Context: an optimization exercise on an open-source flow, tuned for a short achievable clock period and few clock cycles. The choices shown serve that exercise and are no tape-out recipe. RTL that was checked went through simulation tests only; none was proved equivalent to the original. The series may have gaps, and a smaller design here may also do less where the tests do not look. For runs 2 to 4 and 7, only the layout was checked, not whether the RTL still works.

==> flow/config.mk <==
export PLATFORM = sky130hd
export DESIGN_NAME = SingleCycle_MIPS
export DESIGN_NICKNAME = SingleCycle_MIPS
export VERILOG_FILES = /design/flow/design.v
export SDC_FILE = /design/flow/constraint.sdc
export NUM_CORES = 8
export LEC_CHECK = 0
export CAP_MARGIN = 20
export CORE_MARGIN = 2
export CORE_UTILIZATION = 40
export SETUP_SLACK_MARGIN = 4.0
export SLEW_MARGIN = 20
==> flow/constraint.sdc <==
create_clock -name core_clock -period 7.5 [get_ports {clk}]
set_input_delay 1.5000 -clock core_clock [delete_from_list [all_inputs] [get_ports {clk}]]
set_output_delay 1.5000 -clock core_clock [all_outputs]
set_load 0.01 [all_outputs]
==> flow/design.v <==
module SingleCycle_MIPS( 
    clk,
    rst_n,
    IR_addr,
    IR,
    ReadDataMem,
    CEN,
    WEN,
    A,
    ReadData2,
    OEN
);
    input         clk, rst_n;
    input  [31:0] IR;
    output [31:0] IR_addr;
    input  [31:0] ReadDataMem;   
    output        CEN;   
    output        WEN;   
    output  [6:0] A;   
    output [31:0] ReadData2;   
    output        OEN;   
	wire [31:0] PC_i;
	wire [31:0] PC_nxt;
	wire [31:0] PC_o;
	wire [31:0] PC_add4;
	wire [31:0] jump_addr;
	wire		RegDst;
	wire		Jump;
	wire		Branch;
	wire		MemRead;
	wire		MemToReg;
	wire [ 1:0]	ALUOp;
	wire		MemWrite;
	wire		ALUSrc;
	wire		RegWrite;
	wire		jal;
	wire		jr;
	wire [ 4:0] pre_Reg_W;
	wire [ 4:0] Reg_R1;
	wire [ 4:0] Reg_R2;
	wire [ 4:0] Reg_W;	
	wire [31:0] WriteData;
	wire [31:0] ReadData1;
	wire [31:0] IR_extend;
	wire [ 2:0] ALUctrl;
	wire [31:0] ALUin1;
	wire [31:0] ALUin2;
	wire [31:0] ALUresult;
	wire        ALUzero;
	wire [31:0] BranchAddr;
	wire [31:0] MUX_Branch_o;
	wire [31:0] MUX_Jump_o;
	wire [31:0] MUX_MemToReg_o;
	assign PC_i = PC_nxt ;
	PC PC (
	.PC_i(PC_i),
	.PC_o(IR_addr),
	.clk(clk),
	.rst_n(rst_n)
	);
	Control Control (
	.opcode_i(IR[31:26]),
	.func_i(IR[5:0]),
	.RegDst_o(RegDst),
	.Jump_o(Jump),
	.Branch_o(Branch),
	.MemRead_o(MemRead),
	.MemToReg_o(MemToReg),
	.ALUOp_o(ALUOp),
	.MemWrite_o(MemWrite),
	.ALUSrc_o(ALUSrc),
	.RegWrite_o(RegWrite),
	.jal_o(jal),
	.jr_o(jr)
	);
	MUX2_5b MUX_RegDST (
	.data0_i(IR[20:16]),
	.data1_i(IR[15:11]),
	.sel_i(RegDst),
	.data_o(pre_Reg_W)
	);
	MUX2_5b MUX_jal0 (
	.data0_i(pre_Reg_W),
	.data1_i(5'd31),
	.sel_i(jal),
	.data_o(Reg_W)
	);
	assign Reg_R1 = IR[25:21] ;
	assign Reg_R2 = IR[20:16] ;
	Register Register (
	.Reg_R1_i(Reg_R1),
	.Reg_R2_i(Reg_R2),
	.Reg_W_i(Reg_W),
	.RegWrite_i(RegWrite),
	.WriteData_i(WriteData),
	.ReadData1_o(ReadData1),
	.ReadData2_o(ReadData2),
	.clk(clk),
	.rst_n(rst_n)
	);
	Sign_Extend Sign_Extend (
	.data_i(IR[15:0]),
	.data_o(IR_extend)
	);
	MUX2_32b MUX_Src (
	.data0_i(ReadData2),
	.data1_i(IR_extend),
	.sel_i(ALUSrc),
	.data_o(ALUin2)
	);
	ALU_Control ALU_Control (
	.func_i(IR[3:0]),
	.ALUOp_i(ALUOp),
	.ALUctrl_o(ALUctrl)
	);
	assign ALUin1 = ReadData1 ;
	ALU ALU (
	.ALUin1_i(ALUin1),
	.ALUin2_i(ALUin2),
	.ALUctrl_i(ALUctrl),
	.ALUresult_o(ALUresult),
	.ALUzero_o(ALUzero)
	);
	assign A = ALUresult[8:2] ;
	Adder Adder0 (
	.data0_i(IR_addr),
	.data1_i(32'b100),
	.data_o(PC_add4)
	);
	assign jump_addr = {PC_add4[31:28],IR[25:0],2'b00} ;
	Adder Adder1 (
	.data0_i(PC_add4),
	.data1_i({IR_extend[29:0],2'b00}),
	.data_o(BranchAddr)
	);	
	MUX2_32b MUX_Branch (
	.data0_i(PC_add4),
	.data1_i(BranchAddr),
	.sel_i((Branch & ALUzero)),
	.data_o(MUX_Branch_o)
	);	
	MUX2_32b MUX_Jump (
	.data0_i(MUX_Branch_o),
	.data1_i(jump_addr),
	.sel_i(Jump),
	.data_o(MUX_Jump_o)
	);		
	MUX2_32b MUX_jr (
	.data0_i(MUX_Jump_o),
	.data1_i(ReadData1),
	.sel_i(jr),
	.data_o(PC_nxt)
	);	
	MUX2_32b MUX_MemToReg (
	.data0_i(ALUresult),
	.data1_i(ReadDataMem),
	.sel_i(MemToReg),
	.data_o(MUX_MemToReg_o)
	);	
	MUX2_32b MUX_jal1 (
	.data0_i(MUX_MemToReg_o),
	.data1_i(PC_add4),
	.sel_i(jal),
	.data_o(WriteData)
	);	
	assign CEN = ~(MemWrite | MemRead) ;
	assign WEN = ~MemWrite | MemRead ;
	assign OEN = 0 ;
endmodule
module Control (
	opcode_i,
	func_i,	
	RegDst_o,
	Jump_o,
	Branch_o,
	MemRead_o,
	MemToReg_o,
	ALUOp_o,
	MemWrite_o,
	ALUSrc_o,
	RegWrite_o,
	jal_o,
	jr_o
);
	input  [5:0] opcode_i;
	input  [5:0] func_i;
	output 	     RegDst_o;
	output 		 Jump_o;
	output		 Branch_o;
	output		 MemRead_o;
	output		 MemToReg_o;
	output [1:0] ALUOp_o;
	output		 MemWrite_o;
	output 		 ALUSrc_o;
	output 		 RegWrite_o;
	output		 jal_o;
	output		 jr_o;
	wire r,lw,sw,beq,jump,jal,jr;
	assign r    = ( opcode_i == 6'b000000 ) ? 1'b1 : 1'b0 ;
	assign lw   = ( opcode_i == 6'b100011 ) ? 1'b1 : 1'b0 ;
	assign sw   = ( opcode_i == 6'b101011 ) ? 1'b1 : 1'b0 ;
	assign beq  = ( opcode_i == 6'b000100 ) ? 1'b1 : 1'b0 ;
	assign jump = ( opcode_i == 6'b000010 ) ? 1'b1 : 1'b0 ;
	assign jal  = ( opcode_i == 6'b000011 ) ? 1'b1 : 1'b0 ;
	assign jr   = ( (opcode_i == 6'b000000) && (func_i == 6'b001000) ) ? 1'b1 : 1'b0 ;
	assign RegDst_o   = r ;
	assign Jump_o 	  = jump | jal ;
	assign Branch_o   = beq ;
    assign MemRead_o  = lw ;
	assign MemToReg_o = lw ;
	assign ALUOp_o	  = { r , beq } ;
	assign MemWrite_o = sw ;
	assign ALUSrc_o   = lw | sw ;
	assign RegWrite_o = r | lw | jal ;
	assign jal_o 	  = jal ;
	assign jr_o	      = jr ;	
endmodule
module Register (
	Reg_R1_i,
	Reg_R2_i,
	Reg_W_i,
	RegWrite_i,
	WriteData_i,
	ReadData1_o,
	ReadData2_o,
	clk,
	rst_n
);
	input		  clk;  
	input 	      rst_n;
	input		  RegWrite_i;
	input  [ 4:0] Reg_R1_i;
	input  [ 4:0] Reg_R2_i;
	input  [ 4:0] Reg_W_i;
	input  [31:0] WriteData_i;
	output [31:0] ReadData1_o;
	output [31:0] ReadData2_o;
	reg [31:0] register [0:31] ;  
	integer i ;  
	assign ReadData1_o = register[Reg_R1_i] ;
	assign ReadData2_o = register[Reg_R2_i] ;
	always @(posedge clk or negedge rst_n) begin
		if (~rst_n) begin
			for ( i = 0 ; i < 32 ; i = i + 1) begin
				register[i] <= 32'b0 ;
			end	
		end 
		else 
		if (RegWrite_i) begin  
			for ( i = 0 ; i < 32 ; i = i + 1) begin
				if ( i ==  Reg_W_i)
					register[i] <= WriteData_i ;
				else
					register[i] <= register[i] ;
			end			
		end
		else begin
			for ( i = 0 ; i < 32 ; i = i + 1)
				register[i] <= register[i] ;
		end	
	end	
endmodule
module PC (
	PC_i,
	PC_o,
	clk,
	rst_n
);
	input		  	  clk;
	input			  rst_n;	
	input  	   [31:0] PC_i;
	output reg [31:0] PC_o;
	always @ (posedge clk or negedge rst_n) begin
		if(~rst_n)
			PC_o <= 32'b0 ;
		else
			PC_o <= PC_i;	
	end
endmodule
module ALU (
	ALUin1_i,
	ALUin2_i,
	ALUctrl_i,
	ALUresult_o,
	ALUzero_o
);
	input signed [31:0] ALUin1_i;
	input signed [31:0] ALUin2_i;
	input 		 [ 2:0] ALUctrl_i;
	output reg signed [31:0] ALUresult_o;
	output 		  			 ALUzero_o;
	assign ALUzero_o = (ALUin1_i == ALUin2_i) ? 1'b1 : 1'b0 ;
	always @(*) begin
		case(ALUctrl_i)
			3'b000 : ALUresult_o = ALUin1_i & ALUin2_i ;  
			3'b001 : ALUresult_o = ALUin1_i | ALUin2_i ;  
			3'b010 : ALUresult_o = ALUin1_i + ALUin2_i ;  
			3'b110 : ALUresult_o = ALUin1_i - ALUin2_i ;  
			3'b111 : ALUresult_o = (ALUin1_i < ALUin2_i) ? 32'b1 : 32'b0 ;  
			default : ALUresult_o = 32'b0;
		endcase
	end 
endmodule
module ALU_Control (
	func_i,
	ALUOp_i,
	ALUctrl_o
);
	input  [3:0] func_i;
	input  [1:0] ALUOp_i;	
	output [2:0] ALUctrl_o;
	assign ALUctrl_o =
	( ALUOp_i == 2'b10 ) ?  
		(	( func_i == 4'b0000) ? 3'b010 :  
			( func_i == 4'b0010) ? 3'b110 :  
			( func_i == 4'b0100) ? 3'b000 :  
			( func_i == 4'b0101) ? 3'b001 :  
			( func_i == 4'b1010) ? 3'b111 : 3'b000  
		) :
	( ALUOp_i == 2'b01 ) ? 3'b110 :  
	( ALUOp_i == 2'b00 ) ? 3'b010 : 3'b000;  
endmodule
module Adder (
	data0_i,
	data1_i,
	data_o
);
	input  [31:0] data0_i;
	input  [31:0] data1_i;
	output [31:0] data_o;
	assign data_o = data0_i + data1_i ;
endmodule
module Sign_Extend (
	data_i,
	data_o
);
	input  [15:0] data_i;
	output [31:0] data_o;
	assign data_o = { {16{data_i[15]}} , data_i } ;
endmodule
module MUX2_5b (
	data0_i,
	data1_i,
	sel_i,
	data_o
);
	input  [4:0] data0_i;
	input  [4:0] data1_i;
	input		 sel_i;	
	output [4:0] data_o;
	assign data_o = sel_i ? data1_i : data0_i;
endmodule
module MUX2_32b (
	data0_i,
	data1_i,
	sel_i,
	data_o
);
	input  [31:0] data0_i;
	input  [31:0] data1_i;
	input	      sel_i;	
	output [31:0] data_o;
	assign data_o = sel_i ? data1_i : data0_i;
endmodule
==> flow/run.sh <==
#!/bin/bash
# synth_recipe.tcl (not shown) runs the flow's synth.tcl, then flattens the netlist and writes it again
# the make line also repeats each setting of config.mk as NAME=value (left out here)
make -C /OpenROAD-flow-scripts/flow DESIGN_CONFIG=/design/flow/config.mk WORK_HOME=/design/flow/orfs CLKGATE_MAP_FILE= SYNTH_SCRIPT=/design/flow/synth_recipe.tcl finish
==> run_1/layers.png <==
Bar = 100 um. Two of the layers only.
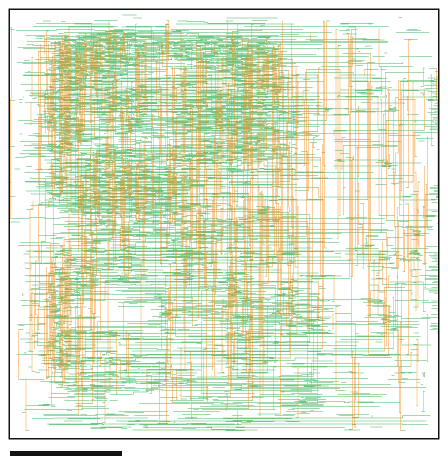
| layer | colour | wire length |
|---|---|---|
| M3 | green | 66.1 mm |
| M4 | orange | 37.4 mm |

==> run_1/m1.png <==
Bar = 100 um.
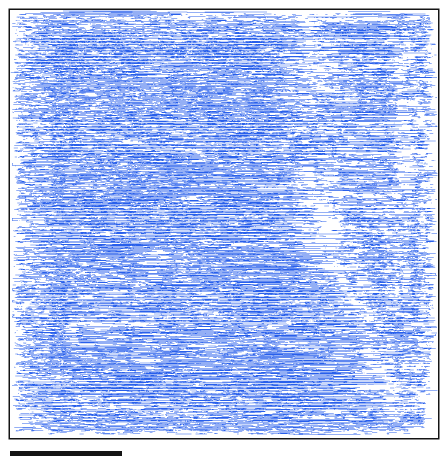
main direction: horizontal
longest straight run: 135 um
wire length on this layer: 144 mm
nets with wire on the layer: 7,158
final WL: 411,000 um
via count: 67,500
met1 Use GR: 63.9%

==> run_1/ff_map.png <==
Bar = 100 um. Other cells in grey.
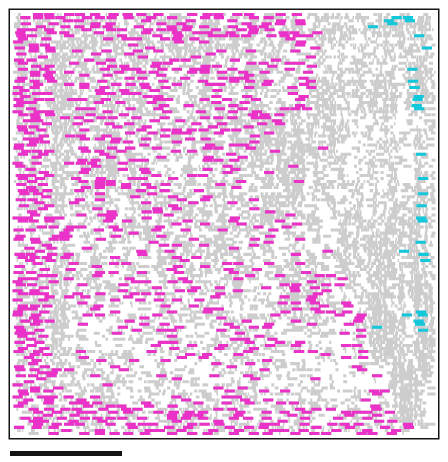
| netlist name | colour | flops | where |
|---|---|---|---|
| PC.PC_o | cyan | 32 | a vertical strip on the right |
| Register.register | magenta | 1,024 | all over the die |

==> results.toml, run 1 <==
[clock_network]
htreeDepth = 3
clk-insertion-delay-late_ns = 0.81
clkSinkCount = 1056
postCtsHoldBufs = 0
path_clk_slew_ns = 0.06
cts_resized = 220
cts-root-buf = "clkbuf_16"
numCtsBuffers = 115
clockBufferDepth = 3
cts_tree = "yes"
post_cts_buffers = 104

[critical_path]
rr_endpoint = "Register.register[15][27]"
slowest_stage = "o32a_1"
r2r_setup_slack_ns = 1.74
worstPathMaxFanout = 7
cp_top_family = "compound AO/OA/AOI/OAI gates"
crit_path_end = "A[6]"
start_kind = "input pin"
rr_worst_depth = 28
crit_start = "IR[16]"
cp_num_cells = 22
critPathMaxStageDelay_ns = 0.46
critPathKind = "in -> out"
cp.arrival_ns = 5.59
crit_buf_inv = 9
required_ns = 6.00

[yosys]
synth_top_family_by_area = "compound AO/OA/AOI/OAI gates"
ys.flop_type = "dfrtp_1"
yosysWarnings = 4
synth_xor_area_share_pct = 0.760
synthSimpleGateAreaFrac_pct = 12.4
synth_area_um2 = 57600
synth_fa_ha_area_share_pct = 2.84
synth.avg_cell_area_um2 = 9.23
ys_async_sr_fraction_pct = 100
ys_types = 86
synth_area_leader_cell = "dfrtp_1"
muxShareOfSynthArea_pct = 4.25
synth_cells = 6241
yosysMostFrequentCell = "dfrtp_1"
synth_top_area_share_pct = 45.9
yosys-top-cells-count = "dfrtp_1 (1,056), nand2_1 (944), o21ai_0 (815)"
synth_compound_area_share_pct = 29.3

[status]
status = "complete, no violations"

[sta]
worst_slew_margin_rel_pct = 17.8
hold_viol = 0
slew_viol_final = 0
fin_tns_setup_ns = 0
worstMarginPinSlew_ns = 1.23
rsz0062_at_grt = "yes"
fmax_ghz = 0.141
setup_viol = 0
fin_crit_ns = 7.09
min_period_over_period_pct = 94.6
fin_skew_ns = 0.0701

[global_routing]
grt.met2_usage_pct = 72.9
grtUsageTotal_pct = 51.5
grt_pass1_vias = 60900
busiest_layer = "met2"
grt_antenna_before_repair = 22
met3_usage_pct = 21.3
gr-total-overflow = 0
grt_pass1_wl_um = 521000
grt_start_max_net_pins = 156

[placement]
dp_hpwl_um = 271000
gp_congestion = 1.05
dp_slack_ns = -0.846
port_buffers = 138

[detailed_routing]
wl_per_cell_um = 43.6
wl_met3_um = 66100
drc = 0
ant_nets = 0
first_pass_iters = 10
via_per_inst = 7.15
wl_met2_um = 163000

[hold_path]
min-delay-start = "Register.register[17][8]"
hold_class = "reg -> reg"
whs_endpoint = "Register.register[17][8]"

[final_layout]
nNetsFinal = 7603
largest_reg_flops = 1024
drive_gt1_share_pct = 37.5
reg_top3 = "Register.register: 1024 flops, PC.PC_o: 32 flops"
area_delta_synth_final_pct = 48.7

[die]
coreArea_um2 = 143000
dieArea_um2 = 147000
rows = 139
start_util_pct = 40.2
fp.dieH_um = 384
die_w_um = 384
ios = 140

[run]
maxCapViolCount = 0
Testbench counts for the RTL of run 1, summed over its fixed seeds: cycles 80,427.
run 1: cell type report:
cell class / count / area, um^2
flip-flops and latches: 1056 / 26400
fillers: 12300 / 57600
diodes: 18 / 45.0
clock inverters: 67 / 882
multi-input cells: 4496 / 34300
clock buffers: 152 / 3220
inverters: 119 / 459
repair buffers: 1620 / 18000
well taps: 1903 / 2380
run 1: placed cells by master, fill, tap and decap left out, drive strengths merged, types with 153 or more instances in the layout:
| cell type | synthesis | layout |
|---|---|---|
| a21oi | 255 | 255 |
| a221oi | 340 | 340 |
| a22o | 324 | 324 |
| a22oi | 326 | 326 |
| buf | 61 | 1456 |
| clkbuf | 511 | 222 |
| dfrtp | 1056 | 1056 |
| mux2 | 196 | 196 |
| nand2 | 944 | 945 |
| nand4 | 153 | 153 |
| nor2 | 261 | 261 |
| o21ai | 846 | 846 |
run 1: stage by stage:
| stage | cell area [um^2] | hold slack [ns] |
|---|---|---|
| 2_1_floorplan | 59400 | 0.471 |
| 3_3_place_gp | 71400 | 0.487 |
| 3_5_place_dp | 71400 | 0.494 |
| 4_1_cts | 77100 | 0.508 |
| 5_1_grt | 85700 | 0.531 |
| 6_report | 85700 | 0.506 |
==> run 2: a larger rewrite; changed files in full <==
==> flow/design.v <==
module SingleCycle_MIPS(
    clk,
    rst_n,
    IR_addr,
    IR,
    ReadDataMem,
    CEN,
    WEN,
    A,
    ReadData2,
    OEN
);
    input         clk, rst_n;
    input  [31:0] IR;
    output [31:0] IR_addr;
    input  [31:0] ReadDataMem;
    output        CEN;
    output        WEN;
    output  [6:0] A;
    output [31:0] ReadData2;
    output        OEN;
    reg  [9:0]  pc_F;
    reg         v_D;
    reg  [31:0] ir_D;
    reg  [9:0]  pc_D;
    reg  [31:0] s1_D, s2_D;      
    reg         v_E;
    reg         we_E;
    reg  [4:0]  rd_E;
    reg         lw_E, beq_E;
    reg  [2:0]  alu_E;           
    reg  [31:0] a_E, b_E;
    reg  [9:0]  bt_E;            
    reg         cen_E, wen_E;
    reg  [6:0]  addr_E;
    reg  [31:0] sd_E;
    reg         we_M;
    reg  [4:0]  rd_M;
    reg  [31:0] res_M;
    reg  [31:0] rf [0:31];
    assign IR_addr   = {20'd0, pc_F, 2'b00};
    assign CEN       = cen_E;
    assign WEN       = wen_E;
    assign A         = addr_E;
    assign ReadData2 = sd_E;
    assign OEN       = 1'b0;
    wire [31:0] sum  = a_E + b_E;
    wire [32:0] diff = {a_E[31], a_E} - {b_E[31], b_E};
    reg  [31:0] alu_y;
    always @(*) begin
        case (alu_E)
            3'd0: alu_y = a_E & b_E;
            3'd1: alu_y = a_E | b_E;
            3'd2: alu_y = sum;
            3'd3: alu_y = diff[31:0];
            default: alu_y = {31'd0, diff[32]};
        endcase
    end
    wire [31:0] res_E = lw_E ? ReadDataMem : alu_y;
    wire taken = v_E & beq_E & (a_E == b_E);
    wire d_ok    = v_D & (pc_D == bt_E);
    wire f_ok    = ~d_ok & (pc_F == bt_E);
    wire kill_D  = taken & ~d_ok;
    wire redir_E = taken & ~d_ok & ~f_ok;
    wire [5:0]  op  = ir_D[31:26];
    wire [4:0]  rs  = ir_D[25:21];
    wire [4:0]  rt  = ir_D[20:16];
    wire [4:0]  rdf = ir_D[15:11];
    wire [5:0]  fn  = ir_D[5:0];
    wire [15:0] imm = ir_D[15:0];
    wire isR   = (op == 6'h00);
    wire isLW  = (op == 6'h23);
    wire isSW  = (op == 6'h2b);
    wire isBEQ = (op == 6'h04);
    wire isJAL = (op == 6'h03);
    wire isJR  = isR & (fn == 6'h08);
    wire wr_D  = isR | isLW | isJAL;
    wire [4:0] dst_D = isJAL ? 5'd31 : isR ? rdf : rt;
    reg  [31:0] rA, rB;
    integer k;
    always @(*) begin
        rA = 32'd0;
        rB = 32'd0;
        for (k = 0; k < 32; k = k + 1) begin
            rA = rA | ({32{s1_D[k]}} & rf[k]);
            rB = rB | ({32{s2_D[k]}} & rf[k]);
        end
    end
    wire byA = we_M & (rd_M == rs);
    wire byB = we_M & (rd_M == rt);
    wire [31:0] vA = byA ? res_M : rA;
    wire [31:0] vB = byB ? res_M : rB;
    wire hzA = v_E & we_E & (rd_E == rs);
    wire hzB = v_E & we_E & (rd_E == rt);
    wire stall = v_D & (((isLW | isSW | isJR) & hzA) | (isSW & hzB));
    wire go_D = v_D & ~kill_D & ~stall;       
    wire [8:0] ea = vA[8:0] + imm[8:0];
    wire redir_D = go_D & isJR;
    reg [2:0] alu_D;
    always @(*) begin
        if (isR) begin
            case (fn[3:0])
                4'b0000: alu_D = 3'd2;
                4'b0010: alu_D = 3'd3;
                4'b0101: alu_D = 3'd1;
                4'b1010: alu_D = 3'd4;
                default: alu_D = 3'd0;
            endcase
        end else alu_D = 3'd2;
    end
    wire [10:0] link = {1'b0, pc_D} + 11'd1;
    wire f_j = (IR[31:27] == 5'b00001);      
    wire [9:0] pc_seq = pc_F + 10'd1;
    integer i;
    always @(posedge clk or negedge rst_n) begin
        if (~rst_n) begin
            pc_F <= 10'd0;
            v_D <= 1'b0; ir_D <= 32'd0; pc_D <= 10'd0; s1_D <= 32'd0; s2_D <= 32'd0;
            v_E <= 1'b0; we_E <= 1'b0; rd_E <= 5'd0; lw_E <= 1'b0; beq_E <= 1'b0;
            alu_E <= 3'd0; a_E <= 32'd0; b_E <= 32'd0;
            bt_E <= 10'd0; cen_E <= 1'b1; wen_E <= 1'b1; addr_E <= 7'd0; sd_E <= 32'd0;
            we_M <= 1'b0; rd_M <= 5'd0; res_M <= 32'd0;
            for (i = 0; i < 32; i = i + 1) rf[i] <= 32'd0;
        end else begin
            if (redir_E) begin
                pc_F <= bt_E;
                v_D <= 1'b0;
            end else if (redir_D) begin
                pc_F <= vA[11:2];
                v_D <= 1'b0;
            end else if (stall & ~kill_D) begin
            end else begin
                pc_F <= f_j ? IR[9:0] : pc_seq;
                v_D <= 1'b1;
                ir_D <= IR;
                pc_D <= pc_F;
                for (i = 0; i < 32; i = i + 1) begin
                    s1_D[i] <= (IR[25:21] == i);
                    s2_D[i] <= (IR[20:16] == i);
                end
            end
            v_E   <= go_D;
            we_E  <= go_D & wr_D;
            rd_E  <= dst_D;
            lw_E  <= isLW;
            beq_E <= isBEQ;
            alu_E <= alu_D;
            a_E   <= isJAL ? {19'd0, link, 2'b00} : hzA ? res_E : vA;
            b_E   <= isJAL ? 32'd0 : hzB ? res_E : vB;
            bt_E  <= pc_D + 10'd1 + imm[9:0];
            cen_E <= ~(go_D & (isLW | isSW));
            wen_E <= ~(go_D & isSW);
            addr_E <= ea[8:2];
            sd_E  <= vB;
            we_M  <= we_E;
            rd_M  <= rd_E;
            res_M <= res_E;
            if (we_M)
                for (i = 0; i < 32; i = i + 1)
                    if (i == rd_M) rf[i] <= res_M;
        end
    end
endmodule
==> flow/config.mk <==
export PLATFORM = sky130hd
export DESIGN_NAME = SingleCycle_MIPS
export DESIGN_NICKNAME = SingleCycle_MIPS
export VERILOG_FILES = /design/flow/design.v
export SDC_FILE = /design/flow/constraint.sdc
export NUM_CORES = 8
export LEC_CHECK = 0
export ABC_CLOCK_PERIOD_IN_PS = 2000
export CAP_MARGIN = 20
export CORE_MARGIN = 2
export CORE_UTILIZATION = 40
export SETUP_SLACK_MARGIN = 5.0
export SLEW_MARGIN = 20
==> run_2/m1.png <==
Bar = 100 um.
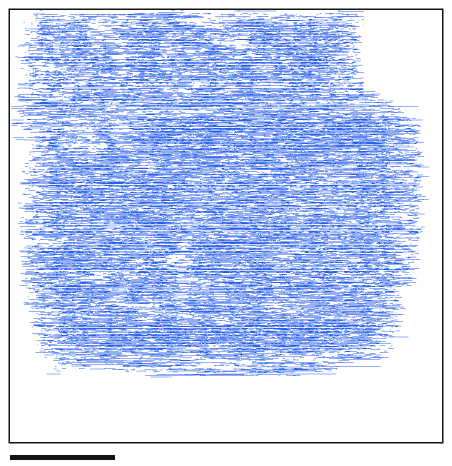
nets with wire on the layer: 5,814
main direction: horizontal
longest straight run: 102 um
share of all routed wire: 37%
final WL: 320,000 um
met1 Use GR: 47.1%
via count: 59,600

==> run_2/congestion_map.png <==
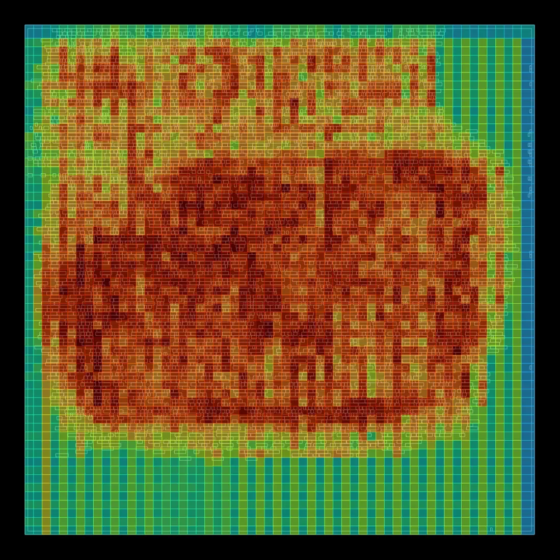
Routed WL per cell: 38.4 um
Final Util: 49.5%
GRT Max-Usage Layer: met2

==> run 2 against run 1 <==
Effect of this change: sequential share of layout area increased by 9.6 points; final area decreased by 5.0%; first-iteration DRC count increased by 3.1%; worst setup slack improved by 3.6 ns; final cell count decreased by 11%; non-clock buffer count decreased by 1021; die area increased by 15%; area after synthesis increased by 15%; utilization decreased by 10 points; hold slack got worse by 0.13 ns; highest routed layer unchanged.
==> results.toml, run 2 <==
[status]
status = "complete, no violations"

[sta]
worstMarginPinSlew_ns = 1.16
rsz0062_at_grt = "yes"
fmax_ghz = 0.284
fin_tns_setup_ns = 0
fin_skew_ns = 0.0426
setup_viol = 0
min_period_over_period_pct = 46.9
fin_crit_ns = 3.52
slew_viol_final = 0
hold_viol = 0
worst_slew_margin_rel_pct = 22.5

[final_layout]
nNonClkInverters = 120
multi_input_area_um2 = 34300
largest_reg_flops = 1024
final_common_cell = "dfrtp_1"
n_all_buffers = 599
nNetsFinal = 6224
largest_class = "multi-input gates"
drive_gt1_share_pct = 38.6
clock_buffers = 210
num-multi-input-gates = 3873
area_delta_synth_final_pct = 23.0
clock_area_share_pct = 5.88
nFillCells = 14400
regArea_um2 = 32900
sh_seq_area_pct = 40.4
layout_common_cells = "dfrtp_1 (1,213), mux2_2 (1,030), a22oi_1 (761), buf_4 (283), nor2_1 (175)"
largest-register = "rf"
multi_input_area_share_pct = 42.1
antenna_cells = 8
seq_cell_count = 1305
buf_share_pct = 7.68

[detailed_routing]
met1_length_um = 117000
first_pass_iters = 10
wl_met2_um = 126000
via_per_inst = 7.14
wl_met3_um = 48500
ant_nets = 0
first_iter_violations = 11400
top_layer_used = "met5"
drc = 0

[critical_path]
path_cells = "inv_2 -> ha_4 -> nor4_4 -> nand3_1 -> or3_4 -> or4_4 -> or2_4 -> nand3_4 -> buf_12 -> clkbuf_16 -> mux2_2"
crit_path_end = "ir_D[25]"
rr_worst_depth = 11
required_ns = 8.18
cp_num_cells = 11
rr_endpoint = "ir_D[25]"
start_kind = "flop"
end_kind = "flop"
slowest_stage = "or4_4"
crit_buf_inv = 3
critPathMaxStageDelay_ns = 0.61
cp_top_family = "simple AND/OR/NAND/NOR gates"
critPathKind = "reg -> reg"
r2r_setup_slack_ns = 3.98
cp.arrival_ns = 4.19
worstPathMaxFanout = 9
crit_start = "b_E[31]"
crit-reg2reg-launch = "b_E[31]"

[yosys]
synth_edf_count = 0
ys_seq_area_share_pct = 49.3
ys_types = 79
ys.flop_type = "dfrtp_1"
synth_area_um2 = 66200
yosys-top-cells-count = "dfrtp_1 (1,303), mux2_2 (1,052), a22oi_1 (770)"
synth_seq_cells = 1305
muxShareOfSynthArea_pct = 18.1
yosysMostFrequentCell = "dfrtp_1"
synth_top_family_by_area = "multiplexers"
synth_fa_ha_area_share_pct = 2.25
yosysWarnings = 2
synth.avg_cell_area_um2 = 11.4
synth_top_area_share_pct = 49.2
synth_compound_area_share_pct = 17.6
ys_async_sr_fraction_pct = 100
synth_cells = 5818
synth_xor_area_share_pct = 1.26
synthSimpleGateAreaFrac_pct = 7.36
synth_area_leader_cell = "dfrtp_1"
synthTopCellsByArea = "dfrtp_1 (49%), mux2_2 (18%), a22oi_1 (8.7%), clkbuf_1 (2.5%), ha_1 (2.2%)"

[die]
rows = 149
tap_cells = 2189
ios = 140
die_w_um = 411
dieArea_um2 = 169000
start_util_pct = 40.2
coreArea_um2 = 165000
fp.dieH_um = 411

[clock_network]
clockBufferDepth = 3
htreeDepth = 4
post_cts_buffers = 215
cts_tree = "yes"
cts-root-buf = "clkbuf_16"
clk-insertion-delay-late_ns = 0.83
numCtsBuffers = 142
postCtsHoldBufs = 0
cts_resized = 830
path_clk_slew_ns = 0.06
clkSinkCount = 1305

[global_routing]
grtUsageTotal_pct = 36.7
grt_pass1_vias = 56900
gr-total-overflow = 0
grt.met2_usage_pct = 49.9
grt_antenna_before_repair = 15
grt_pass1_wl_um = 440000
grt_start_max_net_pins = 177
met3_usage_pct = 15.5

[placement]
dp_hpwl_um = 175000
port_buffers = 115
gp_congestion = 0.957

[hold_path]
whs_endpoint = "we_M"
hold_path_depth = 0
hold_class = "reg -> reg"
min-delay-start = "we_E"

[run]
maxCapViolCount = 0
[run 2: cell types whose count changed in the layout (fill, tap and decap cells not counted), moves of 157 or more]
cell,before,now
buf_4,948,283
mux2_2,190,1030
a22oi_1,313,761
o21ai_1,251,30
a22o_1,319,140
dfrtp_1,1056,1213
nand2_1,893,158
buf_12,264,43
o21ai_2,245,17
o21ai_0,329,58
[run 2: through the flow]
step / instances / hold WS (ns) / util, % / setup WS [ns] / instance area (um^2)
6_report: 8352 / 0.377 / 49.5 / 3.98 / 81400
5_1_grt: 8347 / 0.390 / 49.5 / 3.95 / 81400
4_1_cts: 8250 / 0.377 / 48.3 / 4.00 / 79500
3_5_place_dp: 7761 / 0.359 / 42.5 / 2.23 / 70000
3_3_place_gp: 7760 / 0.360 / 42.5 / 2.29 / 70000
2_1_floorplan: 5840 / 0.354 / - / 4.32 / 66800
==> run 3: a larger rewrite; changed files in full <==
==> flow/design.v <==
module SingleCycle_MIPS(
    clk,
    rst_n,
    IR_addr,
    IR,
    ReadDataMem,
    CEN,
    WEN,
    A,
    ReadData2,
    OEN
);
    input         clk, rst_n;
    input  [31:0] IR;
    output [31:0] IR_addr;
    input  [31:0] ReadDataMem;
    output        CEN;
    output        WEN;
    output  [6:0] A;
    output [31:0] ReadData2;
    output        OEN;
    reg  [9:0]  pc_F;            
    reg  [9:0]  pcn_F;           
    reg         v_D;
    reg  [31:0] ir_D;
    reg  [9:0]  pc_D;
    reg  [9:0]  bt_D;            
    reg  [31:0] rA, rB;          
    reg         hzA, hzB;        
    reg         byA, byB;        
    reg         bwA, bwB;        
    reg         we_E;            
    reg  [4:0]  rd_E;
    reg         eLW, eAND, eOR, eARI, eSLT;
    reg         cin_E;           
    reg  [31:0] a_E, b_E;
    reg  [31:0] bb_E;            
    reg  [31:0] an_E, bbn_E;     
    reg         cen_E, wen_E;
    reg  [6:0]  addr_E;
    reg  [31:0] sd_E;
    reg         we_M;
    reg  [4:0]  rd_M;
    reg  [31:0] res_M;
    reg  [31:0] res_W;           
    reg  [31:0] rf [0:31];
    reg  [9:0]  ras [0:7];
    reg  [7:0]  fv;
    reg  [9:0]  fkey [0:7];
    reg  [9:0]  ftgt [0:7];
    reg  [2:0]  fnext;
    reg         fpend;           
    reg  [9:0]  fpkey, fptgt;
    assign IR_addr   = {20'd0, pc_F, 2'b00};
    assign CEN       = cen_E;
    assign WEN       = wen_E;
    assign A         = addr_E;
    assign ReadData2 = sd_E;
    assign OEN       = 1'b0;
    integer i, k;
    wire [31:0] sum   = a_E + bb_E + {31'd0, cin_E};
    wire        slt_y = $signed(a_E) < $signed(b_E);
    wire [31:0] res_E = ({32{eLW}}  & ReadDataMem) |
                        ({32{eAND}} & (a_E & b_E)) |
                        ({32{eOR}}  & (a_E | b_E)) |
                        ({32{eARI}} & sum) |
                        {31'd0, eSLT & slt_y};
    wire [9:0]  pc  = ~pcn_F;
    wire [5:0]  op  = ir_D[31:26];
    wire [4:0]  rt  = ir_D[20:16];
    wire [4:0]  rdf = ir_D[15:11];
    wire [5:0]  fn  = ir_D[5:0];
    wire [15:0] imm = ir_D[15:0];
    wire isR   = (op == 6'h00);
    wire isLW  = (op == 6'h23);
    wire isSW  = (op == 6'h2b);
    wire isBEQ = (op == 6'h04);
    wire isJAL = (op == 6'h03);
    wire isJR  = isR & (fn == 6'h08);
    wire wr_D  = isR | isLW | isJAL;
    wire [4:0] dst_D = isJAL ? 5'd31 : isR ? rdf : rt;
    wire dADD = isR & (fn[3:0] == 4'b0000);
    wire dSUB = isR & (fn[3:0] == 4'b0010);
    wire dOR  = isR & (fn[3:0] == 4'b0101);
    wire dSLT = isR & (fn[3:0] == 4'b1010);
    wire dAND = isR & ~dADD & ~dSUB & ~dOR & ~dSLT;
    wire sub_D = dSUB | dSLT;
    wire [31:0] vA = byA ? res_M : bwA ? res_W : rA;
    wire [31:0] vB = byB ? res_M : bwB ? res_W : rB;
    wire [31:0] w  = hzA ? vB : vA;                   
    wire [31:0] ta = ~an_E;
    wire [31:0] tb = ~bbn_E;
    wire [31:0] pp = ta ^ tb;
    wire [31:0] gg = ta & tb;
    wire [31:0] cw1 = {gg[30:0], cin_E};              
    wire [31:0] cw0 = {gg[30:0] | pp[30:0], cin_E};   
    wire [31:0] sel1 = {w[30:0], 1'b1};
    reg  [31:0] zsel;
    always @(*) for (k = 0; k < 32; k = k + 1) zsel[k] = sel1[k] ? (pp[k] ^ cw1[k]) : (pp[k] ^ cw0[k]);
    wire e_arith = ~|(w ^ zsel);
    wire [31:0] xl = eLW ? ReadDataMem : eAND ? (ta & tb) : (ta | tb);
    wire e_logic = (xl == w);
    wire e_slt = ~|w[31:1] & (w[0] == slt_y);
    wire eqE = eARI ? e_arith : eSLT ? e_slt : e_logic;
    wire eqAB = (vA == vB);
    wire beq_eq = (hzA & hzB) | ((hzA | hzB) ? eqE : eqAB);
    wire stall = v_D & isJR & hzA;
    wire go_D  = v_D & ~stall;
    wire [8:0] ea_D = vA[8:0] + imm[8:0];
    wire [8:0] ea_S = ta[8:0] + tb[8:0] + {8'd0, cin_E} + imm[8:0];
    wire [8:0] ea_L = xl[8:0] + imm[8:0];
    wire [8:0] ea_T = {8'd0, slt_y} + imm[8:0];
    wire [8:0] ea = ~hzA ? ea_D : eARI ? ea_S : eSLT ? ea_T : ea_L;
    wire [10:0] link = {1'b0, pc_D} + 11'd1;
    wire taken   = v_D & isBEQ & beq_eq;
    wire redir_B = taken & (bt_D != pc);
    wire redir_J = v_D & isJR & ~hzA & (vA[11:2] != pc);
    wire redir   = redir_B | redir_J;
    wire [9:0] redir_pc = isJR ? vA[11:2] : bt_D;
    wire [31:0] fA = hzA ? res_E : isJAL ? {19'd0, link, 2'b00} : vA;
    wire [31:0] fB = hzB ? res_E : isJAL ? 32'd0 : vB;
    wire [31:0] fBB = sub_D ? ~fB : fB;
    wire f_j  = (IR[31:27] == 5'b00001);      
    wire f_jj = (IR[31:26] == 6'h02);         
    wire f_jr = (IR[31:26] == 6'h00) & (IR[5:0] == 6'h08);
    wire [9:0] pc_seq = pc + 10'd1;
    wire [9:0] ras_top = (v_D & isJAL) ? link[9:0] : (v_D & isJR) ? ras[1] : ras[0];
    reg        fhit, fdup;
    reg  [9:0] fpred;
    always @(*) begin
        fhit = 1'b0; fdup = 1'b0; fpred = 10'd0;
        for (k = 0; k < 8; k = k + 1) begin
            if (fv[k] && fkey[k] == pc) begin fhit = 1'b1; fpred = fpred | ftgt[k]; end
            if (fv[k] && fkey[k] == fpkey) fdup = 1'b1;
        end
    end
    reg  [31:0] rf_A, rf_B;
    always @(*) begin
        rf_A = 32'd0;
        rf_B = 32'd0;
        for (k = 0; k < 32; k = k + 1) begin
            rf_A = rf_A | ({32{IR[25:21] == k}} & rf[k]);
            rf_B = rf_B | ({32{IR[20:16] == k}} & rf[k]);
        end
    end
    wire [9:0] pc_pred = f_j ? IR[9:0] : f_jr ? ras_top : fhit ? fpred : pc_seq;
    wire [9:0] pc_nx = redir ? redir_pc : stall ? pc : pc_pred;
    wire uA = ~f_j;                           
    always @(posedge clk or negedge rst_n) begin
        if (~rst_n) begin
            pc_F <= 10'd0; pcn_F <= 10'h3ff;
            v_D <= 1'b0; ir_D <= 32'd0; pc_D <= 10'd0; bt_D <= 10'd0;
            rA <= 32'd0; rB <= 32'd0;
            hzA <= 1'b0; hzB <= 1'b0; byA <= 1'b0; byB <= 1'b0; bwA <= 1'b0; bwB <= 1'b0;
            we_E <= 1'b0; rd_E <= 5'd0;
            eLW <= 1'b0; eAND <= 1'b0; eOR <= 1'b0; eARI <= 1'b0; eSLT <= 1'b0; cin_E <= 1'b0;
            a_E <= 32'd0; b_E <= 32'd0; bb_E <= 32'd0;
            an_E <= 32'hffffffff; bbn_E <= 32'hffffffff;
            cen_E <= 1'b1; wen_E <= 1'b1; addr_E <= 7'd0; sd_E <= 32'd0;
            we_M <= 1'b0; rd_M <= 5'd0; res_M <= 32'd0; res_W <= 32'd0;
            for (i = 0; i < 32; i = i + 1) rf[i] <= 32'd0;
            for (i = 0; i < 8; i = i + 1) begin
                ras[i] <= 10'd0; fkey[i] <= 10'd0; ftgt[i] <= 10'd0;
            end
            fv <= 8'd0; fnext <= 3'd0; fpend <= 1'b0; fpkey <= 10'd0; fptgt <= 10'd0;
        end else begin
            pc_F  <= pc_nx;
            pcn_F <= ~pc_nx;
            if (!stall) begin
                hzA  <= uA & v_D & wr_D & (IR[25:21] == dst_D);
                hzB  <= uA & v_D & wr_D & (IR[20:16] == dst_D);
                byA  <= we_E & (IR[25:21] == rd_E);
                byB  <= we_E & (IR[20:16] == rd_E);
                bwA  <= we_M & (IR[25:21] == rd_M);
                bwB  <= we_M & (IR[20:16] == rd_M);
                rA   <= rf_A;
                rB   <= rf_B;
                ir_D <= IR;
                pc_D <= pc;
                bt_D <= pc + 10'd1 + IR[9:0];
            end else begin
                hzA  <= 1'b0;
                hzB  <= 1'b0;
                byA  <= hzA;
                byB  <= hzB;
                bwA  <= 1'b0;
                bwB  <= 1'b0;
                rA   <= vA;
                rB   <= vB;
            end
            v_D <= ~redir;
            fpend <= f_jj;
            fpkey <= pc - 10'd1;
            fptgt <= IR[9:0];
            if (fpend && !fdup) begin
                fv[fnext]   <= 1'b1;
                fkey[fnext] <= fpkey;
                ftgt[fnext] <= fptgt;
                fnext       <= fnext + 3'd1;
            end
            if (go_D & isJAL) begin
                for (i = 7; i > 0; i = i - 1) ras[i] <= ras[i-1];
                ras[0] <= link[9:0];
            end else if (go_D & isJR) begin
                for (i = 0; i < 7; i = i + 1) ras[i] <= ras[i+1];
            end
            we_E  <= go_D & wr_D;
            rd_E  <= dst_D;
            eLW   <= isLW;
            eAND  <= dAND;
            eOR   <= dOR;
            eARI  <= dADD | dSUB | isJAL;
            eSLT  <= dSLT;
            cin_E <= sub_D;
            a_E   <= fA;
            an_E  <= ~fA;
            b_E   <= fB;
            bb_E  <= fBB;
            bbn_E <= ~fBB;
            cen_E <= ~(go_D & (isLW | isSW));
            wen_E <= ~(go_D & isSW);
            addr_E <= ea[8:2];
            sd_E  <= fB;
            we_M  <= we_E;
            rd_M  <= rd_E;
            res_M <= res_E;
            res_W <= res_M;
            if (we_M)
                for (i = 0; i < 32; i = i + 1)
                    if (i == rd_M) rf[i] <= res_M;
        end
    end
endmodule
==> flow/config.mk <==
export PLATFORM = sky130hd
export DESIGN_NAME = SingleCycle_MIPS
export DESIGN_NICKNAME = SingleCycle_MIPS
export VERILOG_FILES = /design/flow/design.v
export SDC_FILE = /design/flow/constraint.sdc
export NUM_CORES = 8
export LEC_CHECK = 0
export ABC_CLOCK_PERIOD_IN_PS = 1000
export CAP_MARGIN = 20
export CORE_MARGIN = 2
export CORE_UTILIZATION = 40
export SETUP_SLACK_MARGIN = 5.0
export SLEW_MARGIN = 20
==> run_3/m3.png <==
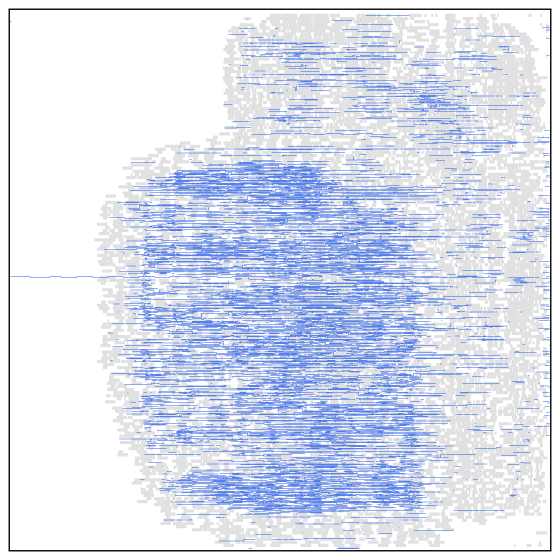
longest straight run: 216 um
share of all routed wire: 15%
main direction: horizontal
wire length on this layer: 60.8 mm
nets with wire on the layer: 1,465
via count: 77,200
final WL: 416,000 um

==> run_3/congestion_map.png <==
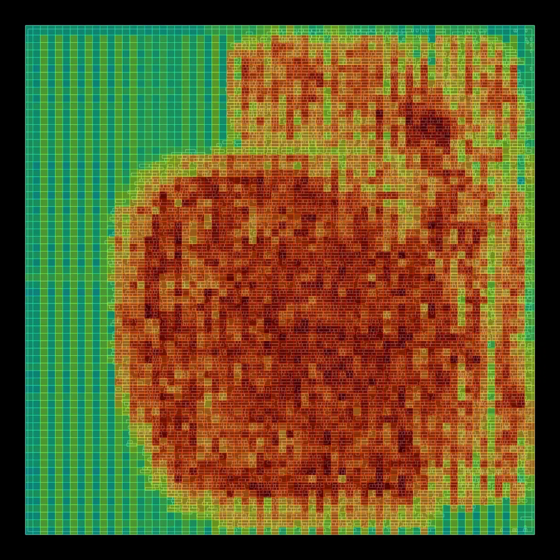
Routed WL per cell: 37.0 um
All-Layer GR Usage: 35.8%
Final Util: 51.9%

==> run 3 against run 2 <==
Effect of this change: still clean on timing, DRC and antenna; area after synthesis is 32% higher; utilization is 2.4 points higher; synthesized cell count is 31% higher; clock-buffer cell count is 48 higher; sequential cell count is 378 higher; critical path type unchanged; largest cell class unchanged.
==> results.toml, run 3 <==
[clock_network]
cts_resized = 1079
post_cts_buffers = 464
htreeDepth = 4
cts-root-buf = "clkbuf_16"
clkSinkCount = 1683
path_clk_slew_ns = 0.06
postCtsHoldBufs = 0
cts_tree = "yes"
clockBufferDepth = 3
numCtsBuffers = 176
clk-insertion-delay-late_ns = 0.87

[detailed_routing]
ant_nets = 0
met1_length_um = 147000
top_layer_used = "met5"
wl_met2_um = 169000
via_per_inst = 6.86
first_iter_violations = 12800
drc = 0
wl_met3_um = 60800
first_pass_iters = 12

[die]
fp.dieH_um = 471
ios = 140
coreArea_um2 = 217000
dieArea_um2 = 222000
rows = 171
start_util_pct = 40.2
die_w_um = 471

[critical_path]
r2r_setup_slack_ns = 3.61
cp.arrival_ns = 4.63
critPathKind = "reg -> reg"
required_ns = 8.24
rr_worst_depth = 15
crit_start = "bwA"
worstPathMaxFanout = 11
crit-reg2reg-launch = "bwA"
start_kind = "flop"
end_kind = "flop"
crit_path_end = "pc_F[1]"
rr_endpoint = "pc_F[1]"

[sta]
whs_ns = 0.446
fin_crit_ns = 3.89
worst_slew_margin_rel_pct = 19.7
hold_viol = 0
slew_viol_final = 0
rsz0062_at_grt = "yes"
min_period_over_period_pct = 51.8
setup_viol = 0
worstMarginPinSlew_ns = 1.20
fin_tns_setup_ns = 0
fin_skew_ns = 0.0574
fmax_ghz = 0.257
setup_ws_ns = 3.61

[yosys]
muxShareOfSynthArea_pct = 17.7
yosysMostFrequentCell = "dfrtp_1"
synth_top_area_share_pct = 46.1
synth_edf_count = 0
ys_seq_area_share_pct = 48.4
synth.avg_cell_area_um2 = 11.4
synthTopCellsByArea = "dfrtp_1 (46%), mux2_2 (16%), a22oi_1 (5.7%), ha_1 (3.3%), xnor2_1 (2.6%)"
ys.flop_type = "dfrtp_1"
yosys-top-cells-count = "dfrtp_1 (1,607), mux2_2 (1,246), a22oi_1 (666)"
synth_compound_area_share_pct = 14.5
yosysWarnings = 5
synth_fa_ha_area_share_pct = 3.53
synth_area_leader_cell = "dfrtp_1"
ys_types = 81
synth_top_family_by_area = "multiplexers"
synth_area_um2 = 87300
synth_seq_cells = 1683
synth_cells = 7635
synthSimpleGateAreaFrac_pct = 7.27
ys_async_sr_fraction_pct = 100
synth_xor_area_share_pct = 4.59

[hold_path]
hold_path_depth = 0
whs_endpoint = "we_M"
min-delay-start = "we_E"
hold_class = "reg -> reg"

[placement]
port_buffers = 115
dp_hpwl_um = 231000
gp_congestion = 0.977
dp.cells = 10200
dp_slack_ns = 2.05
placed_cell_area_um2 = 93700

[final_layout]
final_common_cell = "dfrtp_1"
drive_gt1_share_pct = 41.2
final_area_um2 = 113000
fin_cells = 11200
area_delta_synth_final_pct = 28.9
nNetsFinal = 8533
largest_reg_flops = 1024
layout_common_cells = "dfrtp_1 (1,555), mux2_2 (1,094), a22oi_1 (577), buf_4 (516), nand2_1 (339)"
largest-register = "rf"

[global_routing]
busiest_layer = "met2"
grt_pass1_wl_um = 569000
grt_pass1_vias = 74200
grt.met2_usage_pct = 50.1
gr-total-overflow = 0
grtUsageMet1_pct = 43.3
grt_start_max_net_pins = 176
met3_usage_pct = 16.2
grt_antenna_before_repair = 20

[status]
status = "complete, no violations"

[run]
maxCapViolCount = 0
-- run 3: cell count changes in the layout (fill, tap and decap cells not counted), moves of 122 or more --
cell	previous run	this run
a22oi_1	761	577
buf_4	283	516
dfrtp_1	1213	1555
ha_1	75	209
inv_1	97	219
mux2_4	22	162
nand2_1	158	339
xnor2_1	59	227
xor2_1	29	186
-- run 3: critical path, stage by stage (launching register included) --
cell and delay, ns:
dfrtp_4 0.53, buf_12 0.19, buf_8 0.17, mux2_2 0.25, mux2i_4 0.07, buf_12 0.19, o21ai_4 0.20, mux2i_1 0.26
xnor2_1 0.12, nor4_1 0.30, nand4_1 0.24, nor3_2 0.28, a311oi_2 0.15, o21a_2 0.26, buf_12 0.16, mux2_4 0.34
-- run 3: final cells by class --
type,count,area (um^2)
diodes,19,47.5
clock buffers,258,5120
clock inverters,67,960
fillers,18100,104000
inverters,244,923
multi-input cells,5114,48200
flip-flops and latches,1683,42300
well taps,2854,3570
repair buffers,1008,11400
-- run 3: logic make-up after synthesis --
family | after synthesis
buffers and inverters | 880
adder cells (fa/ha/maj) | 240
flip-flops | 1683
XOR/XNOR | 457
other | 1
AND/OR/NAND/NOR | 1314
multiplexers | 1376
AO/OA/AOI/OAI | 1684
==> run 4: a larger rewrite; changed files in full <==
==> flow/design.v <==
module SingleCycle_MIPS(
    clk,
    rst_n,
    IR_addr,
    IR,
    ReadDataMem,
    CEN,
    WEN,
    A,
    ReadData2,
    OEN
);
    input         clk, rst_n;
    input  [31:0] IR;
    output [31:0] IR_addr;
    input  [31:0] ReadDataMem;
    output        CEN;
    output        WEN;
    output  [6:0] A;
    output [31:0] ReadData2;
    output        OEN;
    reg  [9:0]  pc_F;            
    reg  [9:0]  pcn_F;           
    reg         v_D;
    reg  [31:0] ir_D;
    reg  [9:0]  pc_D;
    reg  [9:0]  bt_D;            
    reg  [31:0] rA, rB;          
    reg         hzA, hzB;        
    reg         we_E;            
    reg  [4:0]  rd_E;
    reg         eLW, eAND, eOR, eARI, eSLT;
    reg         cin_E;           
    reg  [31:0] a_E;
    reg  [31:0] bb_E;            
    reg  [31:0] an_E, bbn_E;     
    reg         cen_E, wen_E;
    reg  [6:0]  addr_E;
    reg  [31:0] sd_E;
    reg         we_M;
    reg  [4:0]  rd_M;
    reg  [31:0] res_M;
    reg  [31:0] rf [0:31];
    reg  [9:0]  ras [0:7];
    reg  [7:0]  fv;
    reg  [9:0]  fkey [0:7];
    reg  [9:0]  ftgt [0:7];
    reg  [2:0]  fnext;
    reg         fpend;           
    reg  [9:0]  fpkey, fptgt;
    assign IR_addr   = {20'd0, pc_F, 2'b00};
    assign CEN       = cen_E;
    assign WEN       = wen_E;
    assign A         = addr_E;
    assign ReadData2 = sd_E;
    assign OEN       = 1'b0;
    integer i, k, d;
    wire [31:0] p0 = a_E ^ bb_E;
    wire [31:0] g0 = a_E & bb_E;
    reg  [31:0] G, P, Gn, Pn;
    reg  [32:0] cy;
    always @(*) begin
        G = g0; P = p0;
        for (d = 1; d < 32; d = d * 2) begin
            for (i = 0; i < 32; i = i + 1)
                if (i >= d) begin Gn[i] = G[i] | (P[i] & G[i-d]); Pn[i] = P[i] & P[i-d]; end
                else begin Gn[i] = G[i]; Pn[i] = P[i]; end
            G = Gn; P = Pn;
        end
        cy[0] = cin_E;
        for (i = 0; i < 32; i = i + 1) cy[i+1] = G[i] | (P[i] & cin_E);
    end
    wire [31:0] sum   = p0 ^ cy[31:0];
    wire        slt_y = a_E[31] ^ bb_E[31] ^ cy[32];
    wire [31:0] res_E = ({32{eLW}}  & ReadDataMem) |
                        ({32{eAND}} & (a_E & bb_E)) |
                        ({32{eOR}}  & (a_E | bb_E)) |
                        ({32{eARI}} & sum) |
                        {31'd0, eSLT & slt_y};
    wire [9:0]  pc  = ~pcn_F;
    wire [5:0]  op  = ir_D[31:26];
    wire [4:0]  rt  = ir_D[20:16];
    wire [4:0]  rdf = ir_D[15:11];
    wire [5:0]  fn  = ir_D[5:0];
    wire [15:0] imm = ir_D[15:0];
    wire isR   = (op == 6'h00);
    wire isLW  = (op == 6'h23);
    wire isSW  = (op == 6'h2b);
    wire isBEQ = (op == 6'h04);
    wire isJAL = (op == 6'h03);
    wire isJR  = isR & (fn == 6'h08);
    wire wr_D  = isR | isLW | isJAL;
    wire [4:0] dst_D = isJAL ? 5'd31 : isR ? rdf : rt;
    wire dADD = isR & (fn[3:0] == 4'b0000);
    wire dSUB = isR & (fn[3:0] == 4'b0010);
    wire dOR  = isR & (fn[3:0] == 4'b0101);
    wire dSLT = isR & (fn[3:0] == 4'b1010);
    wire dAND = isR & ~dADD & ~dSUB & ~dOR & ~dSLT;
    wire sub_D = dSUB | dSLT;
    wire [31:0] w  = hzA ? rB : rA;                   
    wire [31:0] ta = ~an_E;
    wire [31:0] tb = ~bbn_E;
    wire [31:0] pp = ta ^ tb;
    wire [31:0] gg = ta & tb;
    wire [31:0] cw1 = {gg[30:0], cin_E};              
    wire [31:0] cw0 = {gg[30:0] | pp[30:0], cin_E};   
    wire [31:0] sel1 = {w[30:0], 1'b1};
    reg  [31:0] zsel;
    always @(*) for (k = 0; k < 32; k = k + 1) zsel[k] = sel1[k] ? (pp[k] ^ cw1[k]) : (pp[k] ^ cw0[k]);
    wire e_arith = ~|(w ^ zsel);
    wire [31:0] xl = eLW ? ReadDataMem : eAND ? (ta & tb) : (ta | tb);
    wire e_logic = ~|(xl ^ w);
    wire e_slt = ~|w[31:1] & (w[0] == slt_y);
    wire eqE = eARI ? e_arith : eSLT ? e_slt : e_logic;
    wire eqAB = ~|(rA ^ rB);
    wire beq_eq = (hzA & hzB) | ((hzA | hzB) ? eqE : eqAB);
    wire stall = v_D & ((isJR & hzA) | (isSW & hzB));
    wire go_D  = v_D & ~stall;
    wire [8:0] ea_D = rA[8:0] + imm[8:0];
    wire [8:0] cs_s = ta[8:0] ^ tb[8:0] ^ imm[8:0];
    wire [8:0] cs_c = (ta[8:0] & tb[8:0]) | (ta[8:0] & imm[8:0]) | (tb[8:0] & imm[8:0]);
    wire [8:0] ea_S = cs_s + {cs_c[7:0], cin_E};
    wire [8:0] ea_L = xl[8:0] + imm[8:0];
    wire [8:0] ea_T = {8'd0, slt_y} + imm[8:0];
    wire [8:0] ea = ~hzA ? ea_D : eARI ? ea_S : eSLT ? ea_T : ea_L;
    wire [10:0] link = {1'b0, pc_D} + 11'd1;
    wire taken   = v_D & isBEQ & beq_eq;
    wire redir_B = taken & (bt_D != pc);
    wire redir_J = v_D & isJR & ~hzA & (rA[11:2] != pc);
    wire redir   = redir_B | redir_J;
    wire [9:0] redir_pc = isJR ? rA[11:2] : bt_D;
    wire [31:0] fA  = hzA ? res_E : isJAL ? {19'd0, link, 2'b00} : rA;
    wire [31:0] fB  = hzB ? res_E : isJAL ? 32'd0 : rB;
    wire [31:0] fBB = sub_D ? ~fB : fB;
    wire f_j  = (IR[31:27] == 5'b00001);      
    wire f_jj = (IR[31:26] == 6'h02);         
    wire f_jr = (IR[31:26] == 6'h00) & (IR[5:0] == 6'h08);
    wire [9:0] pc_seq = pc + 10'd1;
    wire [9:0] ras_top = (v_D & isJAL) ? link[9:0] : (v_D & isJR) ? ras[1] : ras[0];
    reg        fhit, fdup;
    reg  [9:0] fpred;
    always @(*) begin
        fhit = 1'b0; fdup = 1'b0; fpred = 10'd0;
        for (k = 0; k < 8; k = k + 1) begin
            if (fv[k] && fkey[k] == pc) begin fhit = 1'b1; fpred = fpred | ftgt[k]; end
            if (fv[k] && fkey[k] == fpkey) fdup = 1'b1;
        end
    end
    reg  [31:0] rf_A, rf_B;
    always @(*) begin
        rf_A = 32'd0;
        rf_B = 32'd0;
        for (k = 0; k < 32; k = k + 1) begin
            rf_A = rf_A | ({32{IR[25:21] == k}} & rf[k]);
            rf_B = rf_B | ({32{IR[20:16] == k}} & rf[k]);
        end
    end
    wire byA = we_E & (IR[25:21] == rd_E);
    wire byB = we_E & (IR[20:16] == rd_E);
    wire bmA = we_M & (IR[25:21] == rd_M);
    wire bmB = we_M & (IR[20:16] == rd_M);
    wire [31:0] nA = byA ? res_E : bmA ? res_M : rf_A;
    wire [31:0] nB = byB ? res_E : bmB ? res_M : rf_B;
    wire [9:0] pc_pred = f_j ? IR[9:0] : f_jr ? ras_top : fhit ? fpred : pc_seq;
    wire [9:0] pc_nx = redir ? redir_pc : stall ? pc : pc_pred;
    wire uA = ~f_j;                           
    always @(posedge clk or negedge rst_n) begin
        if (~rst_n) begin
            pc_F <= 10'd0; pcn_F <= 10'h3ff;
            v_D <= 1'b0; ir_D <= 32'd0; pc_D <= 10'd0; bt_D <= 10'd0;
            rA <= 32'd0; rB <= 32'd0; hzA <= 1'b0; hzB <= 1'b0;
            we_E <= 1'b0; rd_E <= 5'd0;
            eLW <= 1'b0; eAND <= 1'b0; eOR <= 1'b0; eARI <= 1'b0; eSLT <= 1'b0; cin_E <= 1'b0;
            a_E <= 32'd0; bb_E <= 32'd0; an_E <= 32'hffffffff; bbn_E <= 32'hffffffff;
            cen_E <= 1'b1; wen_E <= 1'b1; addr_E <= 7'd0; sd_E <= 32'd0;
            we_M <= 1'b0; rd_M <= 5'd0; res_M <= 32'd0;
            for (i = 0; i < 32; i = i + 1) rf[i] <= 32'd0;
            for (i = 0; i < 8; i = i + 1) begin
                ras[i] <= 10'd0; fkey[i] <= 10'd0; ftgt[i] <= 10'd0;
            end
            fv <= 8'd0; fnext <= 3'd0; fpend <= 1'b0; fpkey <= 10'd0; fptgt <= 10'd0;
        end else begin
            pc_F  <= pc_nx;
            pcn_F <= ~pc_nx;
            if (!stall) begin
                hzA  <= uA & v_D & wr_D & (IR[25:21] == dst_D);
                hzB  <= uA & v_D & wr_D & (IR[20:16] == dst_D);
                rA   <= nA;
                rB   <= nB;
                ir_D <= IR;
                pc_D <= pc;
                bt_D <= pc + 10'd1 + IR[9:0];
            end else begin
                hzA  <= 1'b0;
                hzB  <= 1'b0;
                rA   <= hzA ? res_E : rA;
                rB   <= hzB ? res_E : rB;
            end
            v_D <= ~redir;
            fpend <= f_jj;
            fpkey <= pc - 10'd1;
            fptgt <= IR[9:0];
            if (fpend && !fdup) begin
                fv[fnext]   <= 1'b1;
                fkey[fnext] <= fpkey;
                ftgt[fnext] <= fptgt;
                fnext       <= fnext + 3'd1;
            end
            if (go_D & isJAL) begin
                for (i = 7; i > 0; i = i - 1) ras[i] <= ras[i-1];
                ras[0] <= link[9:0];
            end else if (go_D & isJR) begin
                for (i = 0; i < 7; i = i + 1) ras[i] <= ras[i+1];
            end
            we_E  <= go_D & wr_D;
            rd_E  <= dst_D;
            eLW   <= isLW;
            eAND  <= dAND;
            eOR   <= dOR;
            eARI  <= dADD | dSUB | isJAL;
            eSLT  <= dSLT;
            cin_E <= sub_D;
            a_E   <= fA;
            an_E  <= ~fA;
            bb_E  <= fBB;
            bbn_E <= ~fBB;
            cen_E <= ~(go_D & (isLW | isSW));
            wen_E <= ~(go_D & isSW);
            addr_E <= ea[8:2];
            sd_E  <= rB;
            we_M  <= we_E;
            rd_M  <= rd_E;
            res_M <= res_E;
            if (we_M)
                for (i = 0; i < 32; i = i + 1)
                    if (i == rd_M) rf[i] <= res_M;
        end
    end
endmodule
==> run_4/congestion_map.png <==
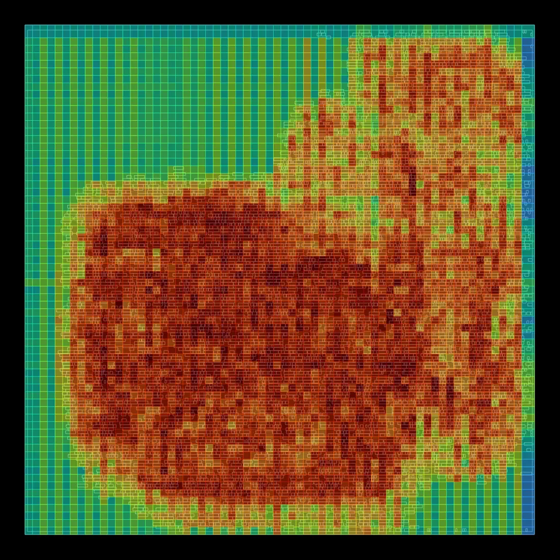
All-Layer GR Usage: 36.7%
met1 Use GR: 43.8%
met2 usage: 50.7%
GR Util met3: 17.7%
Routed WL per cell: 36.7 um

==> run_4/m1.png <==
Bar = 100 um.
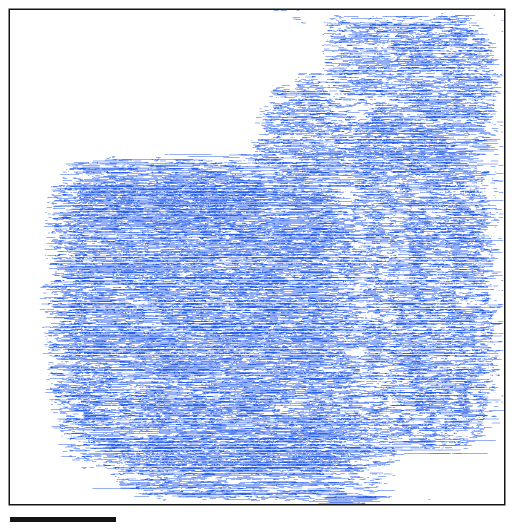
nets with wire on the layer: 8,133
share of all routed wire: 35%

==> run 4 against run 3 <==
Effect of this change: still clean on timing, DRC and antenna; utilization grew 1.1 points; via count grew 1.8%; final cell count grew 2.1%; area after synthesis shrank 1.7%; global-route usage grew 0.84 points; critical endpoint is now pc_F[0]; largest cell class unchanged.
==> results.toml, run 4 <==
[status]
status = "complete, no violations"

[yosys]
synthTopCellsByArea = "dfrtp_1 (46%), mux2_2 (16%), a22oi_1 (9.2%), nand2_1 (2.8%), ha_1 (2.5%)"
synth_compound_area_share_pct = 14.3
synth_area_um2 = 85800
ys_seq_area_share_pct = 48.2
synth_top_area_share_pct = 45.8
yosysWarnings = 5
synth_seq_cells = 1647
synth_edf_count = 0
synth_xor_area_share_pct = 4.66
yosysMostFrequentCell = "dfrtp_1"
synthSimpleGateAreaFrac_pct = 9.20
ys_types = 78
ys_async_sr_fraction_pct = 100
synth_area_leader_cell = "dfrtp_1"

[clock_network]
postCtsHoldBufs = 0
cts-root-buf = "clkbuf_16"
post_cts_buffers = 481
clk-insertion-delay-late_ns = 0.90
path_clk_slew_ns = 0.06
clkSinkCount = 1647
numCtsBuffers = 179

[critical_path]
cp_top_family = "compound AO/OA/AOI/OAI gates"
required_ns = 8.25
critPathMaxStageDelay_ns = 0.74
worstPathMaxFanout = 7
crit_buf_inv = 0
critPathKind = "reg -> reg"
start_kind = "flop"

[sta]
fin_skew_ns = 0.0712
worst_slew_margin_rel_pct = 17.9
slew_viol_final = 0
fmax_ghz = 0.265
setup_viol = 0
hold_viol = 0

[die]
fp.dieH_um = 467
coreArea_um2 = 213000
die_w_um = 467
ios = 140

[placement]
placed_cell_area_um2 = 91600
gp_congestion = 0.942
dp_slack_ns = 1.73
dp_hpwl_um = 216000
port_buffers = 115

[final_layout]
final_common_cell = "dfrtp_1"
largest_reg_flops = 1024
fin_util_pct = 52.9
nNetsFinal = 8713
fin_cells = 11500
layout_common_cells = "dfrtp_1 (1,536), mux2_2 (1,058), a22oi_1 (883), nand2_1 (548), buf_4 (367)"

[detailed_routing]
drt-total-wl_um = 422000
wl_met2_um = 169000
drc = 0
top_layer_used = "met5"
via_per_inst = 6.85
first_pass_iters = 12

[run]
maxCapViolCount = 0

[global_routing]
grt_start_max_net_pins = 169
grt_pass1_vias = 74600

[hold_path]
hold_class = "reg -> reg"
[run 4: path summary, 6_finish.rpt]
path / start / to / slack, ns / cells past startpoint
setup / recovery: rA[7] / pc_F[0] / 3.72 / 7
hold / removal: rd_E[3] / rd_M[3] / 0.42 / 0
min in group asynchronous: rst_n / pc_F[7] / 0.58 / 1
setup reg to reg: rA[7] / pc_F[0] / 3.72 / 7
hold reg to reg: rd_E[3] / rd_M[3] / 0.42 / 0
max in group asynchronous: rst_n / rf[6][31] / 5.16 / 3
[run 4: logic make-up (layout without fill, tap and decap cells)]
group | count (synthesis) | count (layout)
AO/OA/AOI/OAI | 1731 | 1734
AND/OR/NAND/NOR | 1705 | 1728
flip-flops | 1647 | 1647
multiplexers | 1289 | 1289
buffers and inverters | 900 | 1550
XOR/XNOR | 456 | 456
adder cells (fa/ha/maj) | 182 | 182
other | 1 | 71
[run 4: layout make-up]
class	count	area, um^2
clock inverters	76	986
multi-input cells	5412	47800
diodes	48	120
clock buffers	249	5140
fillers	17700	100000
inverters	242	935
well taps	2821	3530
repair buffers	983	12700
flip-flops and latches	1647	41400
==> run 5: a larger rewrite; changed files in full <==
==> flow/design.v <==
module SingleCycle_MIPS(
    clk,
    rst_n,
    IR_addr,
    IR,
    ReadDataMem,
    CEN,
    WEN,
    A,
    ReadData2,
    OEN
);
    input         clk, rst_n;
    input  [31:0] IR;
    output [31:0] IR_addr;
    input  [31:0] ReadDataMem;
    output        CEN;
    output        WEN;
    output  [6:0] A;
    output [31:0] ReadData2;
    output        OEN;
    reg  [9:0]  pc_F;            
    reg  [9:0]  pcn_F;           
    reg         v_D;
    reg  [31:0] ir_D;
    reg  [9:0]  pc_D;
    reg  [31:0] rA, rB;          
    reg         hzA, hzB;        
    reg         we_E;            
    reg  [4:0]  rd_E;
    reg         eLW, eAND, eOR, eARI, eSLT;
    reg         cin_E;           
    reg         slt_E;           
    reg  [31:0] a_E;
    reg  [31:0] bb_E;            
    reg  [31:0] z1_E, z0_E;      
    reg  [31:0] xl_E;            
    reg  [8:0]  lo_E;            
    reg         cen_E, wen_E;
    reg  [6:0]  addr_E;
    reg  [31:0] sd_E;
    reg         we_M;
    reg  [4:0]  rd_M;
    reg  [31:0] res_M;
    reg  [31:0] rf [0:31];
    reg  [9:0]  ras [0:7];
    reg  [7:0]  fv;
    reg  [9:0]  fkey [0:7];
    reg  [9:0]  ftgt [0:7];
    reg  [2:0]  fnext;
    reg         fpend;           
    reg  [9:0]  fpkey, fptgt;
    assign IR_addr   = {20'd0, pc_F, 2'b00};
    assign CEN       = cen_E;
    assign WEN       = wen_E;
    assign A         = addr_E;
    assign ReadData2 = sd_E;
    assign OEN       = 1'b0;
    integer i, k;
    wire [32:0] cy;
    ks_carry #(32) u_alu (.g(a_E & bb_E), .p(a_E ^ bb_E), .cin(cin_E), .c(cy));
    wire [31:0] sum   = a_E ^ bb_E ^ cy[31:0];
    wire [31:0] res_E = ({32{eLW}}  & ReadDataMem) |
                        ({32{eAND}} & (a_E & bb_E)) |
                        ({32{eOR}}  & (a_E | bb_E)) |
                        ({32{eARI}} & sum) |
                        {31'd0, eSLT & slt_E};
    wire [9:0]  pc  = ~pcn_F;
    wire [15:0] imm = ir_D[15:0];
    reg  isR, isLW, isSW, isBEQ, isJAL, isJR, wr_D;
    reg  dADD, dSUB, dOR, dSLT, dAND;
    reg  [4:0] dst_D;
    wire [31:0] vA = rA;
    wire [31:0] vB = rB;
    reg  [31:0] zA, zB;
    always @(*) begin
        zA[0] = z1_E[0];
        zB[0] = z1_E[0];
        for (k = 1; k < 32; k = k + 1) begin
            zA[k] = vB[k-1] ? z1_E[k] : z0_E[k];
            zB[k] = vA[k-1] ? z1_E[k] : z0_E[k];
        end
    end
    wire zeqA, zeqB, xeqA, xeqB, eqAB;
    eq32 u_zA (.a(zA), .b(vB), .eq(zeqA));
    eq32 u_zB (.a(zB), .b(vA), .eq(zeqB));
    eq32 u_xA (.a(xl_E), .b(vB), .eq(xeqA));
    eq32 u_xB (.a(xl_E), .b(vA), .eq(xeqB));
    eq32 u_ab (.a(vA), .b(vB), .eq(eqAB));
    wire eqA = eARI ? zeqA : eSLT ? (~|vB[31:1] & (vB[0] == slt_E)) : xeqA;
    wire eqB = eARI ? zeqB : eSLT ? (~|vA[31:1] & (vA[0] == slt_E)) : xeqB;
    wire beq_eq = (hzA & hzB) | (hzA & ~hzB & eqA) | (~hzA & hzB & eqB) | (~hzA & ~hzB & eqAB);
    wire e_agu = eARI | eAND | eOR;
    wire stall = v_D & ((hzA & isJR) |
                        (hzA & ~eLW & isR) | (hzB & ~eLW & (isR | isSW)) |
                        (hzA & ~e_agu & (isLW | isSW)) |
                        ((hzA | hzB) & eLW & isBEQ));
    wire go_D  = v_D & ~stall;
    wire [8:0] base = ~hzA ? vA[8:0] : eARI ? lo_E : xl_E[8:0];
    wire [9:0] c_e;
    ks_carry #(9) u_ea (.g(base & imm[8:0]), .p(base ^ imm[8:0]), .cin(1'b0), .c(c_e));
    wire [8:0] ea = base ^ imm[8:0] ^ c_e[8:0];
    wire [10:0] link = {1'b0, pc_D} + 11'd1;
    wire [9:0]  bt_D = pc_D + 10'd1 + imm[9:0];       
    wire taken   = v_D & isBEQ & ~stall & beq_eq;
    wire redir_B = taken & (bt_D != pc);
    wire redir_J = v_D & isJR & ~hzA & (vA[11:2] != pc);
    wire redir   = redir_B | redir_J | stall;
    wire [9:0] redir_pc = stall ? pc_D : isJR ? vA[11:2] : bt_D;
    wire [31:0] sA  = hzA ? ReadDataMem : vA;
    wire [31:0] sB  = hzB ? ReadDataMem : vB;
    wire [31:0] fA  = isJAL ? {19'd0, link, 2'b00} : sA;
    wire [31:0] fB  = isJAL ? 32'd0 : sB;
    wire [31:0] fBB = dSUB ? ~fB : fB;
    wire slt_D;
    lt32 u_slt (.a(sA), .b(sB), .lt(slt_D));
    wire [31:0] fp = fA ^ fBB;
    wire [31:0] fg = fA & fBB;
    wire [9:0]  c_o;
    ks_carry #(9) u_lo (.g(fg[8:0]), .p(fp[8:0]), .cin(dSUB), .c(c_o));
    wire f_j  = (IR[31:27] == 5'b00001);      
    wire f_jj = (IR[31:26] == 6'h02);         
    wire f_jr = (IR[31:26] == 6'h00) & (IR[5:0] == 6'h08);
    wire [9:0] pc_seq = pc + 10'd1;
    wire [9:0] ras_top = (v_D & isJAL) ? link[9:0] : (v_D & isJR) ? ras[1] : ras[0];
    reg        fhit, fdup;
    reg  [9:0] fpred;
    always @(*) begin
        fhit = 1'b0; fdup = 1'b0; fpred = 10'd0;
        for (k = 0; k < 8; k = k + 1) begin
            if (fv[k] && fkey[k] == pc) begin fhit = 1'b1; fpred = fpred | ftgt[k]; end
            if (fv[k] && fkey[k] == fpkey) fdup = 1'b1;
        end
    end
    reg  [31:0] rf_A, rf_B;
    always @(*) begin
        rf_A = 32'd0;
        rf_B = 32'd0;
        for (k = 0; k < 32; k = k + 1) begin
            rf_A = rf_A | ({32{IR[25:21] == k}} & rf[k]);
            rf_B = rf_B | ({32{IR[20:16] == k}} & rf[k]);
        end
    end
    wire byA = we_E & (IR[25:21] == rd_E);
    wire byB = we_E & (IR[20:16] == rd_E);
    wire bmA = we_M & (IR[25:21] == rd_M);
    wire bmB = we_M & (IR[20:16] == rd_M);
    wire [31:0] nA = byA ? res_E : bmA ? res_M : rf_A;
    wire [31:0] nB = byB ? res_E : bmB ? res_M : rf_B;
    wire [9:0] pc_pred = f_j ? IR[9:0] : f_jr ? ras_top : fhit ? fpred : pc_seq;
    wire [9:0] pc_nx = redir ? redir_pc : pc_pred;
    wire uA = ~f_j;                           
    always @(posedge clk or negedge rst_n) begin
        if (~rst_n) begin
            pc_F <= 10'd0; pcn_F <= 10'h3ff;
            v_D <= 1'b0; we_E <= 1'b0; we_M <= 1'b0;
            for (i = 0; i < 32; i = i + 1) rf[i] <= 32'd0;
            fv <= 8'd0; fnext <= 3'd0; fpend <= 1'b0;
        end else begin
            pc_F  <= pc_nx;
            pcn_F <= ~pc_nx;
            v_D <= ~redir;
            fpend <= f_jj;
            if (fpend && !fdup) begin
                fv[fnext] <= 1'b1;
                fnext     <= fnext + 3'd1;
            end
            we_E  <= go_D & wr_D;
            we_M  <= we_E;
            if (we_M)
                for (i = 0; i < 32; i = i + 1)
                    if (i == rd_M) rf[i] <= res_M;
        end
    end
    wire [5:0] f_op = IR[31:26];
    wire [5:0] f_fn = IR[5:0];
    wire f_R   = (f_op == 6'h00);
    wire f_LW  = (f_op == 6'h23);
    wire f_JAL = (f_op == 6'h03);
    wire f_ADD = f_R & (f_fn[3:0] == 4'b0000);
    wire f_SUB = f_R & (f_fn[3:0] == 4'b0010);
    wire f_OR  = f_R & (f_fn[3:0] == 4'b0101);
    wire f_SLT = f_R & (f_fn[3:0] == 4'b1010);
    always @(posedge clk) begin
        isR   <= f_R;
        isLW  <= f_LW;
        isSW  <= (f_op == 6'h2b);
        isBEQ <= (f_op == 6'h04);
        isJAL <= f_JAL;
        isJR  <= f_R & (f_fn == 6'h08);
        wr_D  <= f_R | f_LW | f_JAL;
        dst_D <= f_JAL ? 5'd31 : f_R ? IR[15:11] : IR[20:16];
        dADD  <= f_ADD;
        dSUB  <= f_SUB;
        dOR   <= f_OR;
        dSLT  <= f_SLT;
        dAND  <= f_R & ~f_ADD & ~f_SUB & ~f_OR & ~f_SLT;
        hzA  <= uA & v_D & wr_D & (IR[25:21] == dst_D);
        hzB  <= uA & v_D & wr_D & (IR[20:16] == dst_D);
        rA   <= nA;
        rB   <= nB;
        ir_D <= IR;
        pc_D <= pc;
        fpkey <= pc - 10'd1;
        fptgt <= IR[9:0];
        if (fpend && !fdup) begin
            fkey[fnext] <= fpkey;
            ftgt[fnext] <= fptgt;
        end
        if (go_D & isJAL) begin
            for (i = 7; i > 0; i = i - 1) ras[i] <= ras[i-1];
            ras[0] <= link[9:0];
        end else if (go_D & isJR) begin
            for (i = 0; i < 7; i = i + 1) ras[i] <= ras[i+1];
        end
        rd_E  <= dst_D;
        eLW   <= isLW;
        eAND  <= dAND;
        eOR   <= dOR;
        eARI  <= dADD | dSUB | isJAL;
        eSLT  <= dSLT;
        cin_E <= dSUB;
        slt_E <= slt_D;
        a_E   <= fA;
        bb_E  <= fBB;
        z1_E  <= fp ^ {fg[30:0], dSUB};
        z0_E  <= fp ^ {fg[30:0] | fp[30:0], dSUB};
        xl_E  <= dAND ? fg : (fA | fBB);
        lo_E  <= fp[8:0] ^ c_o[8:0];
        addr_E <= ea[8:2];
        cen_E <= ~(go_D & (isLW | isSW));
        wen_E <= ~(go_D & isSW);
        sd_E  <= sB;
        rd_M  <= rd_E;
        res_M <= res_E;
    end
endmodule
module ks_carry #(parameter W = 32) (
    input  [W-1:0] g,
    input  [W-1:0] p,
    input          cin,
    output [W:0]   c
);
    reg [W-1:0] G, P, Gn, Pn;
    integer i, d;
    always @(*) begin
        G = g; P = p;
        for (d = 1; d < W; d = d * 2) begin
            for (i = 0; i < W; i = i + 1)
                if (i >= d) begin
                    Gn[i] = G[i] | (P[i] & G[i-d]);
                    Pn[i] = P[i] & P[i-d];
                end else begin
                    Gn[i] = G[i];
                    Pn[i] = P[i];
                end
            G = Gn; P = Pn;
        end
    end
    assign c = {G | (P & {W{cin}}), cin};
endmodule
module eq32 (
    input  [31:0] a,
    input  [31:0] b,
    output        eq
);
    assign eq = ~|(a ^ b);
endmodule
module lt32 (
    input  [31:0] a,
    input  [31:0] b,
    output        lt
);
    wire [31:0] xa = {~a[31], a[30:0]};
    wire [31:0] xb = {b[31], ~b[30:0]};
    wire [32:0] c;
    ks_carry #(32) u_c (.g(xa & xb), .p(xa ^ xb), .cin(1'b1), .c(c));
    assign lt = ~c[32];
endmodule
==> run_5/layers.png <==
Bar = 100 um. Two of the layers only.
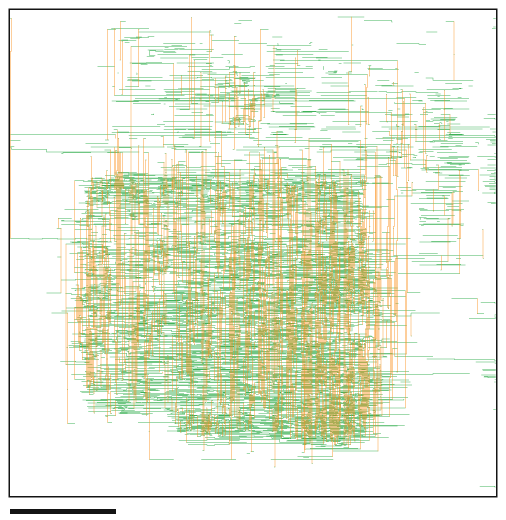
| layer | colour | wire length |
|---|---|---|
| M3 | green | 65.3 mm |
| M4 | orange | 38.2 mm |

==> run_5/m1.png <==
Bar = 100 um.
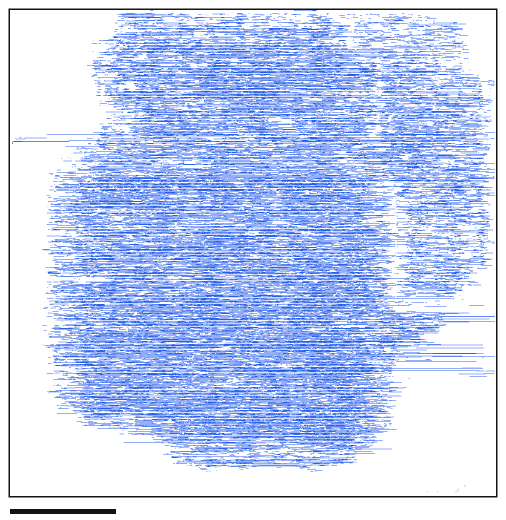
main direction: horizontal
nets with wire on the layer: 7,514
longest straight run: 134 um
share of all routed wire: 36%

==> run 5 against run 4 <==
Effect of this change: area after synthesis is 3.1% lower; synthesized cell count down 10%; critical path depth up 6; clock-buffer cell count up 18; critical path type is now in -> reg.
==> results.toml, run 5 <==
[yosys]
yosys-top-cells-count = "mux2_2 (1,115), dfrtp_1 (1,049), a22oi_1 (550)"
ys_seq_area_share_pct = 49.5
synth.avg_cell_area_um2 = 11.7
synth_top_area_share_pct = 31.6
ys_types = 82
synth_edf_count = 240
yosysMostFrequentCell = "mux2_2"
synthTopCellsByArea = "dfrtp_1 (32%), mux2_2 (15%), dfxtp_1 (8.9%), edfxtp_1 (8.7%), a22oi_1 (5.0%)"
synth_area_leader_cell = "dfrtp_1"
synth_area_um2 = 83100
yosysWarnings = 5
ys_async_sr_fraction_pct = 63.5
synth_seq_cells = 1669
synth_cells = 7119
ys.flop_type = "dfrtp_1"

[placement]
port_buffers = 115
dp_slack_ns = 1.99
gp_congestion = 0.959
dp_hpwl_um = 213000
dp.cells = 9524

[global_routing]
met3_usage_pct = 17.4
grtUsageMet1_pct = 46.3
grtUsageTotal_pct = 36.8
grt.met2_usage_pct = 49.6
grt_pass1_wl_um = 547000
grt_start_max_net_pins = 170
busiest_layer = "met2"
grt_antenna_before_repair = 17

[die]
start_util_pct = 40.2
ios = 140
rows = 167
die_w_um = 460
fp.dieH_um = 460

[sta]
fmax_ghz = 0.286
fin_crit_ns = 3.49
whs_ns = 0.330
hold_viol = 0
worstMarginPinSlew_ns = 1.20
min_period_over_period_pct = 46.6
rsz0062_at_grt = "yes"
setup_ws_ns = 4.01
setup_viol = 0
worst_slew_margin_rel_pct = 19.9
fin_tns_setup_ns = 0
fin_skew_ns = 0.0419
slew_viol_final = 0

[clock_network]
cts-root-buf = "clkbuf_16"
clockBufferDepth = 3
path_clk_slew_ns = 0.06
clkSinkCount = 1669
numCtsBuffers = 182
htreeDepth = 4

[final_layout]
largest_reg_flops = 1024
nFillCells = 17000
area_delta_synth_final_pct = 32.4
fin_util_pct = 53.2
largest-register = "rf"
final_common_cell = "mux2_2"
nNetsFinal = 8010
drive_gt1_share_pct = 43.9
fin_cells = 10600

[critical_path]
path_cells = "buf_12 -> buf_4 -> or3_4 -> nor2_4 -> buf_4 -> bufbuf_16 -> buf_4 -> a22oi_1 -> nand4_1 -> nor3_4 -> nand2_1 -> o211ai_1 -> o21ai_1"
slowest_stage = "o211ai_1"
end_kind = "flop"
crit_start = "IR[23]"
rr_endpoint = "slt_E"
critPathMaxStageDelay_ns = 0.48
crit_path_end = "rA[3]"
r2r_setup_slack_ns = 4.41
rr_worst_depth = 12
crit_buf_inv = 5
critPathKind = "in -> reg"
cpMostUsedCell = "buf_4"
worstPathMaxFanout = 5
cp_num_cells = 13
cp.arrival_ns = 4.23
required_ns = 8.24

[hold_path]
whs_endpoint = "eOR"
hold_class = "reg -> reg"
hold_path_depth = 0

[detailed_routing]
wl_met3_um = 65300
drc = 0
ant_nets = 0
vias = 74100
wl_met2_um = 159000
first_pass_iters = 22
first_iter_violations = 13800
met1_length_um = 149000
wl_per_cell_um = 38.9
top_layer_used = "met5"
via_per_inst = 6.99

[status]
status = "complete, no violations"
Testbench counts for the RTL of run 5, summed over its fixed seeds: cycles 80,066.
-- run 5: cell types whose count changed after synthesis, sizes merged, moves of 240 or more --
| cell | previous run | this run |
|---|---|---|
| dfrtp | 1571 | 1049 |
| a22oi | 1050 | 550 |
| nand2 | 629 | 208 |
| dfxtp | 0 | 370 |
| a221oi | 27 | 277 |
| edfxtp | 0 | 240 |
-- run 5: cells by family after synthesis --
logic type / count (synthesis) / share of synthesized area [%]
flip-flops: 1669 / 49.5
other: 1 / 0.00451
XOR/XNOR: 525 / 5.55
adder cells (fa/ha/maj): 224 / 3.45
AND/OR/NAND/NOR: 1048 / 6.39
buffers and inverters: 875 / 4.28
AO/OA/AOI/OAI: 1506 / 13.8
multiplexers: 1271 / 17.0
-- run 5: timing repair --
item                                     CTS  global route
endpoints found under the setup margin  1318          1061
pin swaps                                269           286
gates resized for setup                 1270           433
gates cloned                              42            18
setup buffers                            429           227
hold buffers                               0             0
-- run 5: final cells by class --
type	instances	area [um^2]	area share, %
inverters	256	982	0.893
clock inverters	72	983	0.894
multi-input cells	4603	45400	41.3
flip-flops and latches	1669	41400	37.7
clock buffers	267	5300	4.82
well taps	2704	3380	3.07
diodes	18	45.0	0.0409
repair buffers	1008	12500	11.4
--- run 6 (diff from run 5) ---
--- a/flow/design.v
+++ b/flow/design.v
@@ -24,13 +24,15 @@
     reg         v_D;
     reg  [31:0] ir_D;
     reg  [9:0]  pc_D;
+    reg  [9:0]  bt_D;            
     reg  [31:0] rA, rB;          
     reg         hzA, hzB;        
     reg         we_E;            
     reg  [4:0]  rd_E;
     reg         eLW, eAND, eOR, eARI, eSLT;
     reg         cin_E;           
-    reg         slt_E;           
+    reg  [3:0]  ltc_E;           
+    reg  [3:1]  eqc_E;           
     reg  [31:0] a_E;
     reg  [31:0] bb_E;            
     reg  [31:0] z1_E, z0_E;      
@@ -60,6 +62,7 @@
     wire [32:0] cy;
     ks_carry #(32) u_alu (.g(a_E & bb_E), .p(a_E ^ bb_E), .cin(cin_E), .c(cy));
     wire [31:0] sum   = a_E ^ bb_E ^ cy[31:0];
+    wire        slt_E = ltc_E[3] | eqc_E[3] & (ltc_E[2] | eqc_E[2] & (ltc_E[1] | eqc_E[1] & ltc_E[0]));
     wire [31:0] res_E = ({32{eLW}}  & ReadDataMem) |
                         ({32{eAND}} & (a_E & bb_E)) |
                         ({32{eOR}}  & (a_E | bb_E)) |
@@ -101,7 +104,6 @@
     ks_carry #(9) u_ea (.g(base & imm[8:0]), .p(base ^ imm[8:0]), .cin(1'b0), .c(c_e));
     wire [8:0] ea = base ^ imm[8:0] ^ c_e[8:0];
     wire [10:0] link = {1'b0, pc_D} + 11'd1;
-    wire [9:0]  bt_D = pc_D + 10'd1 + imm[9:0];       
     wire taken   = v_D & isBEQ & ~stall & beq_eq;
     wire redir_B = taken & (bt_D != pc);
     wire redir_J = v_D & isJR & ~hzA & (vA[11:2] != pc);
@@ -112,8 +114,9 @@
     wire [31:0] fA  = isJAL ? {19'd0, link, 2'b00} : sA;
     wire [31:0] fB  = isJAL ? 32'd0 : sB;
     wire [31:0] fBB = dSUB ? ~fB : fB;
-    wire slt_D;
-    lt32 u_slt (.a(sA), .b(sB), .lt(slt_D));
+    wire [3:0] ltc_D = {{~sA[31], sA[30:24]} < {~sB[31], sB[30:24]},
+                        sA[23:16] < sB[23:16], sA[15:8] < sB[15:8], sA[7:0] < sB[7:0]};
+    wire [3:1] eqc_D = {sA[31:24] == sB[31:24], sA[23:16] == sB[23:16], sA[15:8] == sB[15:8]};
     wire [31:0] fp = fA ^ fBB;
     wire [31:0] fg = fA & fBB;
     wire [9:0]  c_o;
@@ -152,12 +155,11 @@
     wire uA = ~f_j;                           
     always @(posedge clk or negedge rst_n) begin
         if (~rst_n) begin
-            pc_F <= 10'd0; pcn_F <= 10'h3ff;
+            pcn_F <= 10'h3ff;
             v_D <= 1'b0; we_E <= 1'b0; we_M <= 1'b0;
             for (i = 0; i < 32; i = i + 1) rf[i] <= 32'd0;
             fv <= 8'd0; fnext <= 3'd0; fpend <= 1'b0;
         end else begin
-            pc_F  <= pc_nx;
             pcn_F <= ~pc_nx;
             v_D <= ~redir;
             fpend <= f_jj;
@@ -182,6 +184,8 @@
     wire f_OR  = f_R & (f_fn[3:0] == 4'b0101);
     wire f_SLT = f_R & (f_fn[3:0] == 4'b1010);
     always @(posedge clk) begin
+        pc_F  <= rst_n ? pc_nx : 10'd0;
+        bt_D  <= pc + 10'd1 + IR[9:0];
         isR   <= f_R;
         isLW  <= f_LW;
         isSW  <= (f_op == 6'h2b);
@@ -220,7 +224,8 @@
         eARI  <= dADD | dSUB | isJAL;
         eSLT  <= dSLT;
         cin_E <= dSUB;
-        slt_E <= slt_D;
+        ltc_E <= ltc_D;
+        eqc_E <= eqc_D;
         a_E   <= fA;
         bb_E  <= fBB;
         z1_E  <= fp ^ {fg[30:0], dSUB};
@@ -266,14 +271,3 @@
 );
     assign eq = ~|(a ^ b);
 endmodule
-module lt32 (
-    input  [31:0] a,
-    input  [31:0] b,
-    output        lt
-);
-    wire [31:0] xa = {~a[31], a[30:0]};
-    wire [31:0] xb = {b[31], ~b[30:0]};
-    wire [32:0] c;
-    ks_carry #(32) u_c (.g(xa & xb), .p(xa ^ xb), .cin(1'b1), .c(c));
-    assign lt = ~c[32];
-endmodule
--- a/flow/config.mk
+++ b/flow/config.mk
@@ -5,7 +5,7 @@
 export SDC_FILE = /design/flow/constraint.sdc
 export NUM_CORES = 8
 export LEC_CHECK = 0
-export ABC_CLOCK_PERIOD_IN_PS = 1000
+export ABC_AREA = 1
 export CAP_MARGIN = 20
 export CORE_MARGIN = 2
 export CORE_UTILIZATION = 40
==> run_6/congestion_map.png <==
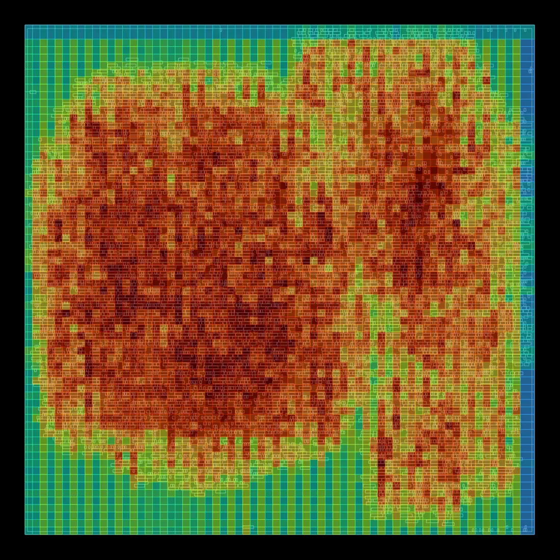
met1 Use GR: 47.4%
All-Layer GR Usage: 38.8%
Routed WL per cell: 30.5 um
Final Util: 53.5%
GR Util met3: 16.2%

==> run_6/m3.png <==
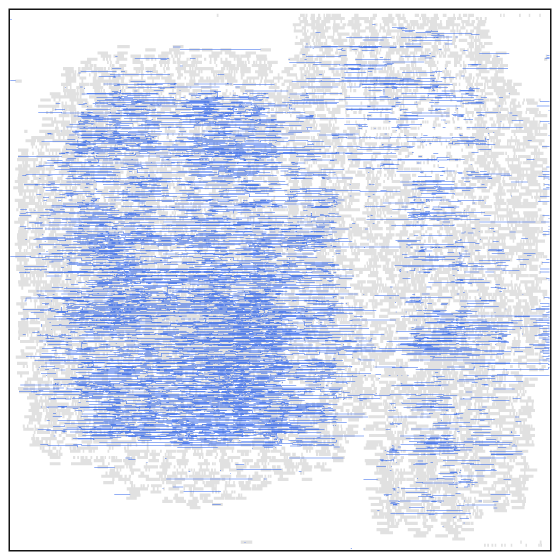
nets with wire on the layer: 1,764
share of all routed wire: 14%
main direction: horizontal
via count: 88,900
final WL: 442,000 um

==> run 6 against run 5 <==
Effect of this change: synthesized cell count increased by 52%; die area increased by 3.8%; routed wire length increased by 7.2%; maximum frequency increased by 2.9%; final cell count increased by 37%; worst setup slack improved by 0.099 ns; critical path type unchanged; highest routed layer unchanged.
==> results.toml, run 6 <==
[detailed_routing]
ant_nets = 0
drc = 0
via_per_inst = 6.13
first_pass_iters = 12
first_iter_violations = 14200

[final_layout]
fin_cells = 14500
drive_gt1_share_pct = 22.9
nNetsFinal = 11800
final_common_cell = "nand2_1"
area_delta_synth_final_pct = 32.9
largest_reg_flops = 1024
nFillCells = 19300
largest-register = "rf"
layout_common_cells = "nand2_1 (2,751), o21ai_0 (1,298), inv_1 (1,047), dfrtp_1 (1,039), buf_4 (568)"
final_area_um2 = 115000

[global_routing]
grt_pass1_vias = 82100
grt_antenna_before_repair = 22
grt_start_max_net_pins = 163
grt_pass1_wl_um = 610000
gr-total-overflow = 0

[die]
die_w_um = 468
dieArea_um2 = 219000
fp.dieH_um = 468
coreArea_um2 = 214000
ios = 140

[placement]
port_buffers = 115
placed_cell_area_um2 = 91700
dp.cells = 13300
dp_slack_ns = 1.73
dp_hpwl_um = 270000

[yosys]
synth_top_area_share_pct = 30.1
synth_fa_ha_area_share_pct = 3.31
yosysWarnings = 5
synth_compound_area_share_pct = 18.4
synth_area_um2 = 86300
synthSimpleGateAreaFrac_pct = 19.6
yosysMostFrequentCell = "nand2_1"
ys.flop_type = "dfrtp_1"
synth_cells = 10800
synth_seq_cells = 1685
ys_types = 69
yosys-top-cells-count = "nand2_1 (2,915), o21ai_0 (1,491), inv_1 (1,149)"
synth_area_leader_cell = "dfrtp_1"
synth_xor_area_share_pct = 2.06
muxShareOfSynthArea_pct = 0
synth_top_family_by_area = "simple AND/OR/NAND/NOR gates"
synth.avg_cell_area_um2 = 7.99
synthTopCellsByArea = "dfrtp_1 (30%), nand2_1 (13%), dfxtp_1 (9.2%), o21ai_0 (8.7%), edfxtp_1 (8.4%)"

[critical_path]
rr_endpoint = "rB[10]"
slowest_stage = "a2111oi_4"
r2r_setup_slack_ns = 4.67
path_cells = "buf_16 -> buf_16 -> buf_12 -> inv_16 -> nand2_8 -> inv_16 -> nand2_4 -> o221ai_4 -> a2111oi_4 -> nand4_1 -> o21ai_4 -> nand2_1"
end_kind = "flop"
critPathMaxStageDelay_ns = 0.68
required_ns = 8.24
worstPathMaxFanout = 6
rr_worst_depth = 10
crit-reg2reg-launch = "rd_M[2]"
cp.arrival_ns = 4.13
start_kind = "input pin"
critPathKind = "in -> reg"

[status]
status = "complete, no violations"

[clock_network]
numCtsBuffers = 187
path_clk_slew_ns = 0.06
cts_resized = 1743
clkSinkCount = 1685
cts_tree = "yes"
postCtsHoldBufs = 0
cts-root-buf = "clkbuf_16"
clk-insertion-delay-late_ns = 0.90
htreeDepth = 4
post_cts_buffers = 593
clockBufferDepth = 3

[sta]
worst_slew_margin_rel_pct = 16.7
fin_tns_setup_ns = 0
whs_ns = 0.352
hold_viol = 0
setup_ws_ns = 4.11
rsz0062_at_grt = "yes"
fin_skew_ns = 0.0372
fmax_ghz = 0.295
slew_viol_final = 0
setup_viol = 0
min_period_over_period_pct = 45.2

[hold_path]
min-delay-start = "dOR"
hold_class = "reg -> reg"
whs_endpoint = "eOR"

[run]
maxCapViolCount = 0
Testbench counts for the RTL of run 6, summed over its fixed seeds: cycles 80,066.
-- run 6: layer usage --
layer,vias to the layer above,part of all wire [%],track usage (%)
met5,-,0.16,2.73
met4,32,9.2,28.1
met2,6675,40,54.6
li1,37600,-,-
met3,2073,14,16.2
met1,42500,36,47.4
-- run 6: how the worst max path moves through the flow --
stage | from | to | slack (ns) | cells past startpoint
after floorplan | ReadDataMem[1] | lo_E[7] | 3.97 | 14
after global routing | IR[20] | rB[5] | 4.27 | 14
after CTS | IR[20] | rB[9] | 4.43 | 13
after global placement | IR[16] | rB[6] | 1.54 | 9
final | IR[25] | rA[3] | 4.11 | 12
after detailed placement | IR[18] | rB[17] | 1.73 | 10
-- run 6: critical path: cells and delay by family --
family / cells / cell delay, ns
compound gates: 3 / 1.16
simple gates: 4 / 0.87
buf+inv: 5 / 0.54
-- run 6: cell type report --
cell class,instances,area [um^2],area share [%]
antenna,12,30.0,0.0262
clock buffer,275,5470,4.77
clock inverter,74,857,0.747
inverter,1216,5450,4.75
multi-input combinational,7283,45200,39.4
sequential,1685,41600,36.3
tap,2838,3550,3.10
timing repair buffer,1093,12300,10.7
timing repair inverter,16,181,0.158
## Run 7: files that changed since run 6, shown whole
removed: flow/run.sh
==> flow/design.v <==
module SingleCycle_MIPS(
    clk,
    rst_n,
    IR_addr,
    IR,
    ReadDataMem,
    CEN,
    WEN,
    A,
    ReadData2,
    OEN
);
    input         clk, rst_n;
    input  [31:0] IR;
    output [31:0] IR_addr;
    input  [31:0] ReadDataMem;
    output        CEN;
    output        WEN;
    output  [6:0] A;
    output [31:0] ReadData2;
    output        OEN;
    reg  [9:0]  pc_F;            
    reg  [9:0]  pci_F;           
    reg         v_D;
    reg  [31:0] ir_D;
    reg  [9:0]  pc_D;
    reg  [9:0]  bt_D;            
    reg  [9:0]  pn_D;            
    reg         pt_D;            
    reg         pv_D;            
    reg  [6:0]  pi_D;            
    reg  [1:0]  pc2_D;
    reg  [31:0] rA, rB;          
    reg         hzA, hzB;        
    reg         we_E;            
    reg  [4:0]  rd_E;
    reg         eLW, eAND, eOR, eARI, eSLT;
    reg         cin_E;           
    reg  [3:0]  ltc_E;           
    reg  [3:1]  eqc_E;           
    reg  [31:0] a_E;
    reg  [31:0] bb_E;            
    reg  [31:0] z1_E, z0_E;      
    reg  [31:0] xl_E;            
    reg  [8:0]  lo_E;            
    reg         cen_E, wen_E;
    reg  [6:0]  addr_E;
    reg  [31:0] sd_E;
    reg         we_M;
    reg  [4:0]  rd_M;
    reg  [31:0] res_M;
    reg  [31:0] rf [0:31];
    reg  [9:0]  ras [0:7];
    reg  [7:0]  fv;
    reg  [9:0]  fkey [0:7];
    reg  [9:0]  ftgt [0:7];
    reg  [2:0]  fnext;
    reg         fpend;           
    reg  [1:0]  pht [0:127];
    reg  [3:0]  ghist;
    reg         bu_v, bu_t;
    reg  [6:0]  bu_i;
    reg  [1:0]  bu_c;
    reg  [1:0]  pp_F;
    reg  [9:0]  ppc_F;
    reg  [6:0]  ppi_F;
    reg  [9:0]  fpkey, fptgt;
    assign IR_addr   = {20'd0, pc_F, 2'b00};
    assign CEN       = cen_E;
    assign WEN       = wen_E;
    assign A         = addr_E;
    assign ReadData2 = sd_E;
    assign OEN       = 1'b0;
    integer i, k;
    wire [32:0] cy;
    ks_carry #(32) u_alu (.g(a_E & bb_E), .p(a_E ^ bb_E), .cin(cin_E), .c(cy));
    wire [31:0] sum   = a_E ^ bb_E ^ cy[31:0];
    wire        slt_E = ltc_E[3] | eqc_E[3] & (ltc_E[2] | eqc_E[2] & (ltc_E[1] | eqc_E[1] & ltc_E[0]));
    wire [31:0] res_E = ({32{eLW}}  & ReadDataMem) |
                        ({32{eAND}} & (a_E & bb_E)) |
                        ({32{eOR}}  & (a_E | bb_E)) |
                        ({32{eARI}} & sum) |
                        {31'd0, eSLT & slt_E};
    wire [9:0]  pc  = pci_F;
    wire [15:0] imm = ir_D[15:0];
    reg  isR, isLW, isSW, isBEQ, isJAL, isJR, wr_D;
    reg  dADD, dSUB, dOR, dSLT, dAND;
    reg  [4:0] dst_D;
    reg  stp_D;
    wire [31:0] vA = rA;
    wire [31:0] vB = rB;
    reg  [31:0] zA, zB;
    always @(*) begin
        zA[0] = z1_E[0];
        zB[0] = z1_E[0];
        for (k = 1; k < 32; k = k + 1) begin
            zA[k] = vB[k-1] ? z1_E[k] : z0_E[k];
            zB[k] = vA[k-1] ? z1_E[k] : z0_E[k];
        end
    end
    wire zeqA, zeqB, xeqA, xeqB, eqAB;
    eq32 u_zA (.a(zA), .b(vB), .eq(zeqA));
    eq32 u_zB (.a(zB), .b(vA), .eq(zeqB));
    eq32 u_xA (.a(xl_E), .b(vB), .eq(xeqA));
    eq32 u_xB (.a(xl_E), .b(vA), .eq(xeqB));
    eq32 u_ab (.a(vA), .b(vB), .eq(eqAB));
    wire eqA = eARI ? zeqA : eSLT ? (~|vB[31:1] & (vB[0] == slt_E)) : xeqA;
    wire eqB = eARI ? zeqB : eSLT ? (~|vA[31:1] & (vA[0] == slt_E)) : xeqB;
    wire beq_eq = (hzA & hzB) | (hzA & ~hzB & eqA) | (~hzA & hzB & eqB) | (~hzA & ~hzB & eqAB);
    wire stall = v_D & stp_D;
    wire go_D  = v_D & ~stall;
    wire [8:0] base = ~hzA ? vA[8:0] : eARI ? lo_E : xl_E[8:0];
    wire [9:0] c_e;
    ks_carry #(9) u_ea (.g(base & imm[8:0]), .p(base ^ imm[8:0]), .cin(1'b0), .c(c_e));
    wire [8:0] ea = base ^ imm[8:0] ^ c_e[8:0];
    wire [10:0] link = {1'b0, pc_D} + 11'd1;
    wire brV = v_D & isBEQ & ~stp_D;                       
    wire brB = brV & (bt_D != pc);                         
    wire brN = brV & pt_D;                                 
    wire rdJ = v_D & isJR & ~hzA & (vA[11:2] != pc);
    wire rdo = rdJ | stall;
    wire [9:0] rdo_pc = stall ? pc_D : vA[11:2];
    wire redir = beq_eq ? (brB | rdo) : (brN | rdo);
    wire [31:0] sA  = hzA ? ReadDataMem : vA;
    wire [31:0] sB  = hzB ? ReadDataMem : vB;
    wire [31:0] fA  = isJAL ? {19'd0, link, 2'b00} : sA;
    wire [31:0] fB  = isJAL ? 32'd0 : sB;
    wire [31:0] fBB = dSUB ? ~fB : fB;
    wire [3:0] ltc_D = {{~sA[31], sA[30:24]} < {~sB[31], sB[30:24]},
                        sA[23:16] < sB[23:16], sA[15:8] < sB[15:8], sA[7:0] < sB[7:0]};
    wire [3:1] eqc_D = {sA[31:24] == sB[31:24], sA[23:16] == sB[23:16], sA[15:8] == sB[15:8]};
    wire [31:0] fp = fA ^ fBB;
    wire [31:0] fg = fA & fBB;
    wire [9:0]  c_o;
    wire [8:0]  sBB = dSUB ? ~sB[8:0] : sB[8:0];
    ks_carry #(9) u_lo (.g(sA[8:0] & sBB), .p(sA[8:0] ^ sBB), .cin(dSUB), .c(c_o));
    wire f_j  = (IR[31:27] == 5'b00001);      
    wire f_jj = (IR[31:26] == 6'h02);         
    wire f_jr = (IR[31:26] == 6'h00) & (IR[5:0] == 6'h08);
    wire [10:0] c_sq;
    ks_carry #(10) u_sq (.g(10'd0), .p(pc), .cin(1'b1), .c(c_sq));
    wire [9:0] pc_seq = pc ^ c_sq[9:0];
    wire [9:0] ras_top = (v_D & isJAL) ? link[9:0] : (v_D & isJR) ? ras[1] : ras[0];
    reg        fhit, fdup;
    reg  [9:0] fpred;
    always @(*) begin
        fhit = 1'b0; fdup = 1'b0; fpred = 10'd0;
        for (k = 0; k < 8; k = k + 1) begin
            if (fv[k] && fkey[k] == pc) begin fhit = 1'b1; fpred = fpred | ftgt[k]; end
            if (fv[k] && fkey[k] == fpkey) fdup = 1'b1;
        end
    end
    reg  [31:0] rf_A, rf_B;
    always @(*) begin
        rf_A = 32'd0;
        rf_B = 32'd0;
        for (k = 0; k < 32; k = k + 1) begin
            rf_A = rf_A | ({32{IR[25:21] == k}} & rf[k]);
            rf_B = rf_B | ({32{IR[20:16] == k}} & rf[k]);
        end
    end
    wire byA = we_E & (IR[25:21] == rd_E);
    wire byB = we_E & (IR[20:16] == rd_E);
    wire bmA = we_M & (IR[25:21] == rd_M);
    wire bmB = we_M & (IR[20:16] == rd_M);
    wire [31:0] nA = byA ? res_E : bmA ? res_M : rf_A;
    wire [31:0] nB = byB ? res_E : bmB ? res_M : rf_B;
    wire       pv_F = (pc == ppc_F);                       
    wire       pt_F = f_BEQ & pv_F & pp_F[1];
    wire [10:0] c_bt;
    ks_carry #(10) u_bt (.g(pc & IR[9:0]), .p(pc ^ IR[9:0]), .cin(1'b1), .c(c_bt));
    wire [9:0] bt_F = pc ^ IR[9:0] ^ c_bt[9:0];
    wire [9:0] pc_pred = f_j ? IR[9:0] : f_jr ? ras_top : pt_F ? bt_F : fhit ? fpred : pc_seq;
    wire [9:0] nxb = rdo ? rdo_pc : pc_pred;
    wire [9:0] nx0 = brN ? pn_D : nxb;                     
    wire [9:0] nx1 = brB ? bt_D : nxb;                     
    wire [9:0] pc_nx = beq_eq ? nx1 : nx0;
    wire [6:0] pre_i = pc_seq[6:0] ^ {ghist, 3'b000};
    wire uA = ~f_j;                           
    wire hzA_n = uA & v_D & wr_D & (IR[25:21] == dst_D);
    wire hzB_n = uA & v_D & wr_D & (IR[20:16] == dst_D);
    always @(posedge clk or negedge rst_n) begin
        if (~rst_n) begin
            pci_F <= 10'd0;
            v_D <= 1'b0; we_E <= 1'b0; we_M <= 1'b0;
            for (i = 0; i < 32; i = i + 1) rf[i] <= 32'd0;
            fv <= 8'd0; fnext <= 3'd0; fpend <= 1'b0;
            for (i = 0; i < 128; i = i + 1) pht[i] <= 2'b01;
            ghist <= 4'd0; bu_v <= 1'b0;
        end else begin
            pci_F <= pc_nx;
            v_D <= ~redir;
            bu_v <= brV & pv_D;
            if (bu_v) begin
                ghist <= {ghist[2:0], bu_t};
                pht[bu_i] <= bu_t ? (bu_c == 2'b11 ? 2'b11 : bu_c + 2'b01)
                                  : (bu_c == 2'b00 ? 2'b00 : bu_c - 2'b01);
            end
            fpend <= f_jj;
            if (fpend && !fdup) begin
                fv[fnext] <= 1'b1;
                fnext     <= fnext + 3'd1;
            end
            we_E  <= go_D & wr_D;
            we_M  <= we_E;
            if (we_M)
                for (i = 0; i < 32; i = i + 1)
                    if (i == rd_M) rf[i] <= res_M;
        end
    end
    wire [5:0] f_op = IR[31:26];
    wire [5:0] f_fn = IR[5:0];
    wire f_R   = (f_op == 6'h00);
    wire f_LW  = (f_op == 6'h23);
    wire f_SW  = (f_op == 6'h2b);
    wire f_BEQ = (f_op == 6'h04);
    wire f_JAL = (f_op == 6'h03);
    wire f_JR  = f_R & (f_fn == 6'h08);
    wire f_ADD = f_R & (f_fn[3:0] == 4'b0000);
    wire f_SUB = f_R & (f_fn[3:0] == 4'b0010);
    wire f_OR  = f_R & (f_fn[3:0] == 4'b0101);
    wire f_SLT = f_R & (f_fn[3:0] == 4'b1010);
    always @(posedge clk) begin
        pc_F  <= rst_n ? pc_nx : 10'd0;
        bt_D  <= bt_F;
        pn_D  <= pc_seq;
        pt_D  <= pt_F;
        pv_D  <= pv_F;
        pi_D  <= ppi_F;
        pc2_D <= pp_F;
        bu_t  <= beq_eq;
        bu_i  <= pi_D;
        bu_c  <= pc2_D;
        pp_F  <= pht[pre_i];
        ppc_F <= pc_seq;
        ppi_F <= pre_i;
        isR   <= f_R;
        isLW  <= f_LW;
        isSW  <= f_SW;
        isBEQ <= f_BEQ;
        isJAL <= f_JAL;
        isJR  <= f_JR;
        stp_D <= (hzA_n & f_JR) |
                 (hzA_n & ~isLW & f_R) | (hzB_n & ~isLW & (f_R | f_SW)) |
                 (hzA_n & ~(dADD | dSUB | dAND | dOR) & (f_LW | f_SW)) |
                 ((hzA_n | hzB_n) & isLW & f_BEQ);
        wr_D  <= f_R | f_LW | f_JAL;
        dst_D <= f_JAL ? 5'd31 : f_R ? IR[15:11] : IR[20:16];
        dADD  <= f_ADD;
        dSUB  <= f_SUB;
        dOR   <= f_OR;
        dSLT  <= f_SLT;
        dAND  <= f_R & ~f_ADD & ~f_SUB & ~f_OR & ~f_SLT;
        hzA  <= hzA_n;
        hzB  <= hzB_n;
        rA   <= nA;
        rB   <= nB;
        ir_D <= IR;
        pc_D <= pc;
        fpkey <= pc - 10'd1;
        fptgt <= IR[9:0];
        if (fpend && !fdup) begin
            fkey[fnext] <= fpkey;
            ftgt[fnext] <= fptgt;
        end
        if (go_D & isJAL) begin
            for (i = 7; i > 0; i = i - 1) ras[i] <= ras[i-1];
            ras[0] <= link[9:0];
        end else if (go_D & isJR) begin
            for (i = 0; i < 7; i = i + 1) ras[i] <= ras[i+1];
        end
        rd_E  <= dst_D;
        eLW   <= isLW;
        eAND  <= dAND;
        eOR   <= dOR;
        eARI  <= dADD | dSUB | isJAL;
        eSLT  <= dSLT;
        cin_E <= dSUB;
        ltc_E <= ltc_D;
        eqc_E <= eqc_D;
        a_E   <= fA;
        bb_E  <= fBB;
        z1_E  <= fp ^ {fg[30:0], dSUB};
        z0_E  <= fp ^ {fg[30:0] | fp[30:0], dSUB};
        xl_E  <= dAND ? fg : (fA | fBB);
        lo_E  <= sA[8:0] ^ sBB ^ c_o[8:0];
        addr_E <= ea[8:2];
        cen_E <= ~(go_D & (isLW | isSW));
        wen_E <= ~(go_D & isSW);
        sd_E  <= sB;
        rd_M  <= rd_E;
        res_M <= res_E;
    end
endmodule
module ks_carry #(parameter W = 32) (
    input  [W-1:0] g,
    input  [W-1:0] p,
    input          cin,
    output [W:0]   c
);
    reg [W-1:0] G, P, Gn, Pn;
    integer i, d;
    always @(*) begin
        G = g; P = p;
        for (d = 1; d < W; d = d * 2) begin
            for (i = 0; i < W; i = i + 1)
                if (i >= d) begin
                    Gn[i] = G[i] | (P[i] & G[i-d]);
                    Pn[i] = P[i] & P[i-d];
                end else begin
                    Gn[i] = G[i];
                    Pn[i] = P[i];
                end
            G = Gn; P = Pn;
        end
    end
    assign c = {G | (P & {W{cin}}), cin};
endmodule
module eq32 (
    input  [31:0] a,
    input  [31:0] b,
    output        eq
);
    assign eq = ~|(a ^ b);
endmodule
==> flow/flow/run.sh <==
#!/bin/bash
# The standard layout (standard.sh, ORFS from synthesis to the final layout), with
# two ORFS settings changed:
#  - MATCH_CELL_FOOTPRINT=0: timing repair may resize a cell to one of another width
#    (the platform sets 1, which keeps most weak gates at their first size);
#  - BUFFER_PORTS_ARGS: the port buffers are sky130_fd_sc_hd__buf_4, not the delay cell
#    that buffer_ports picks by default.
# Each ORFS step writes its own log under orfs/logs/; make's output goes to flow.log here.
set -euo pipefail
bash standard.sh MATCH_CELL_FOOTPRINT=0 "BUFFER_PORTS_ARGS=-buffer_cell sky130_fd_sc_hd__buf_4" finish > flow.log 2>&1
==> flow/standard.sh <==
#!/bin/bash
# synth_recipe.tcl (not shown) runs the flow's synth.tcl, then flattens the netlist and writes it again
# the make line also repeats each setting of config.mk as NAME=value (left out here)
make -C /OpenROAD-flow-scripts/flow DESIGN_CONFIG=/design/flow/config.mk WORK_HOME=/design/flow/orfs CLKGATE_MAP_FILE= SYNTH_SCRIPT=/design/flow/synth_recipe.tcl "${@:-finish}"
==> run_7/ff_map.png <==
Bar = 200 um. Other sequential cells in the stronger grey, the rest of the logic in the fainter grey.
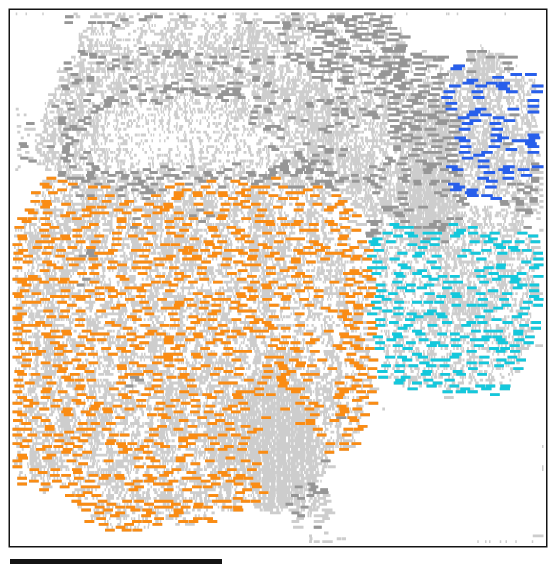
| netlist name | colour | flops |
|---|---|---|
| pht | cyan | 256 |
| fkey | blue | 80 |
| rf | orange | 1,024 |
not coloured: 623
register area: 49,100 um^2
Final Util: 53.4%
sequential cell area share: 36.6%

==> run_7/m1.png <==
Bar = 200 um.
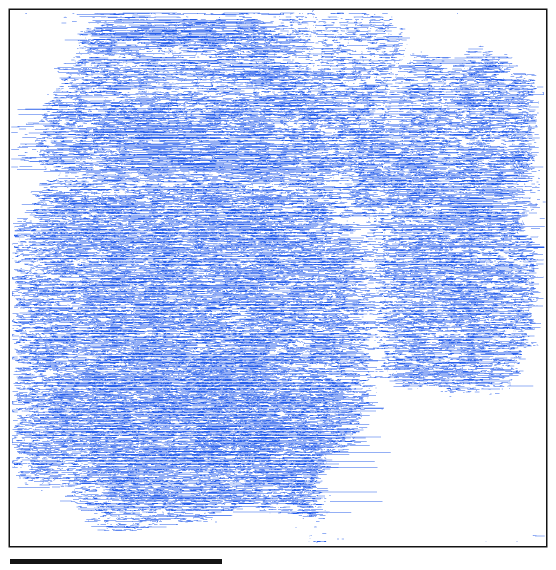
main direction: horizontal
share of all routed wire: 36%
wire length on this layer: 188 mm
longest straight run: 139 um
nets with wire on the layer: 13,059
final WL: 522,000 um
met1 Use GR: 47.9%
via count: 105,000

==> run 7 against run 6 <==
Effect of this change: clock skew rose by 0.037 ns; routed wire length rose by 18%; first-iteration DRC count rose by 28%; clock-buffer cell count rose by 34; synthesized cell count rose by 19%; worst setup slack got worse by 0.13 ns; global-route usage fell by 0.98 points.
==> results.toml, run 7 <==
[final_layout]
seq_cell_count = 1983
antenna_cells = 57
largest-register = "rf"
multi_input_area_um2 = 52800
largest_class = "multi-input gates"
n_all_buffers = 1210
multi_input_area_share_pct = 39.5
layout_common_cells = "nand2_1 (3,478), o21ai_0 (1,582), dfrtp_1 (1,179), inv_1 (1,075), buf_4 (665)"
largest_reg_flops = 1024
final_common_cell = "nand2_1"
reg_top3 = "rf: 1024 flops, pht: 256 flops"
area_delta_synth_final_pct = 33.0
buf_share_pct = 10.4
clock_buffers = 309
fin_cells = 17100
clock_area_share_pct = 5.65
num-multi-input-gates = 8861
nNetsFinal = 13800
nFillCells = 22800
nNonClkInverters = 1267
drive_gt1_share_pct = 23.5
final_area_um2 = 134000

[placement]
dp.cells = 15800
dp_slack_ns = 1.85
port_buffers = 115
gp_congestion = 1.03
dp_hpwl_um = 300000
placed_cell_area_um2 = 107000

[detailed_routing]
drc = 0
first_iter_violations = 18200
via_per_inst = 6.12
first_pass_iters = 13
wl_per_cell_um = 30.4
ant_nets = 0

[clock_network]
postCtsHoldBufs = 0
clkSinkCount = 1983
cts_resized = 1396
path_clk_slew_ns = 0.06
clk-insertion-delay-late_ns = 0.93
post_cts_buffers = 488
cts-root-buf = "clkbuf_16"
htreeDepth = 4
clockBufferDepth = 3
numCtsBuffers = 216
cts_tree = "yes"

[yosys]
ys_async_sr_fraction_pct = 66.1
synth_top_family_by_area = "simple AND/OR/NAND/NOR gates"
ys_seq_area_share_pct = 48.5
synth_cells = 12800
yosys-top-cells-count = "nand2_1 (3,749), o21ai_0 (1,765), inv_1 (1,199)"
ys.flop_type = "dfrtp_1"
synth.avg_cell_area_um2 = 7.86
synth_fa_ha_area_share_pct = 2.83
muxShareOfSynthArea_pct = 0.0199
yosysMostFrequentCell = "nand2_1"
synth_edf_count = 240
synth_top_area_share_pct = 29.4
synth_seq_cells = 1983
synthSimpleGateAreaFrac_pct = 21.8
synth_area_um2 = 101000
synthTopCellsByArea = "dfrtp_1 (29%), nand2_1 (14%), o21ai_0 (8.8%), dfxtp_1 (8.6%), edfxtp_1 (7.2%)"
synth_compound_area_share_pct = 17.0
synth_xor_area_share_pct = 2.02
yosysWarnings = 7
ys_types = 66
synth_area_leader_cell = "dfrtp_1"

[global_routing]
grt_pass1_wl_um = 696000
grt_pass1_vias = 92700
grt_start_max_net_pins = 164
gr-total-overflow = 0
grt_antenna_before_repair = 56
grtUsageTotal_pct = 37.9

[sta]
rsz0062_at_grt = "yes"
fin_tns_setup_ns = 0
setup_ws_ns = 3.98
slew_viol_final = 0
worst_slew_margin_rel_pct = 18.7
setup_viol = 0
fmax_ghz = 0.284
fin_skew_ns = 0.0737
hold_viol = 0
whs_ns = 0.288
min_period_over_period_pct = 47.0
fin_crit_ns = 3.52
worstMarginPinSlew_ns = 1.22

[critical_path]
path_cells = "buf_12 -> buf_4 -> nand2_4 -> inv_1 -> nand3_4 -> buf_4 -> o2111ai_2 -> a2111oi_4 -> nand4_1 -> o211ai_1 -> nand2_1"
crit_path_end = "rA[0]"
crit-reg2reg-launch = "pci_F[1]"
start_kind = "input pin"
r2r_setup_slack_ns = 4.44
critPathMaxStageDelay_ns = 0.80
critPathKind = "in -> reg"
end_kind = "flop"
worstPathMaxFanout = 6
required_ns = 8.24
cpMostUsedCell = "buf_4"
cp.arrival_ns = 4.27
crit_start = "IR[24]"
rr_worst_depth = 20
slowest_stage = "a2111oi_4"
rr_endpoint = "pp_F[1]"

[die]
start_util_pct = 40.1
fp.dieH_um = 506
coreArea_um2 = 251000
dieArea_um2 = 256000
ios = 140
rows = 184
tap_cells = 3348
die_w_um = 506

[hold_path]
hold_class = "reg -> reg"

[run]
maxCapViolCount = 0

[status]
status = "complete, no violations"
run 7: routing by layer:
| metal | vias to the layer above | routed length [um] | track usage (%) | part of all wire [%] |
|---|---|---|---|---|
| met5 | - | 1120 | 1.71 | 0.21 |
| met4 | 49 | 48300 | 26.9 | 9.3 |
| met3 | 2408 | 79500 | 15.4 | 15 |
| met2 | 8380 | 205000 | 51.7 | 39 |
| met1 | 49800 | 188000 | 47.9 | 36 |
| li1 | 44200 | - | - | - |
run 7: how the worst min path moves through the flow:
stage	start	end	slack (ns)	cells after the start
5_1_grt	pc2_D[0]	bu_c[0]	0.30	0
4_1_cts	pc2_D[0]	bu_c[0]	0.29	0
6_report	pc2_D[0]	bu_c[0]	0.29	0
3_5_place_dp	pc2_D[0]	bu_c[0]	0.31	0
2_1_floorplan	pc2_D[0]	bu_c[0]	0.31	0
3_3_place_gp	pc2_D[1]	bu_c[1]	0.31	0
run 7: worst max-delay path: cells and delay by family:
family | cells | cell delay [ns]
compound gates | 3 | 1.24
simple gates | 4 | 0.73
buf+inv | 4 | 0.76

==> gallery <==
Track usage over the die.
picture 1
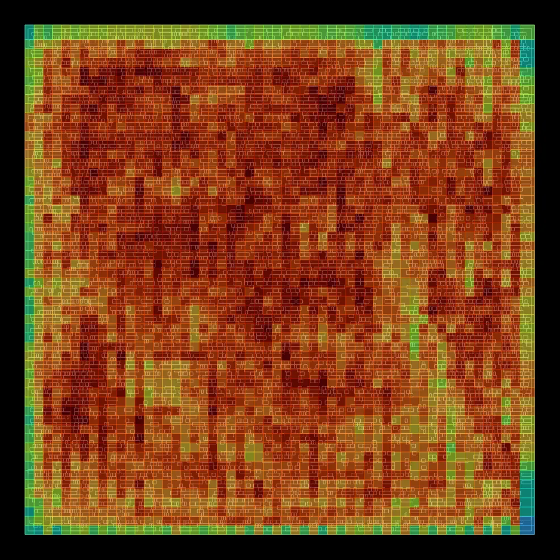
picture 2
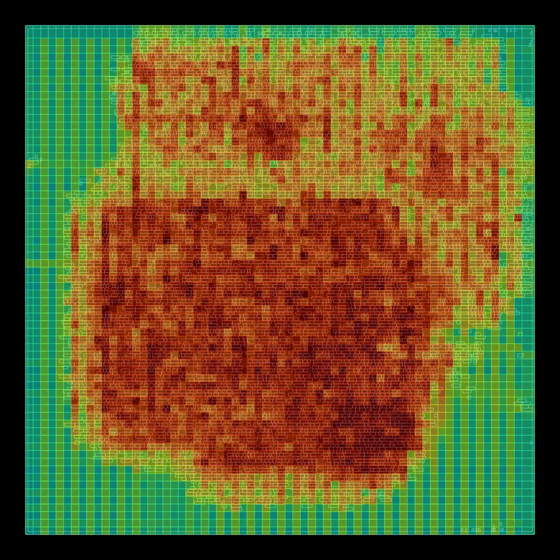
picture 3
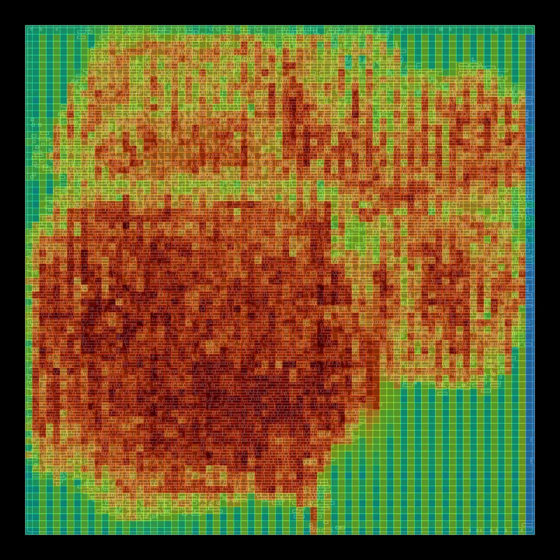
| from | picture |
|---|---|
| run 7 | picture 3 |
| run 1 | picture 1 |
| run 5 | picture 2 |


==> layout pictures side by side <==
Where the registers sit.
Bar = 100 um. Other sequential cells in the stronger grey, the rest of the logic in the fainter grey.
image #1
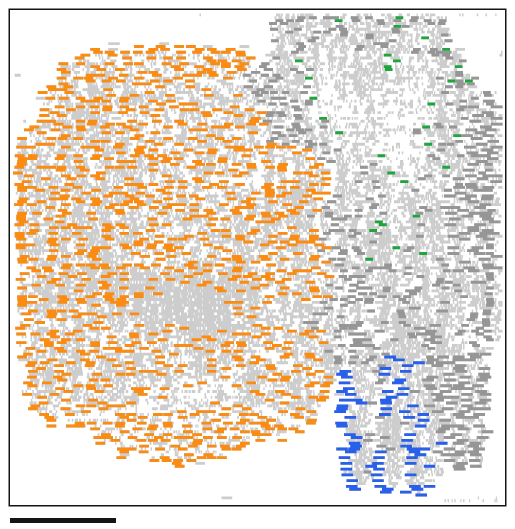
image #2
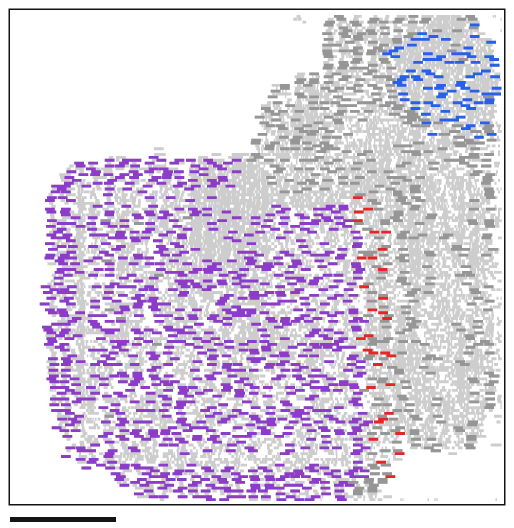
image #3
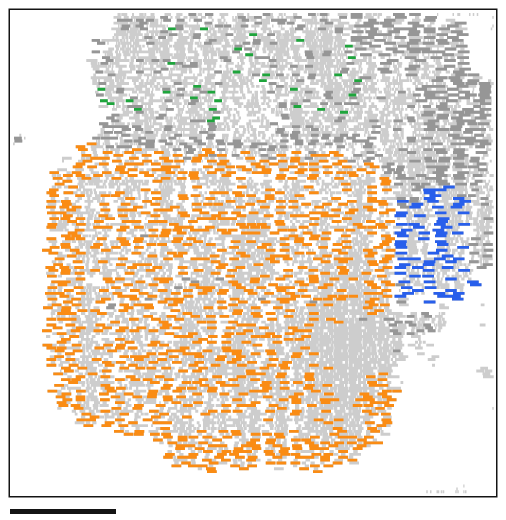
image #4
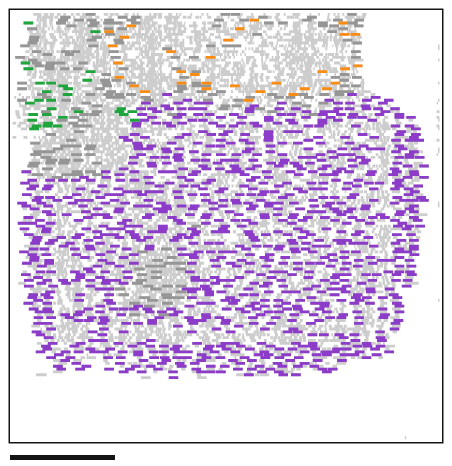
image #5
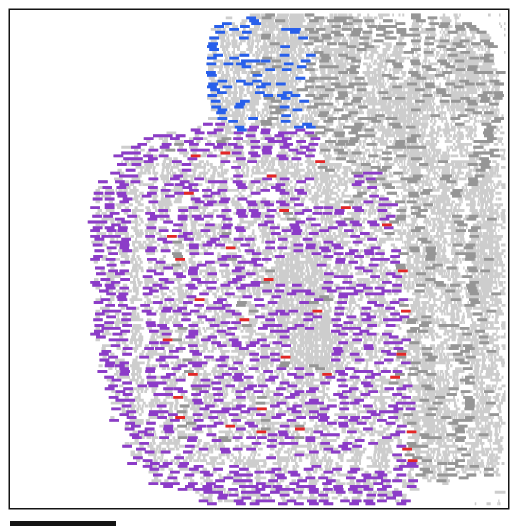
Of these, fewest sequential cells: image #4
| picture | from |
|---|---|
| image #3 | run 5 |
| image #4 | run 2 |
| image #2 | run 4 |
| image #5 | run 3 |
| image #1 | run 6 |

Key to image #2:
| netlist name | colour | flops |
|---|---|---|
| rf | purple | 1,024 |
| rB | red | 32 |
| fkey | blue | 80 |

-- port drivers added, routing unchanged --
The flow's constraints put no driver on any port. The routed layouts listed below were extracted and timed again, unchanged, in two steps.
Step 1: set_driving_cell puts a clkbuf_16 on clk and a buf_2 on each other input, an assumption about the parent block.
Step 2, shift: input delay + t, output delay - t, t = (earliest + latest rising clock arrival at the registers) / 2. This alone moves slack from input paths to output paths.
a / b / c = ideal ports / drivers / drivers and shift; a / b = the first two.
| run | t, ns | setup slack, ns | hold slack, ns |
|---|---|---|---|
| run 1 | 0.865 | 0.406 / 0.354 / -0.235 | 0.506 / 0.506 / 0.506 |
| run 2 | 0.907 | 3.984 / 3.984 / 3.745 | 0.377 / 0.377 / 0.377 |
| run 3 | 0.944 | 3.611 / 3.611 / 3.035 | 0.446 / 0.446 / 0.446 |
| run 4 | 0.954 | 3.721 / 3.721 / 3.042 | 0.421 / 0.421 / 0.421 |
| run 5 | 0.967 | 4.008 / 3.860 / 2.893 | 0.330 / 0.330 / 0.330 |
| run 6 | 0.964 | 4.107 / 4.059 / 3.096 | 0.352 / 0.352 / 0.352 |
| run 7 | 0.990 | 3.978 / 4.029 / 3.038 | 0.288 / 0.288 / 0.288 |
Met with ideal ports but missed after step 2: setup timing in run 1. The setup slack of run 5, which loses most, moves by -0.148 ns with the drivers and by -1.115 ns with both steps.
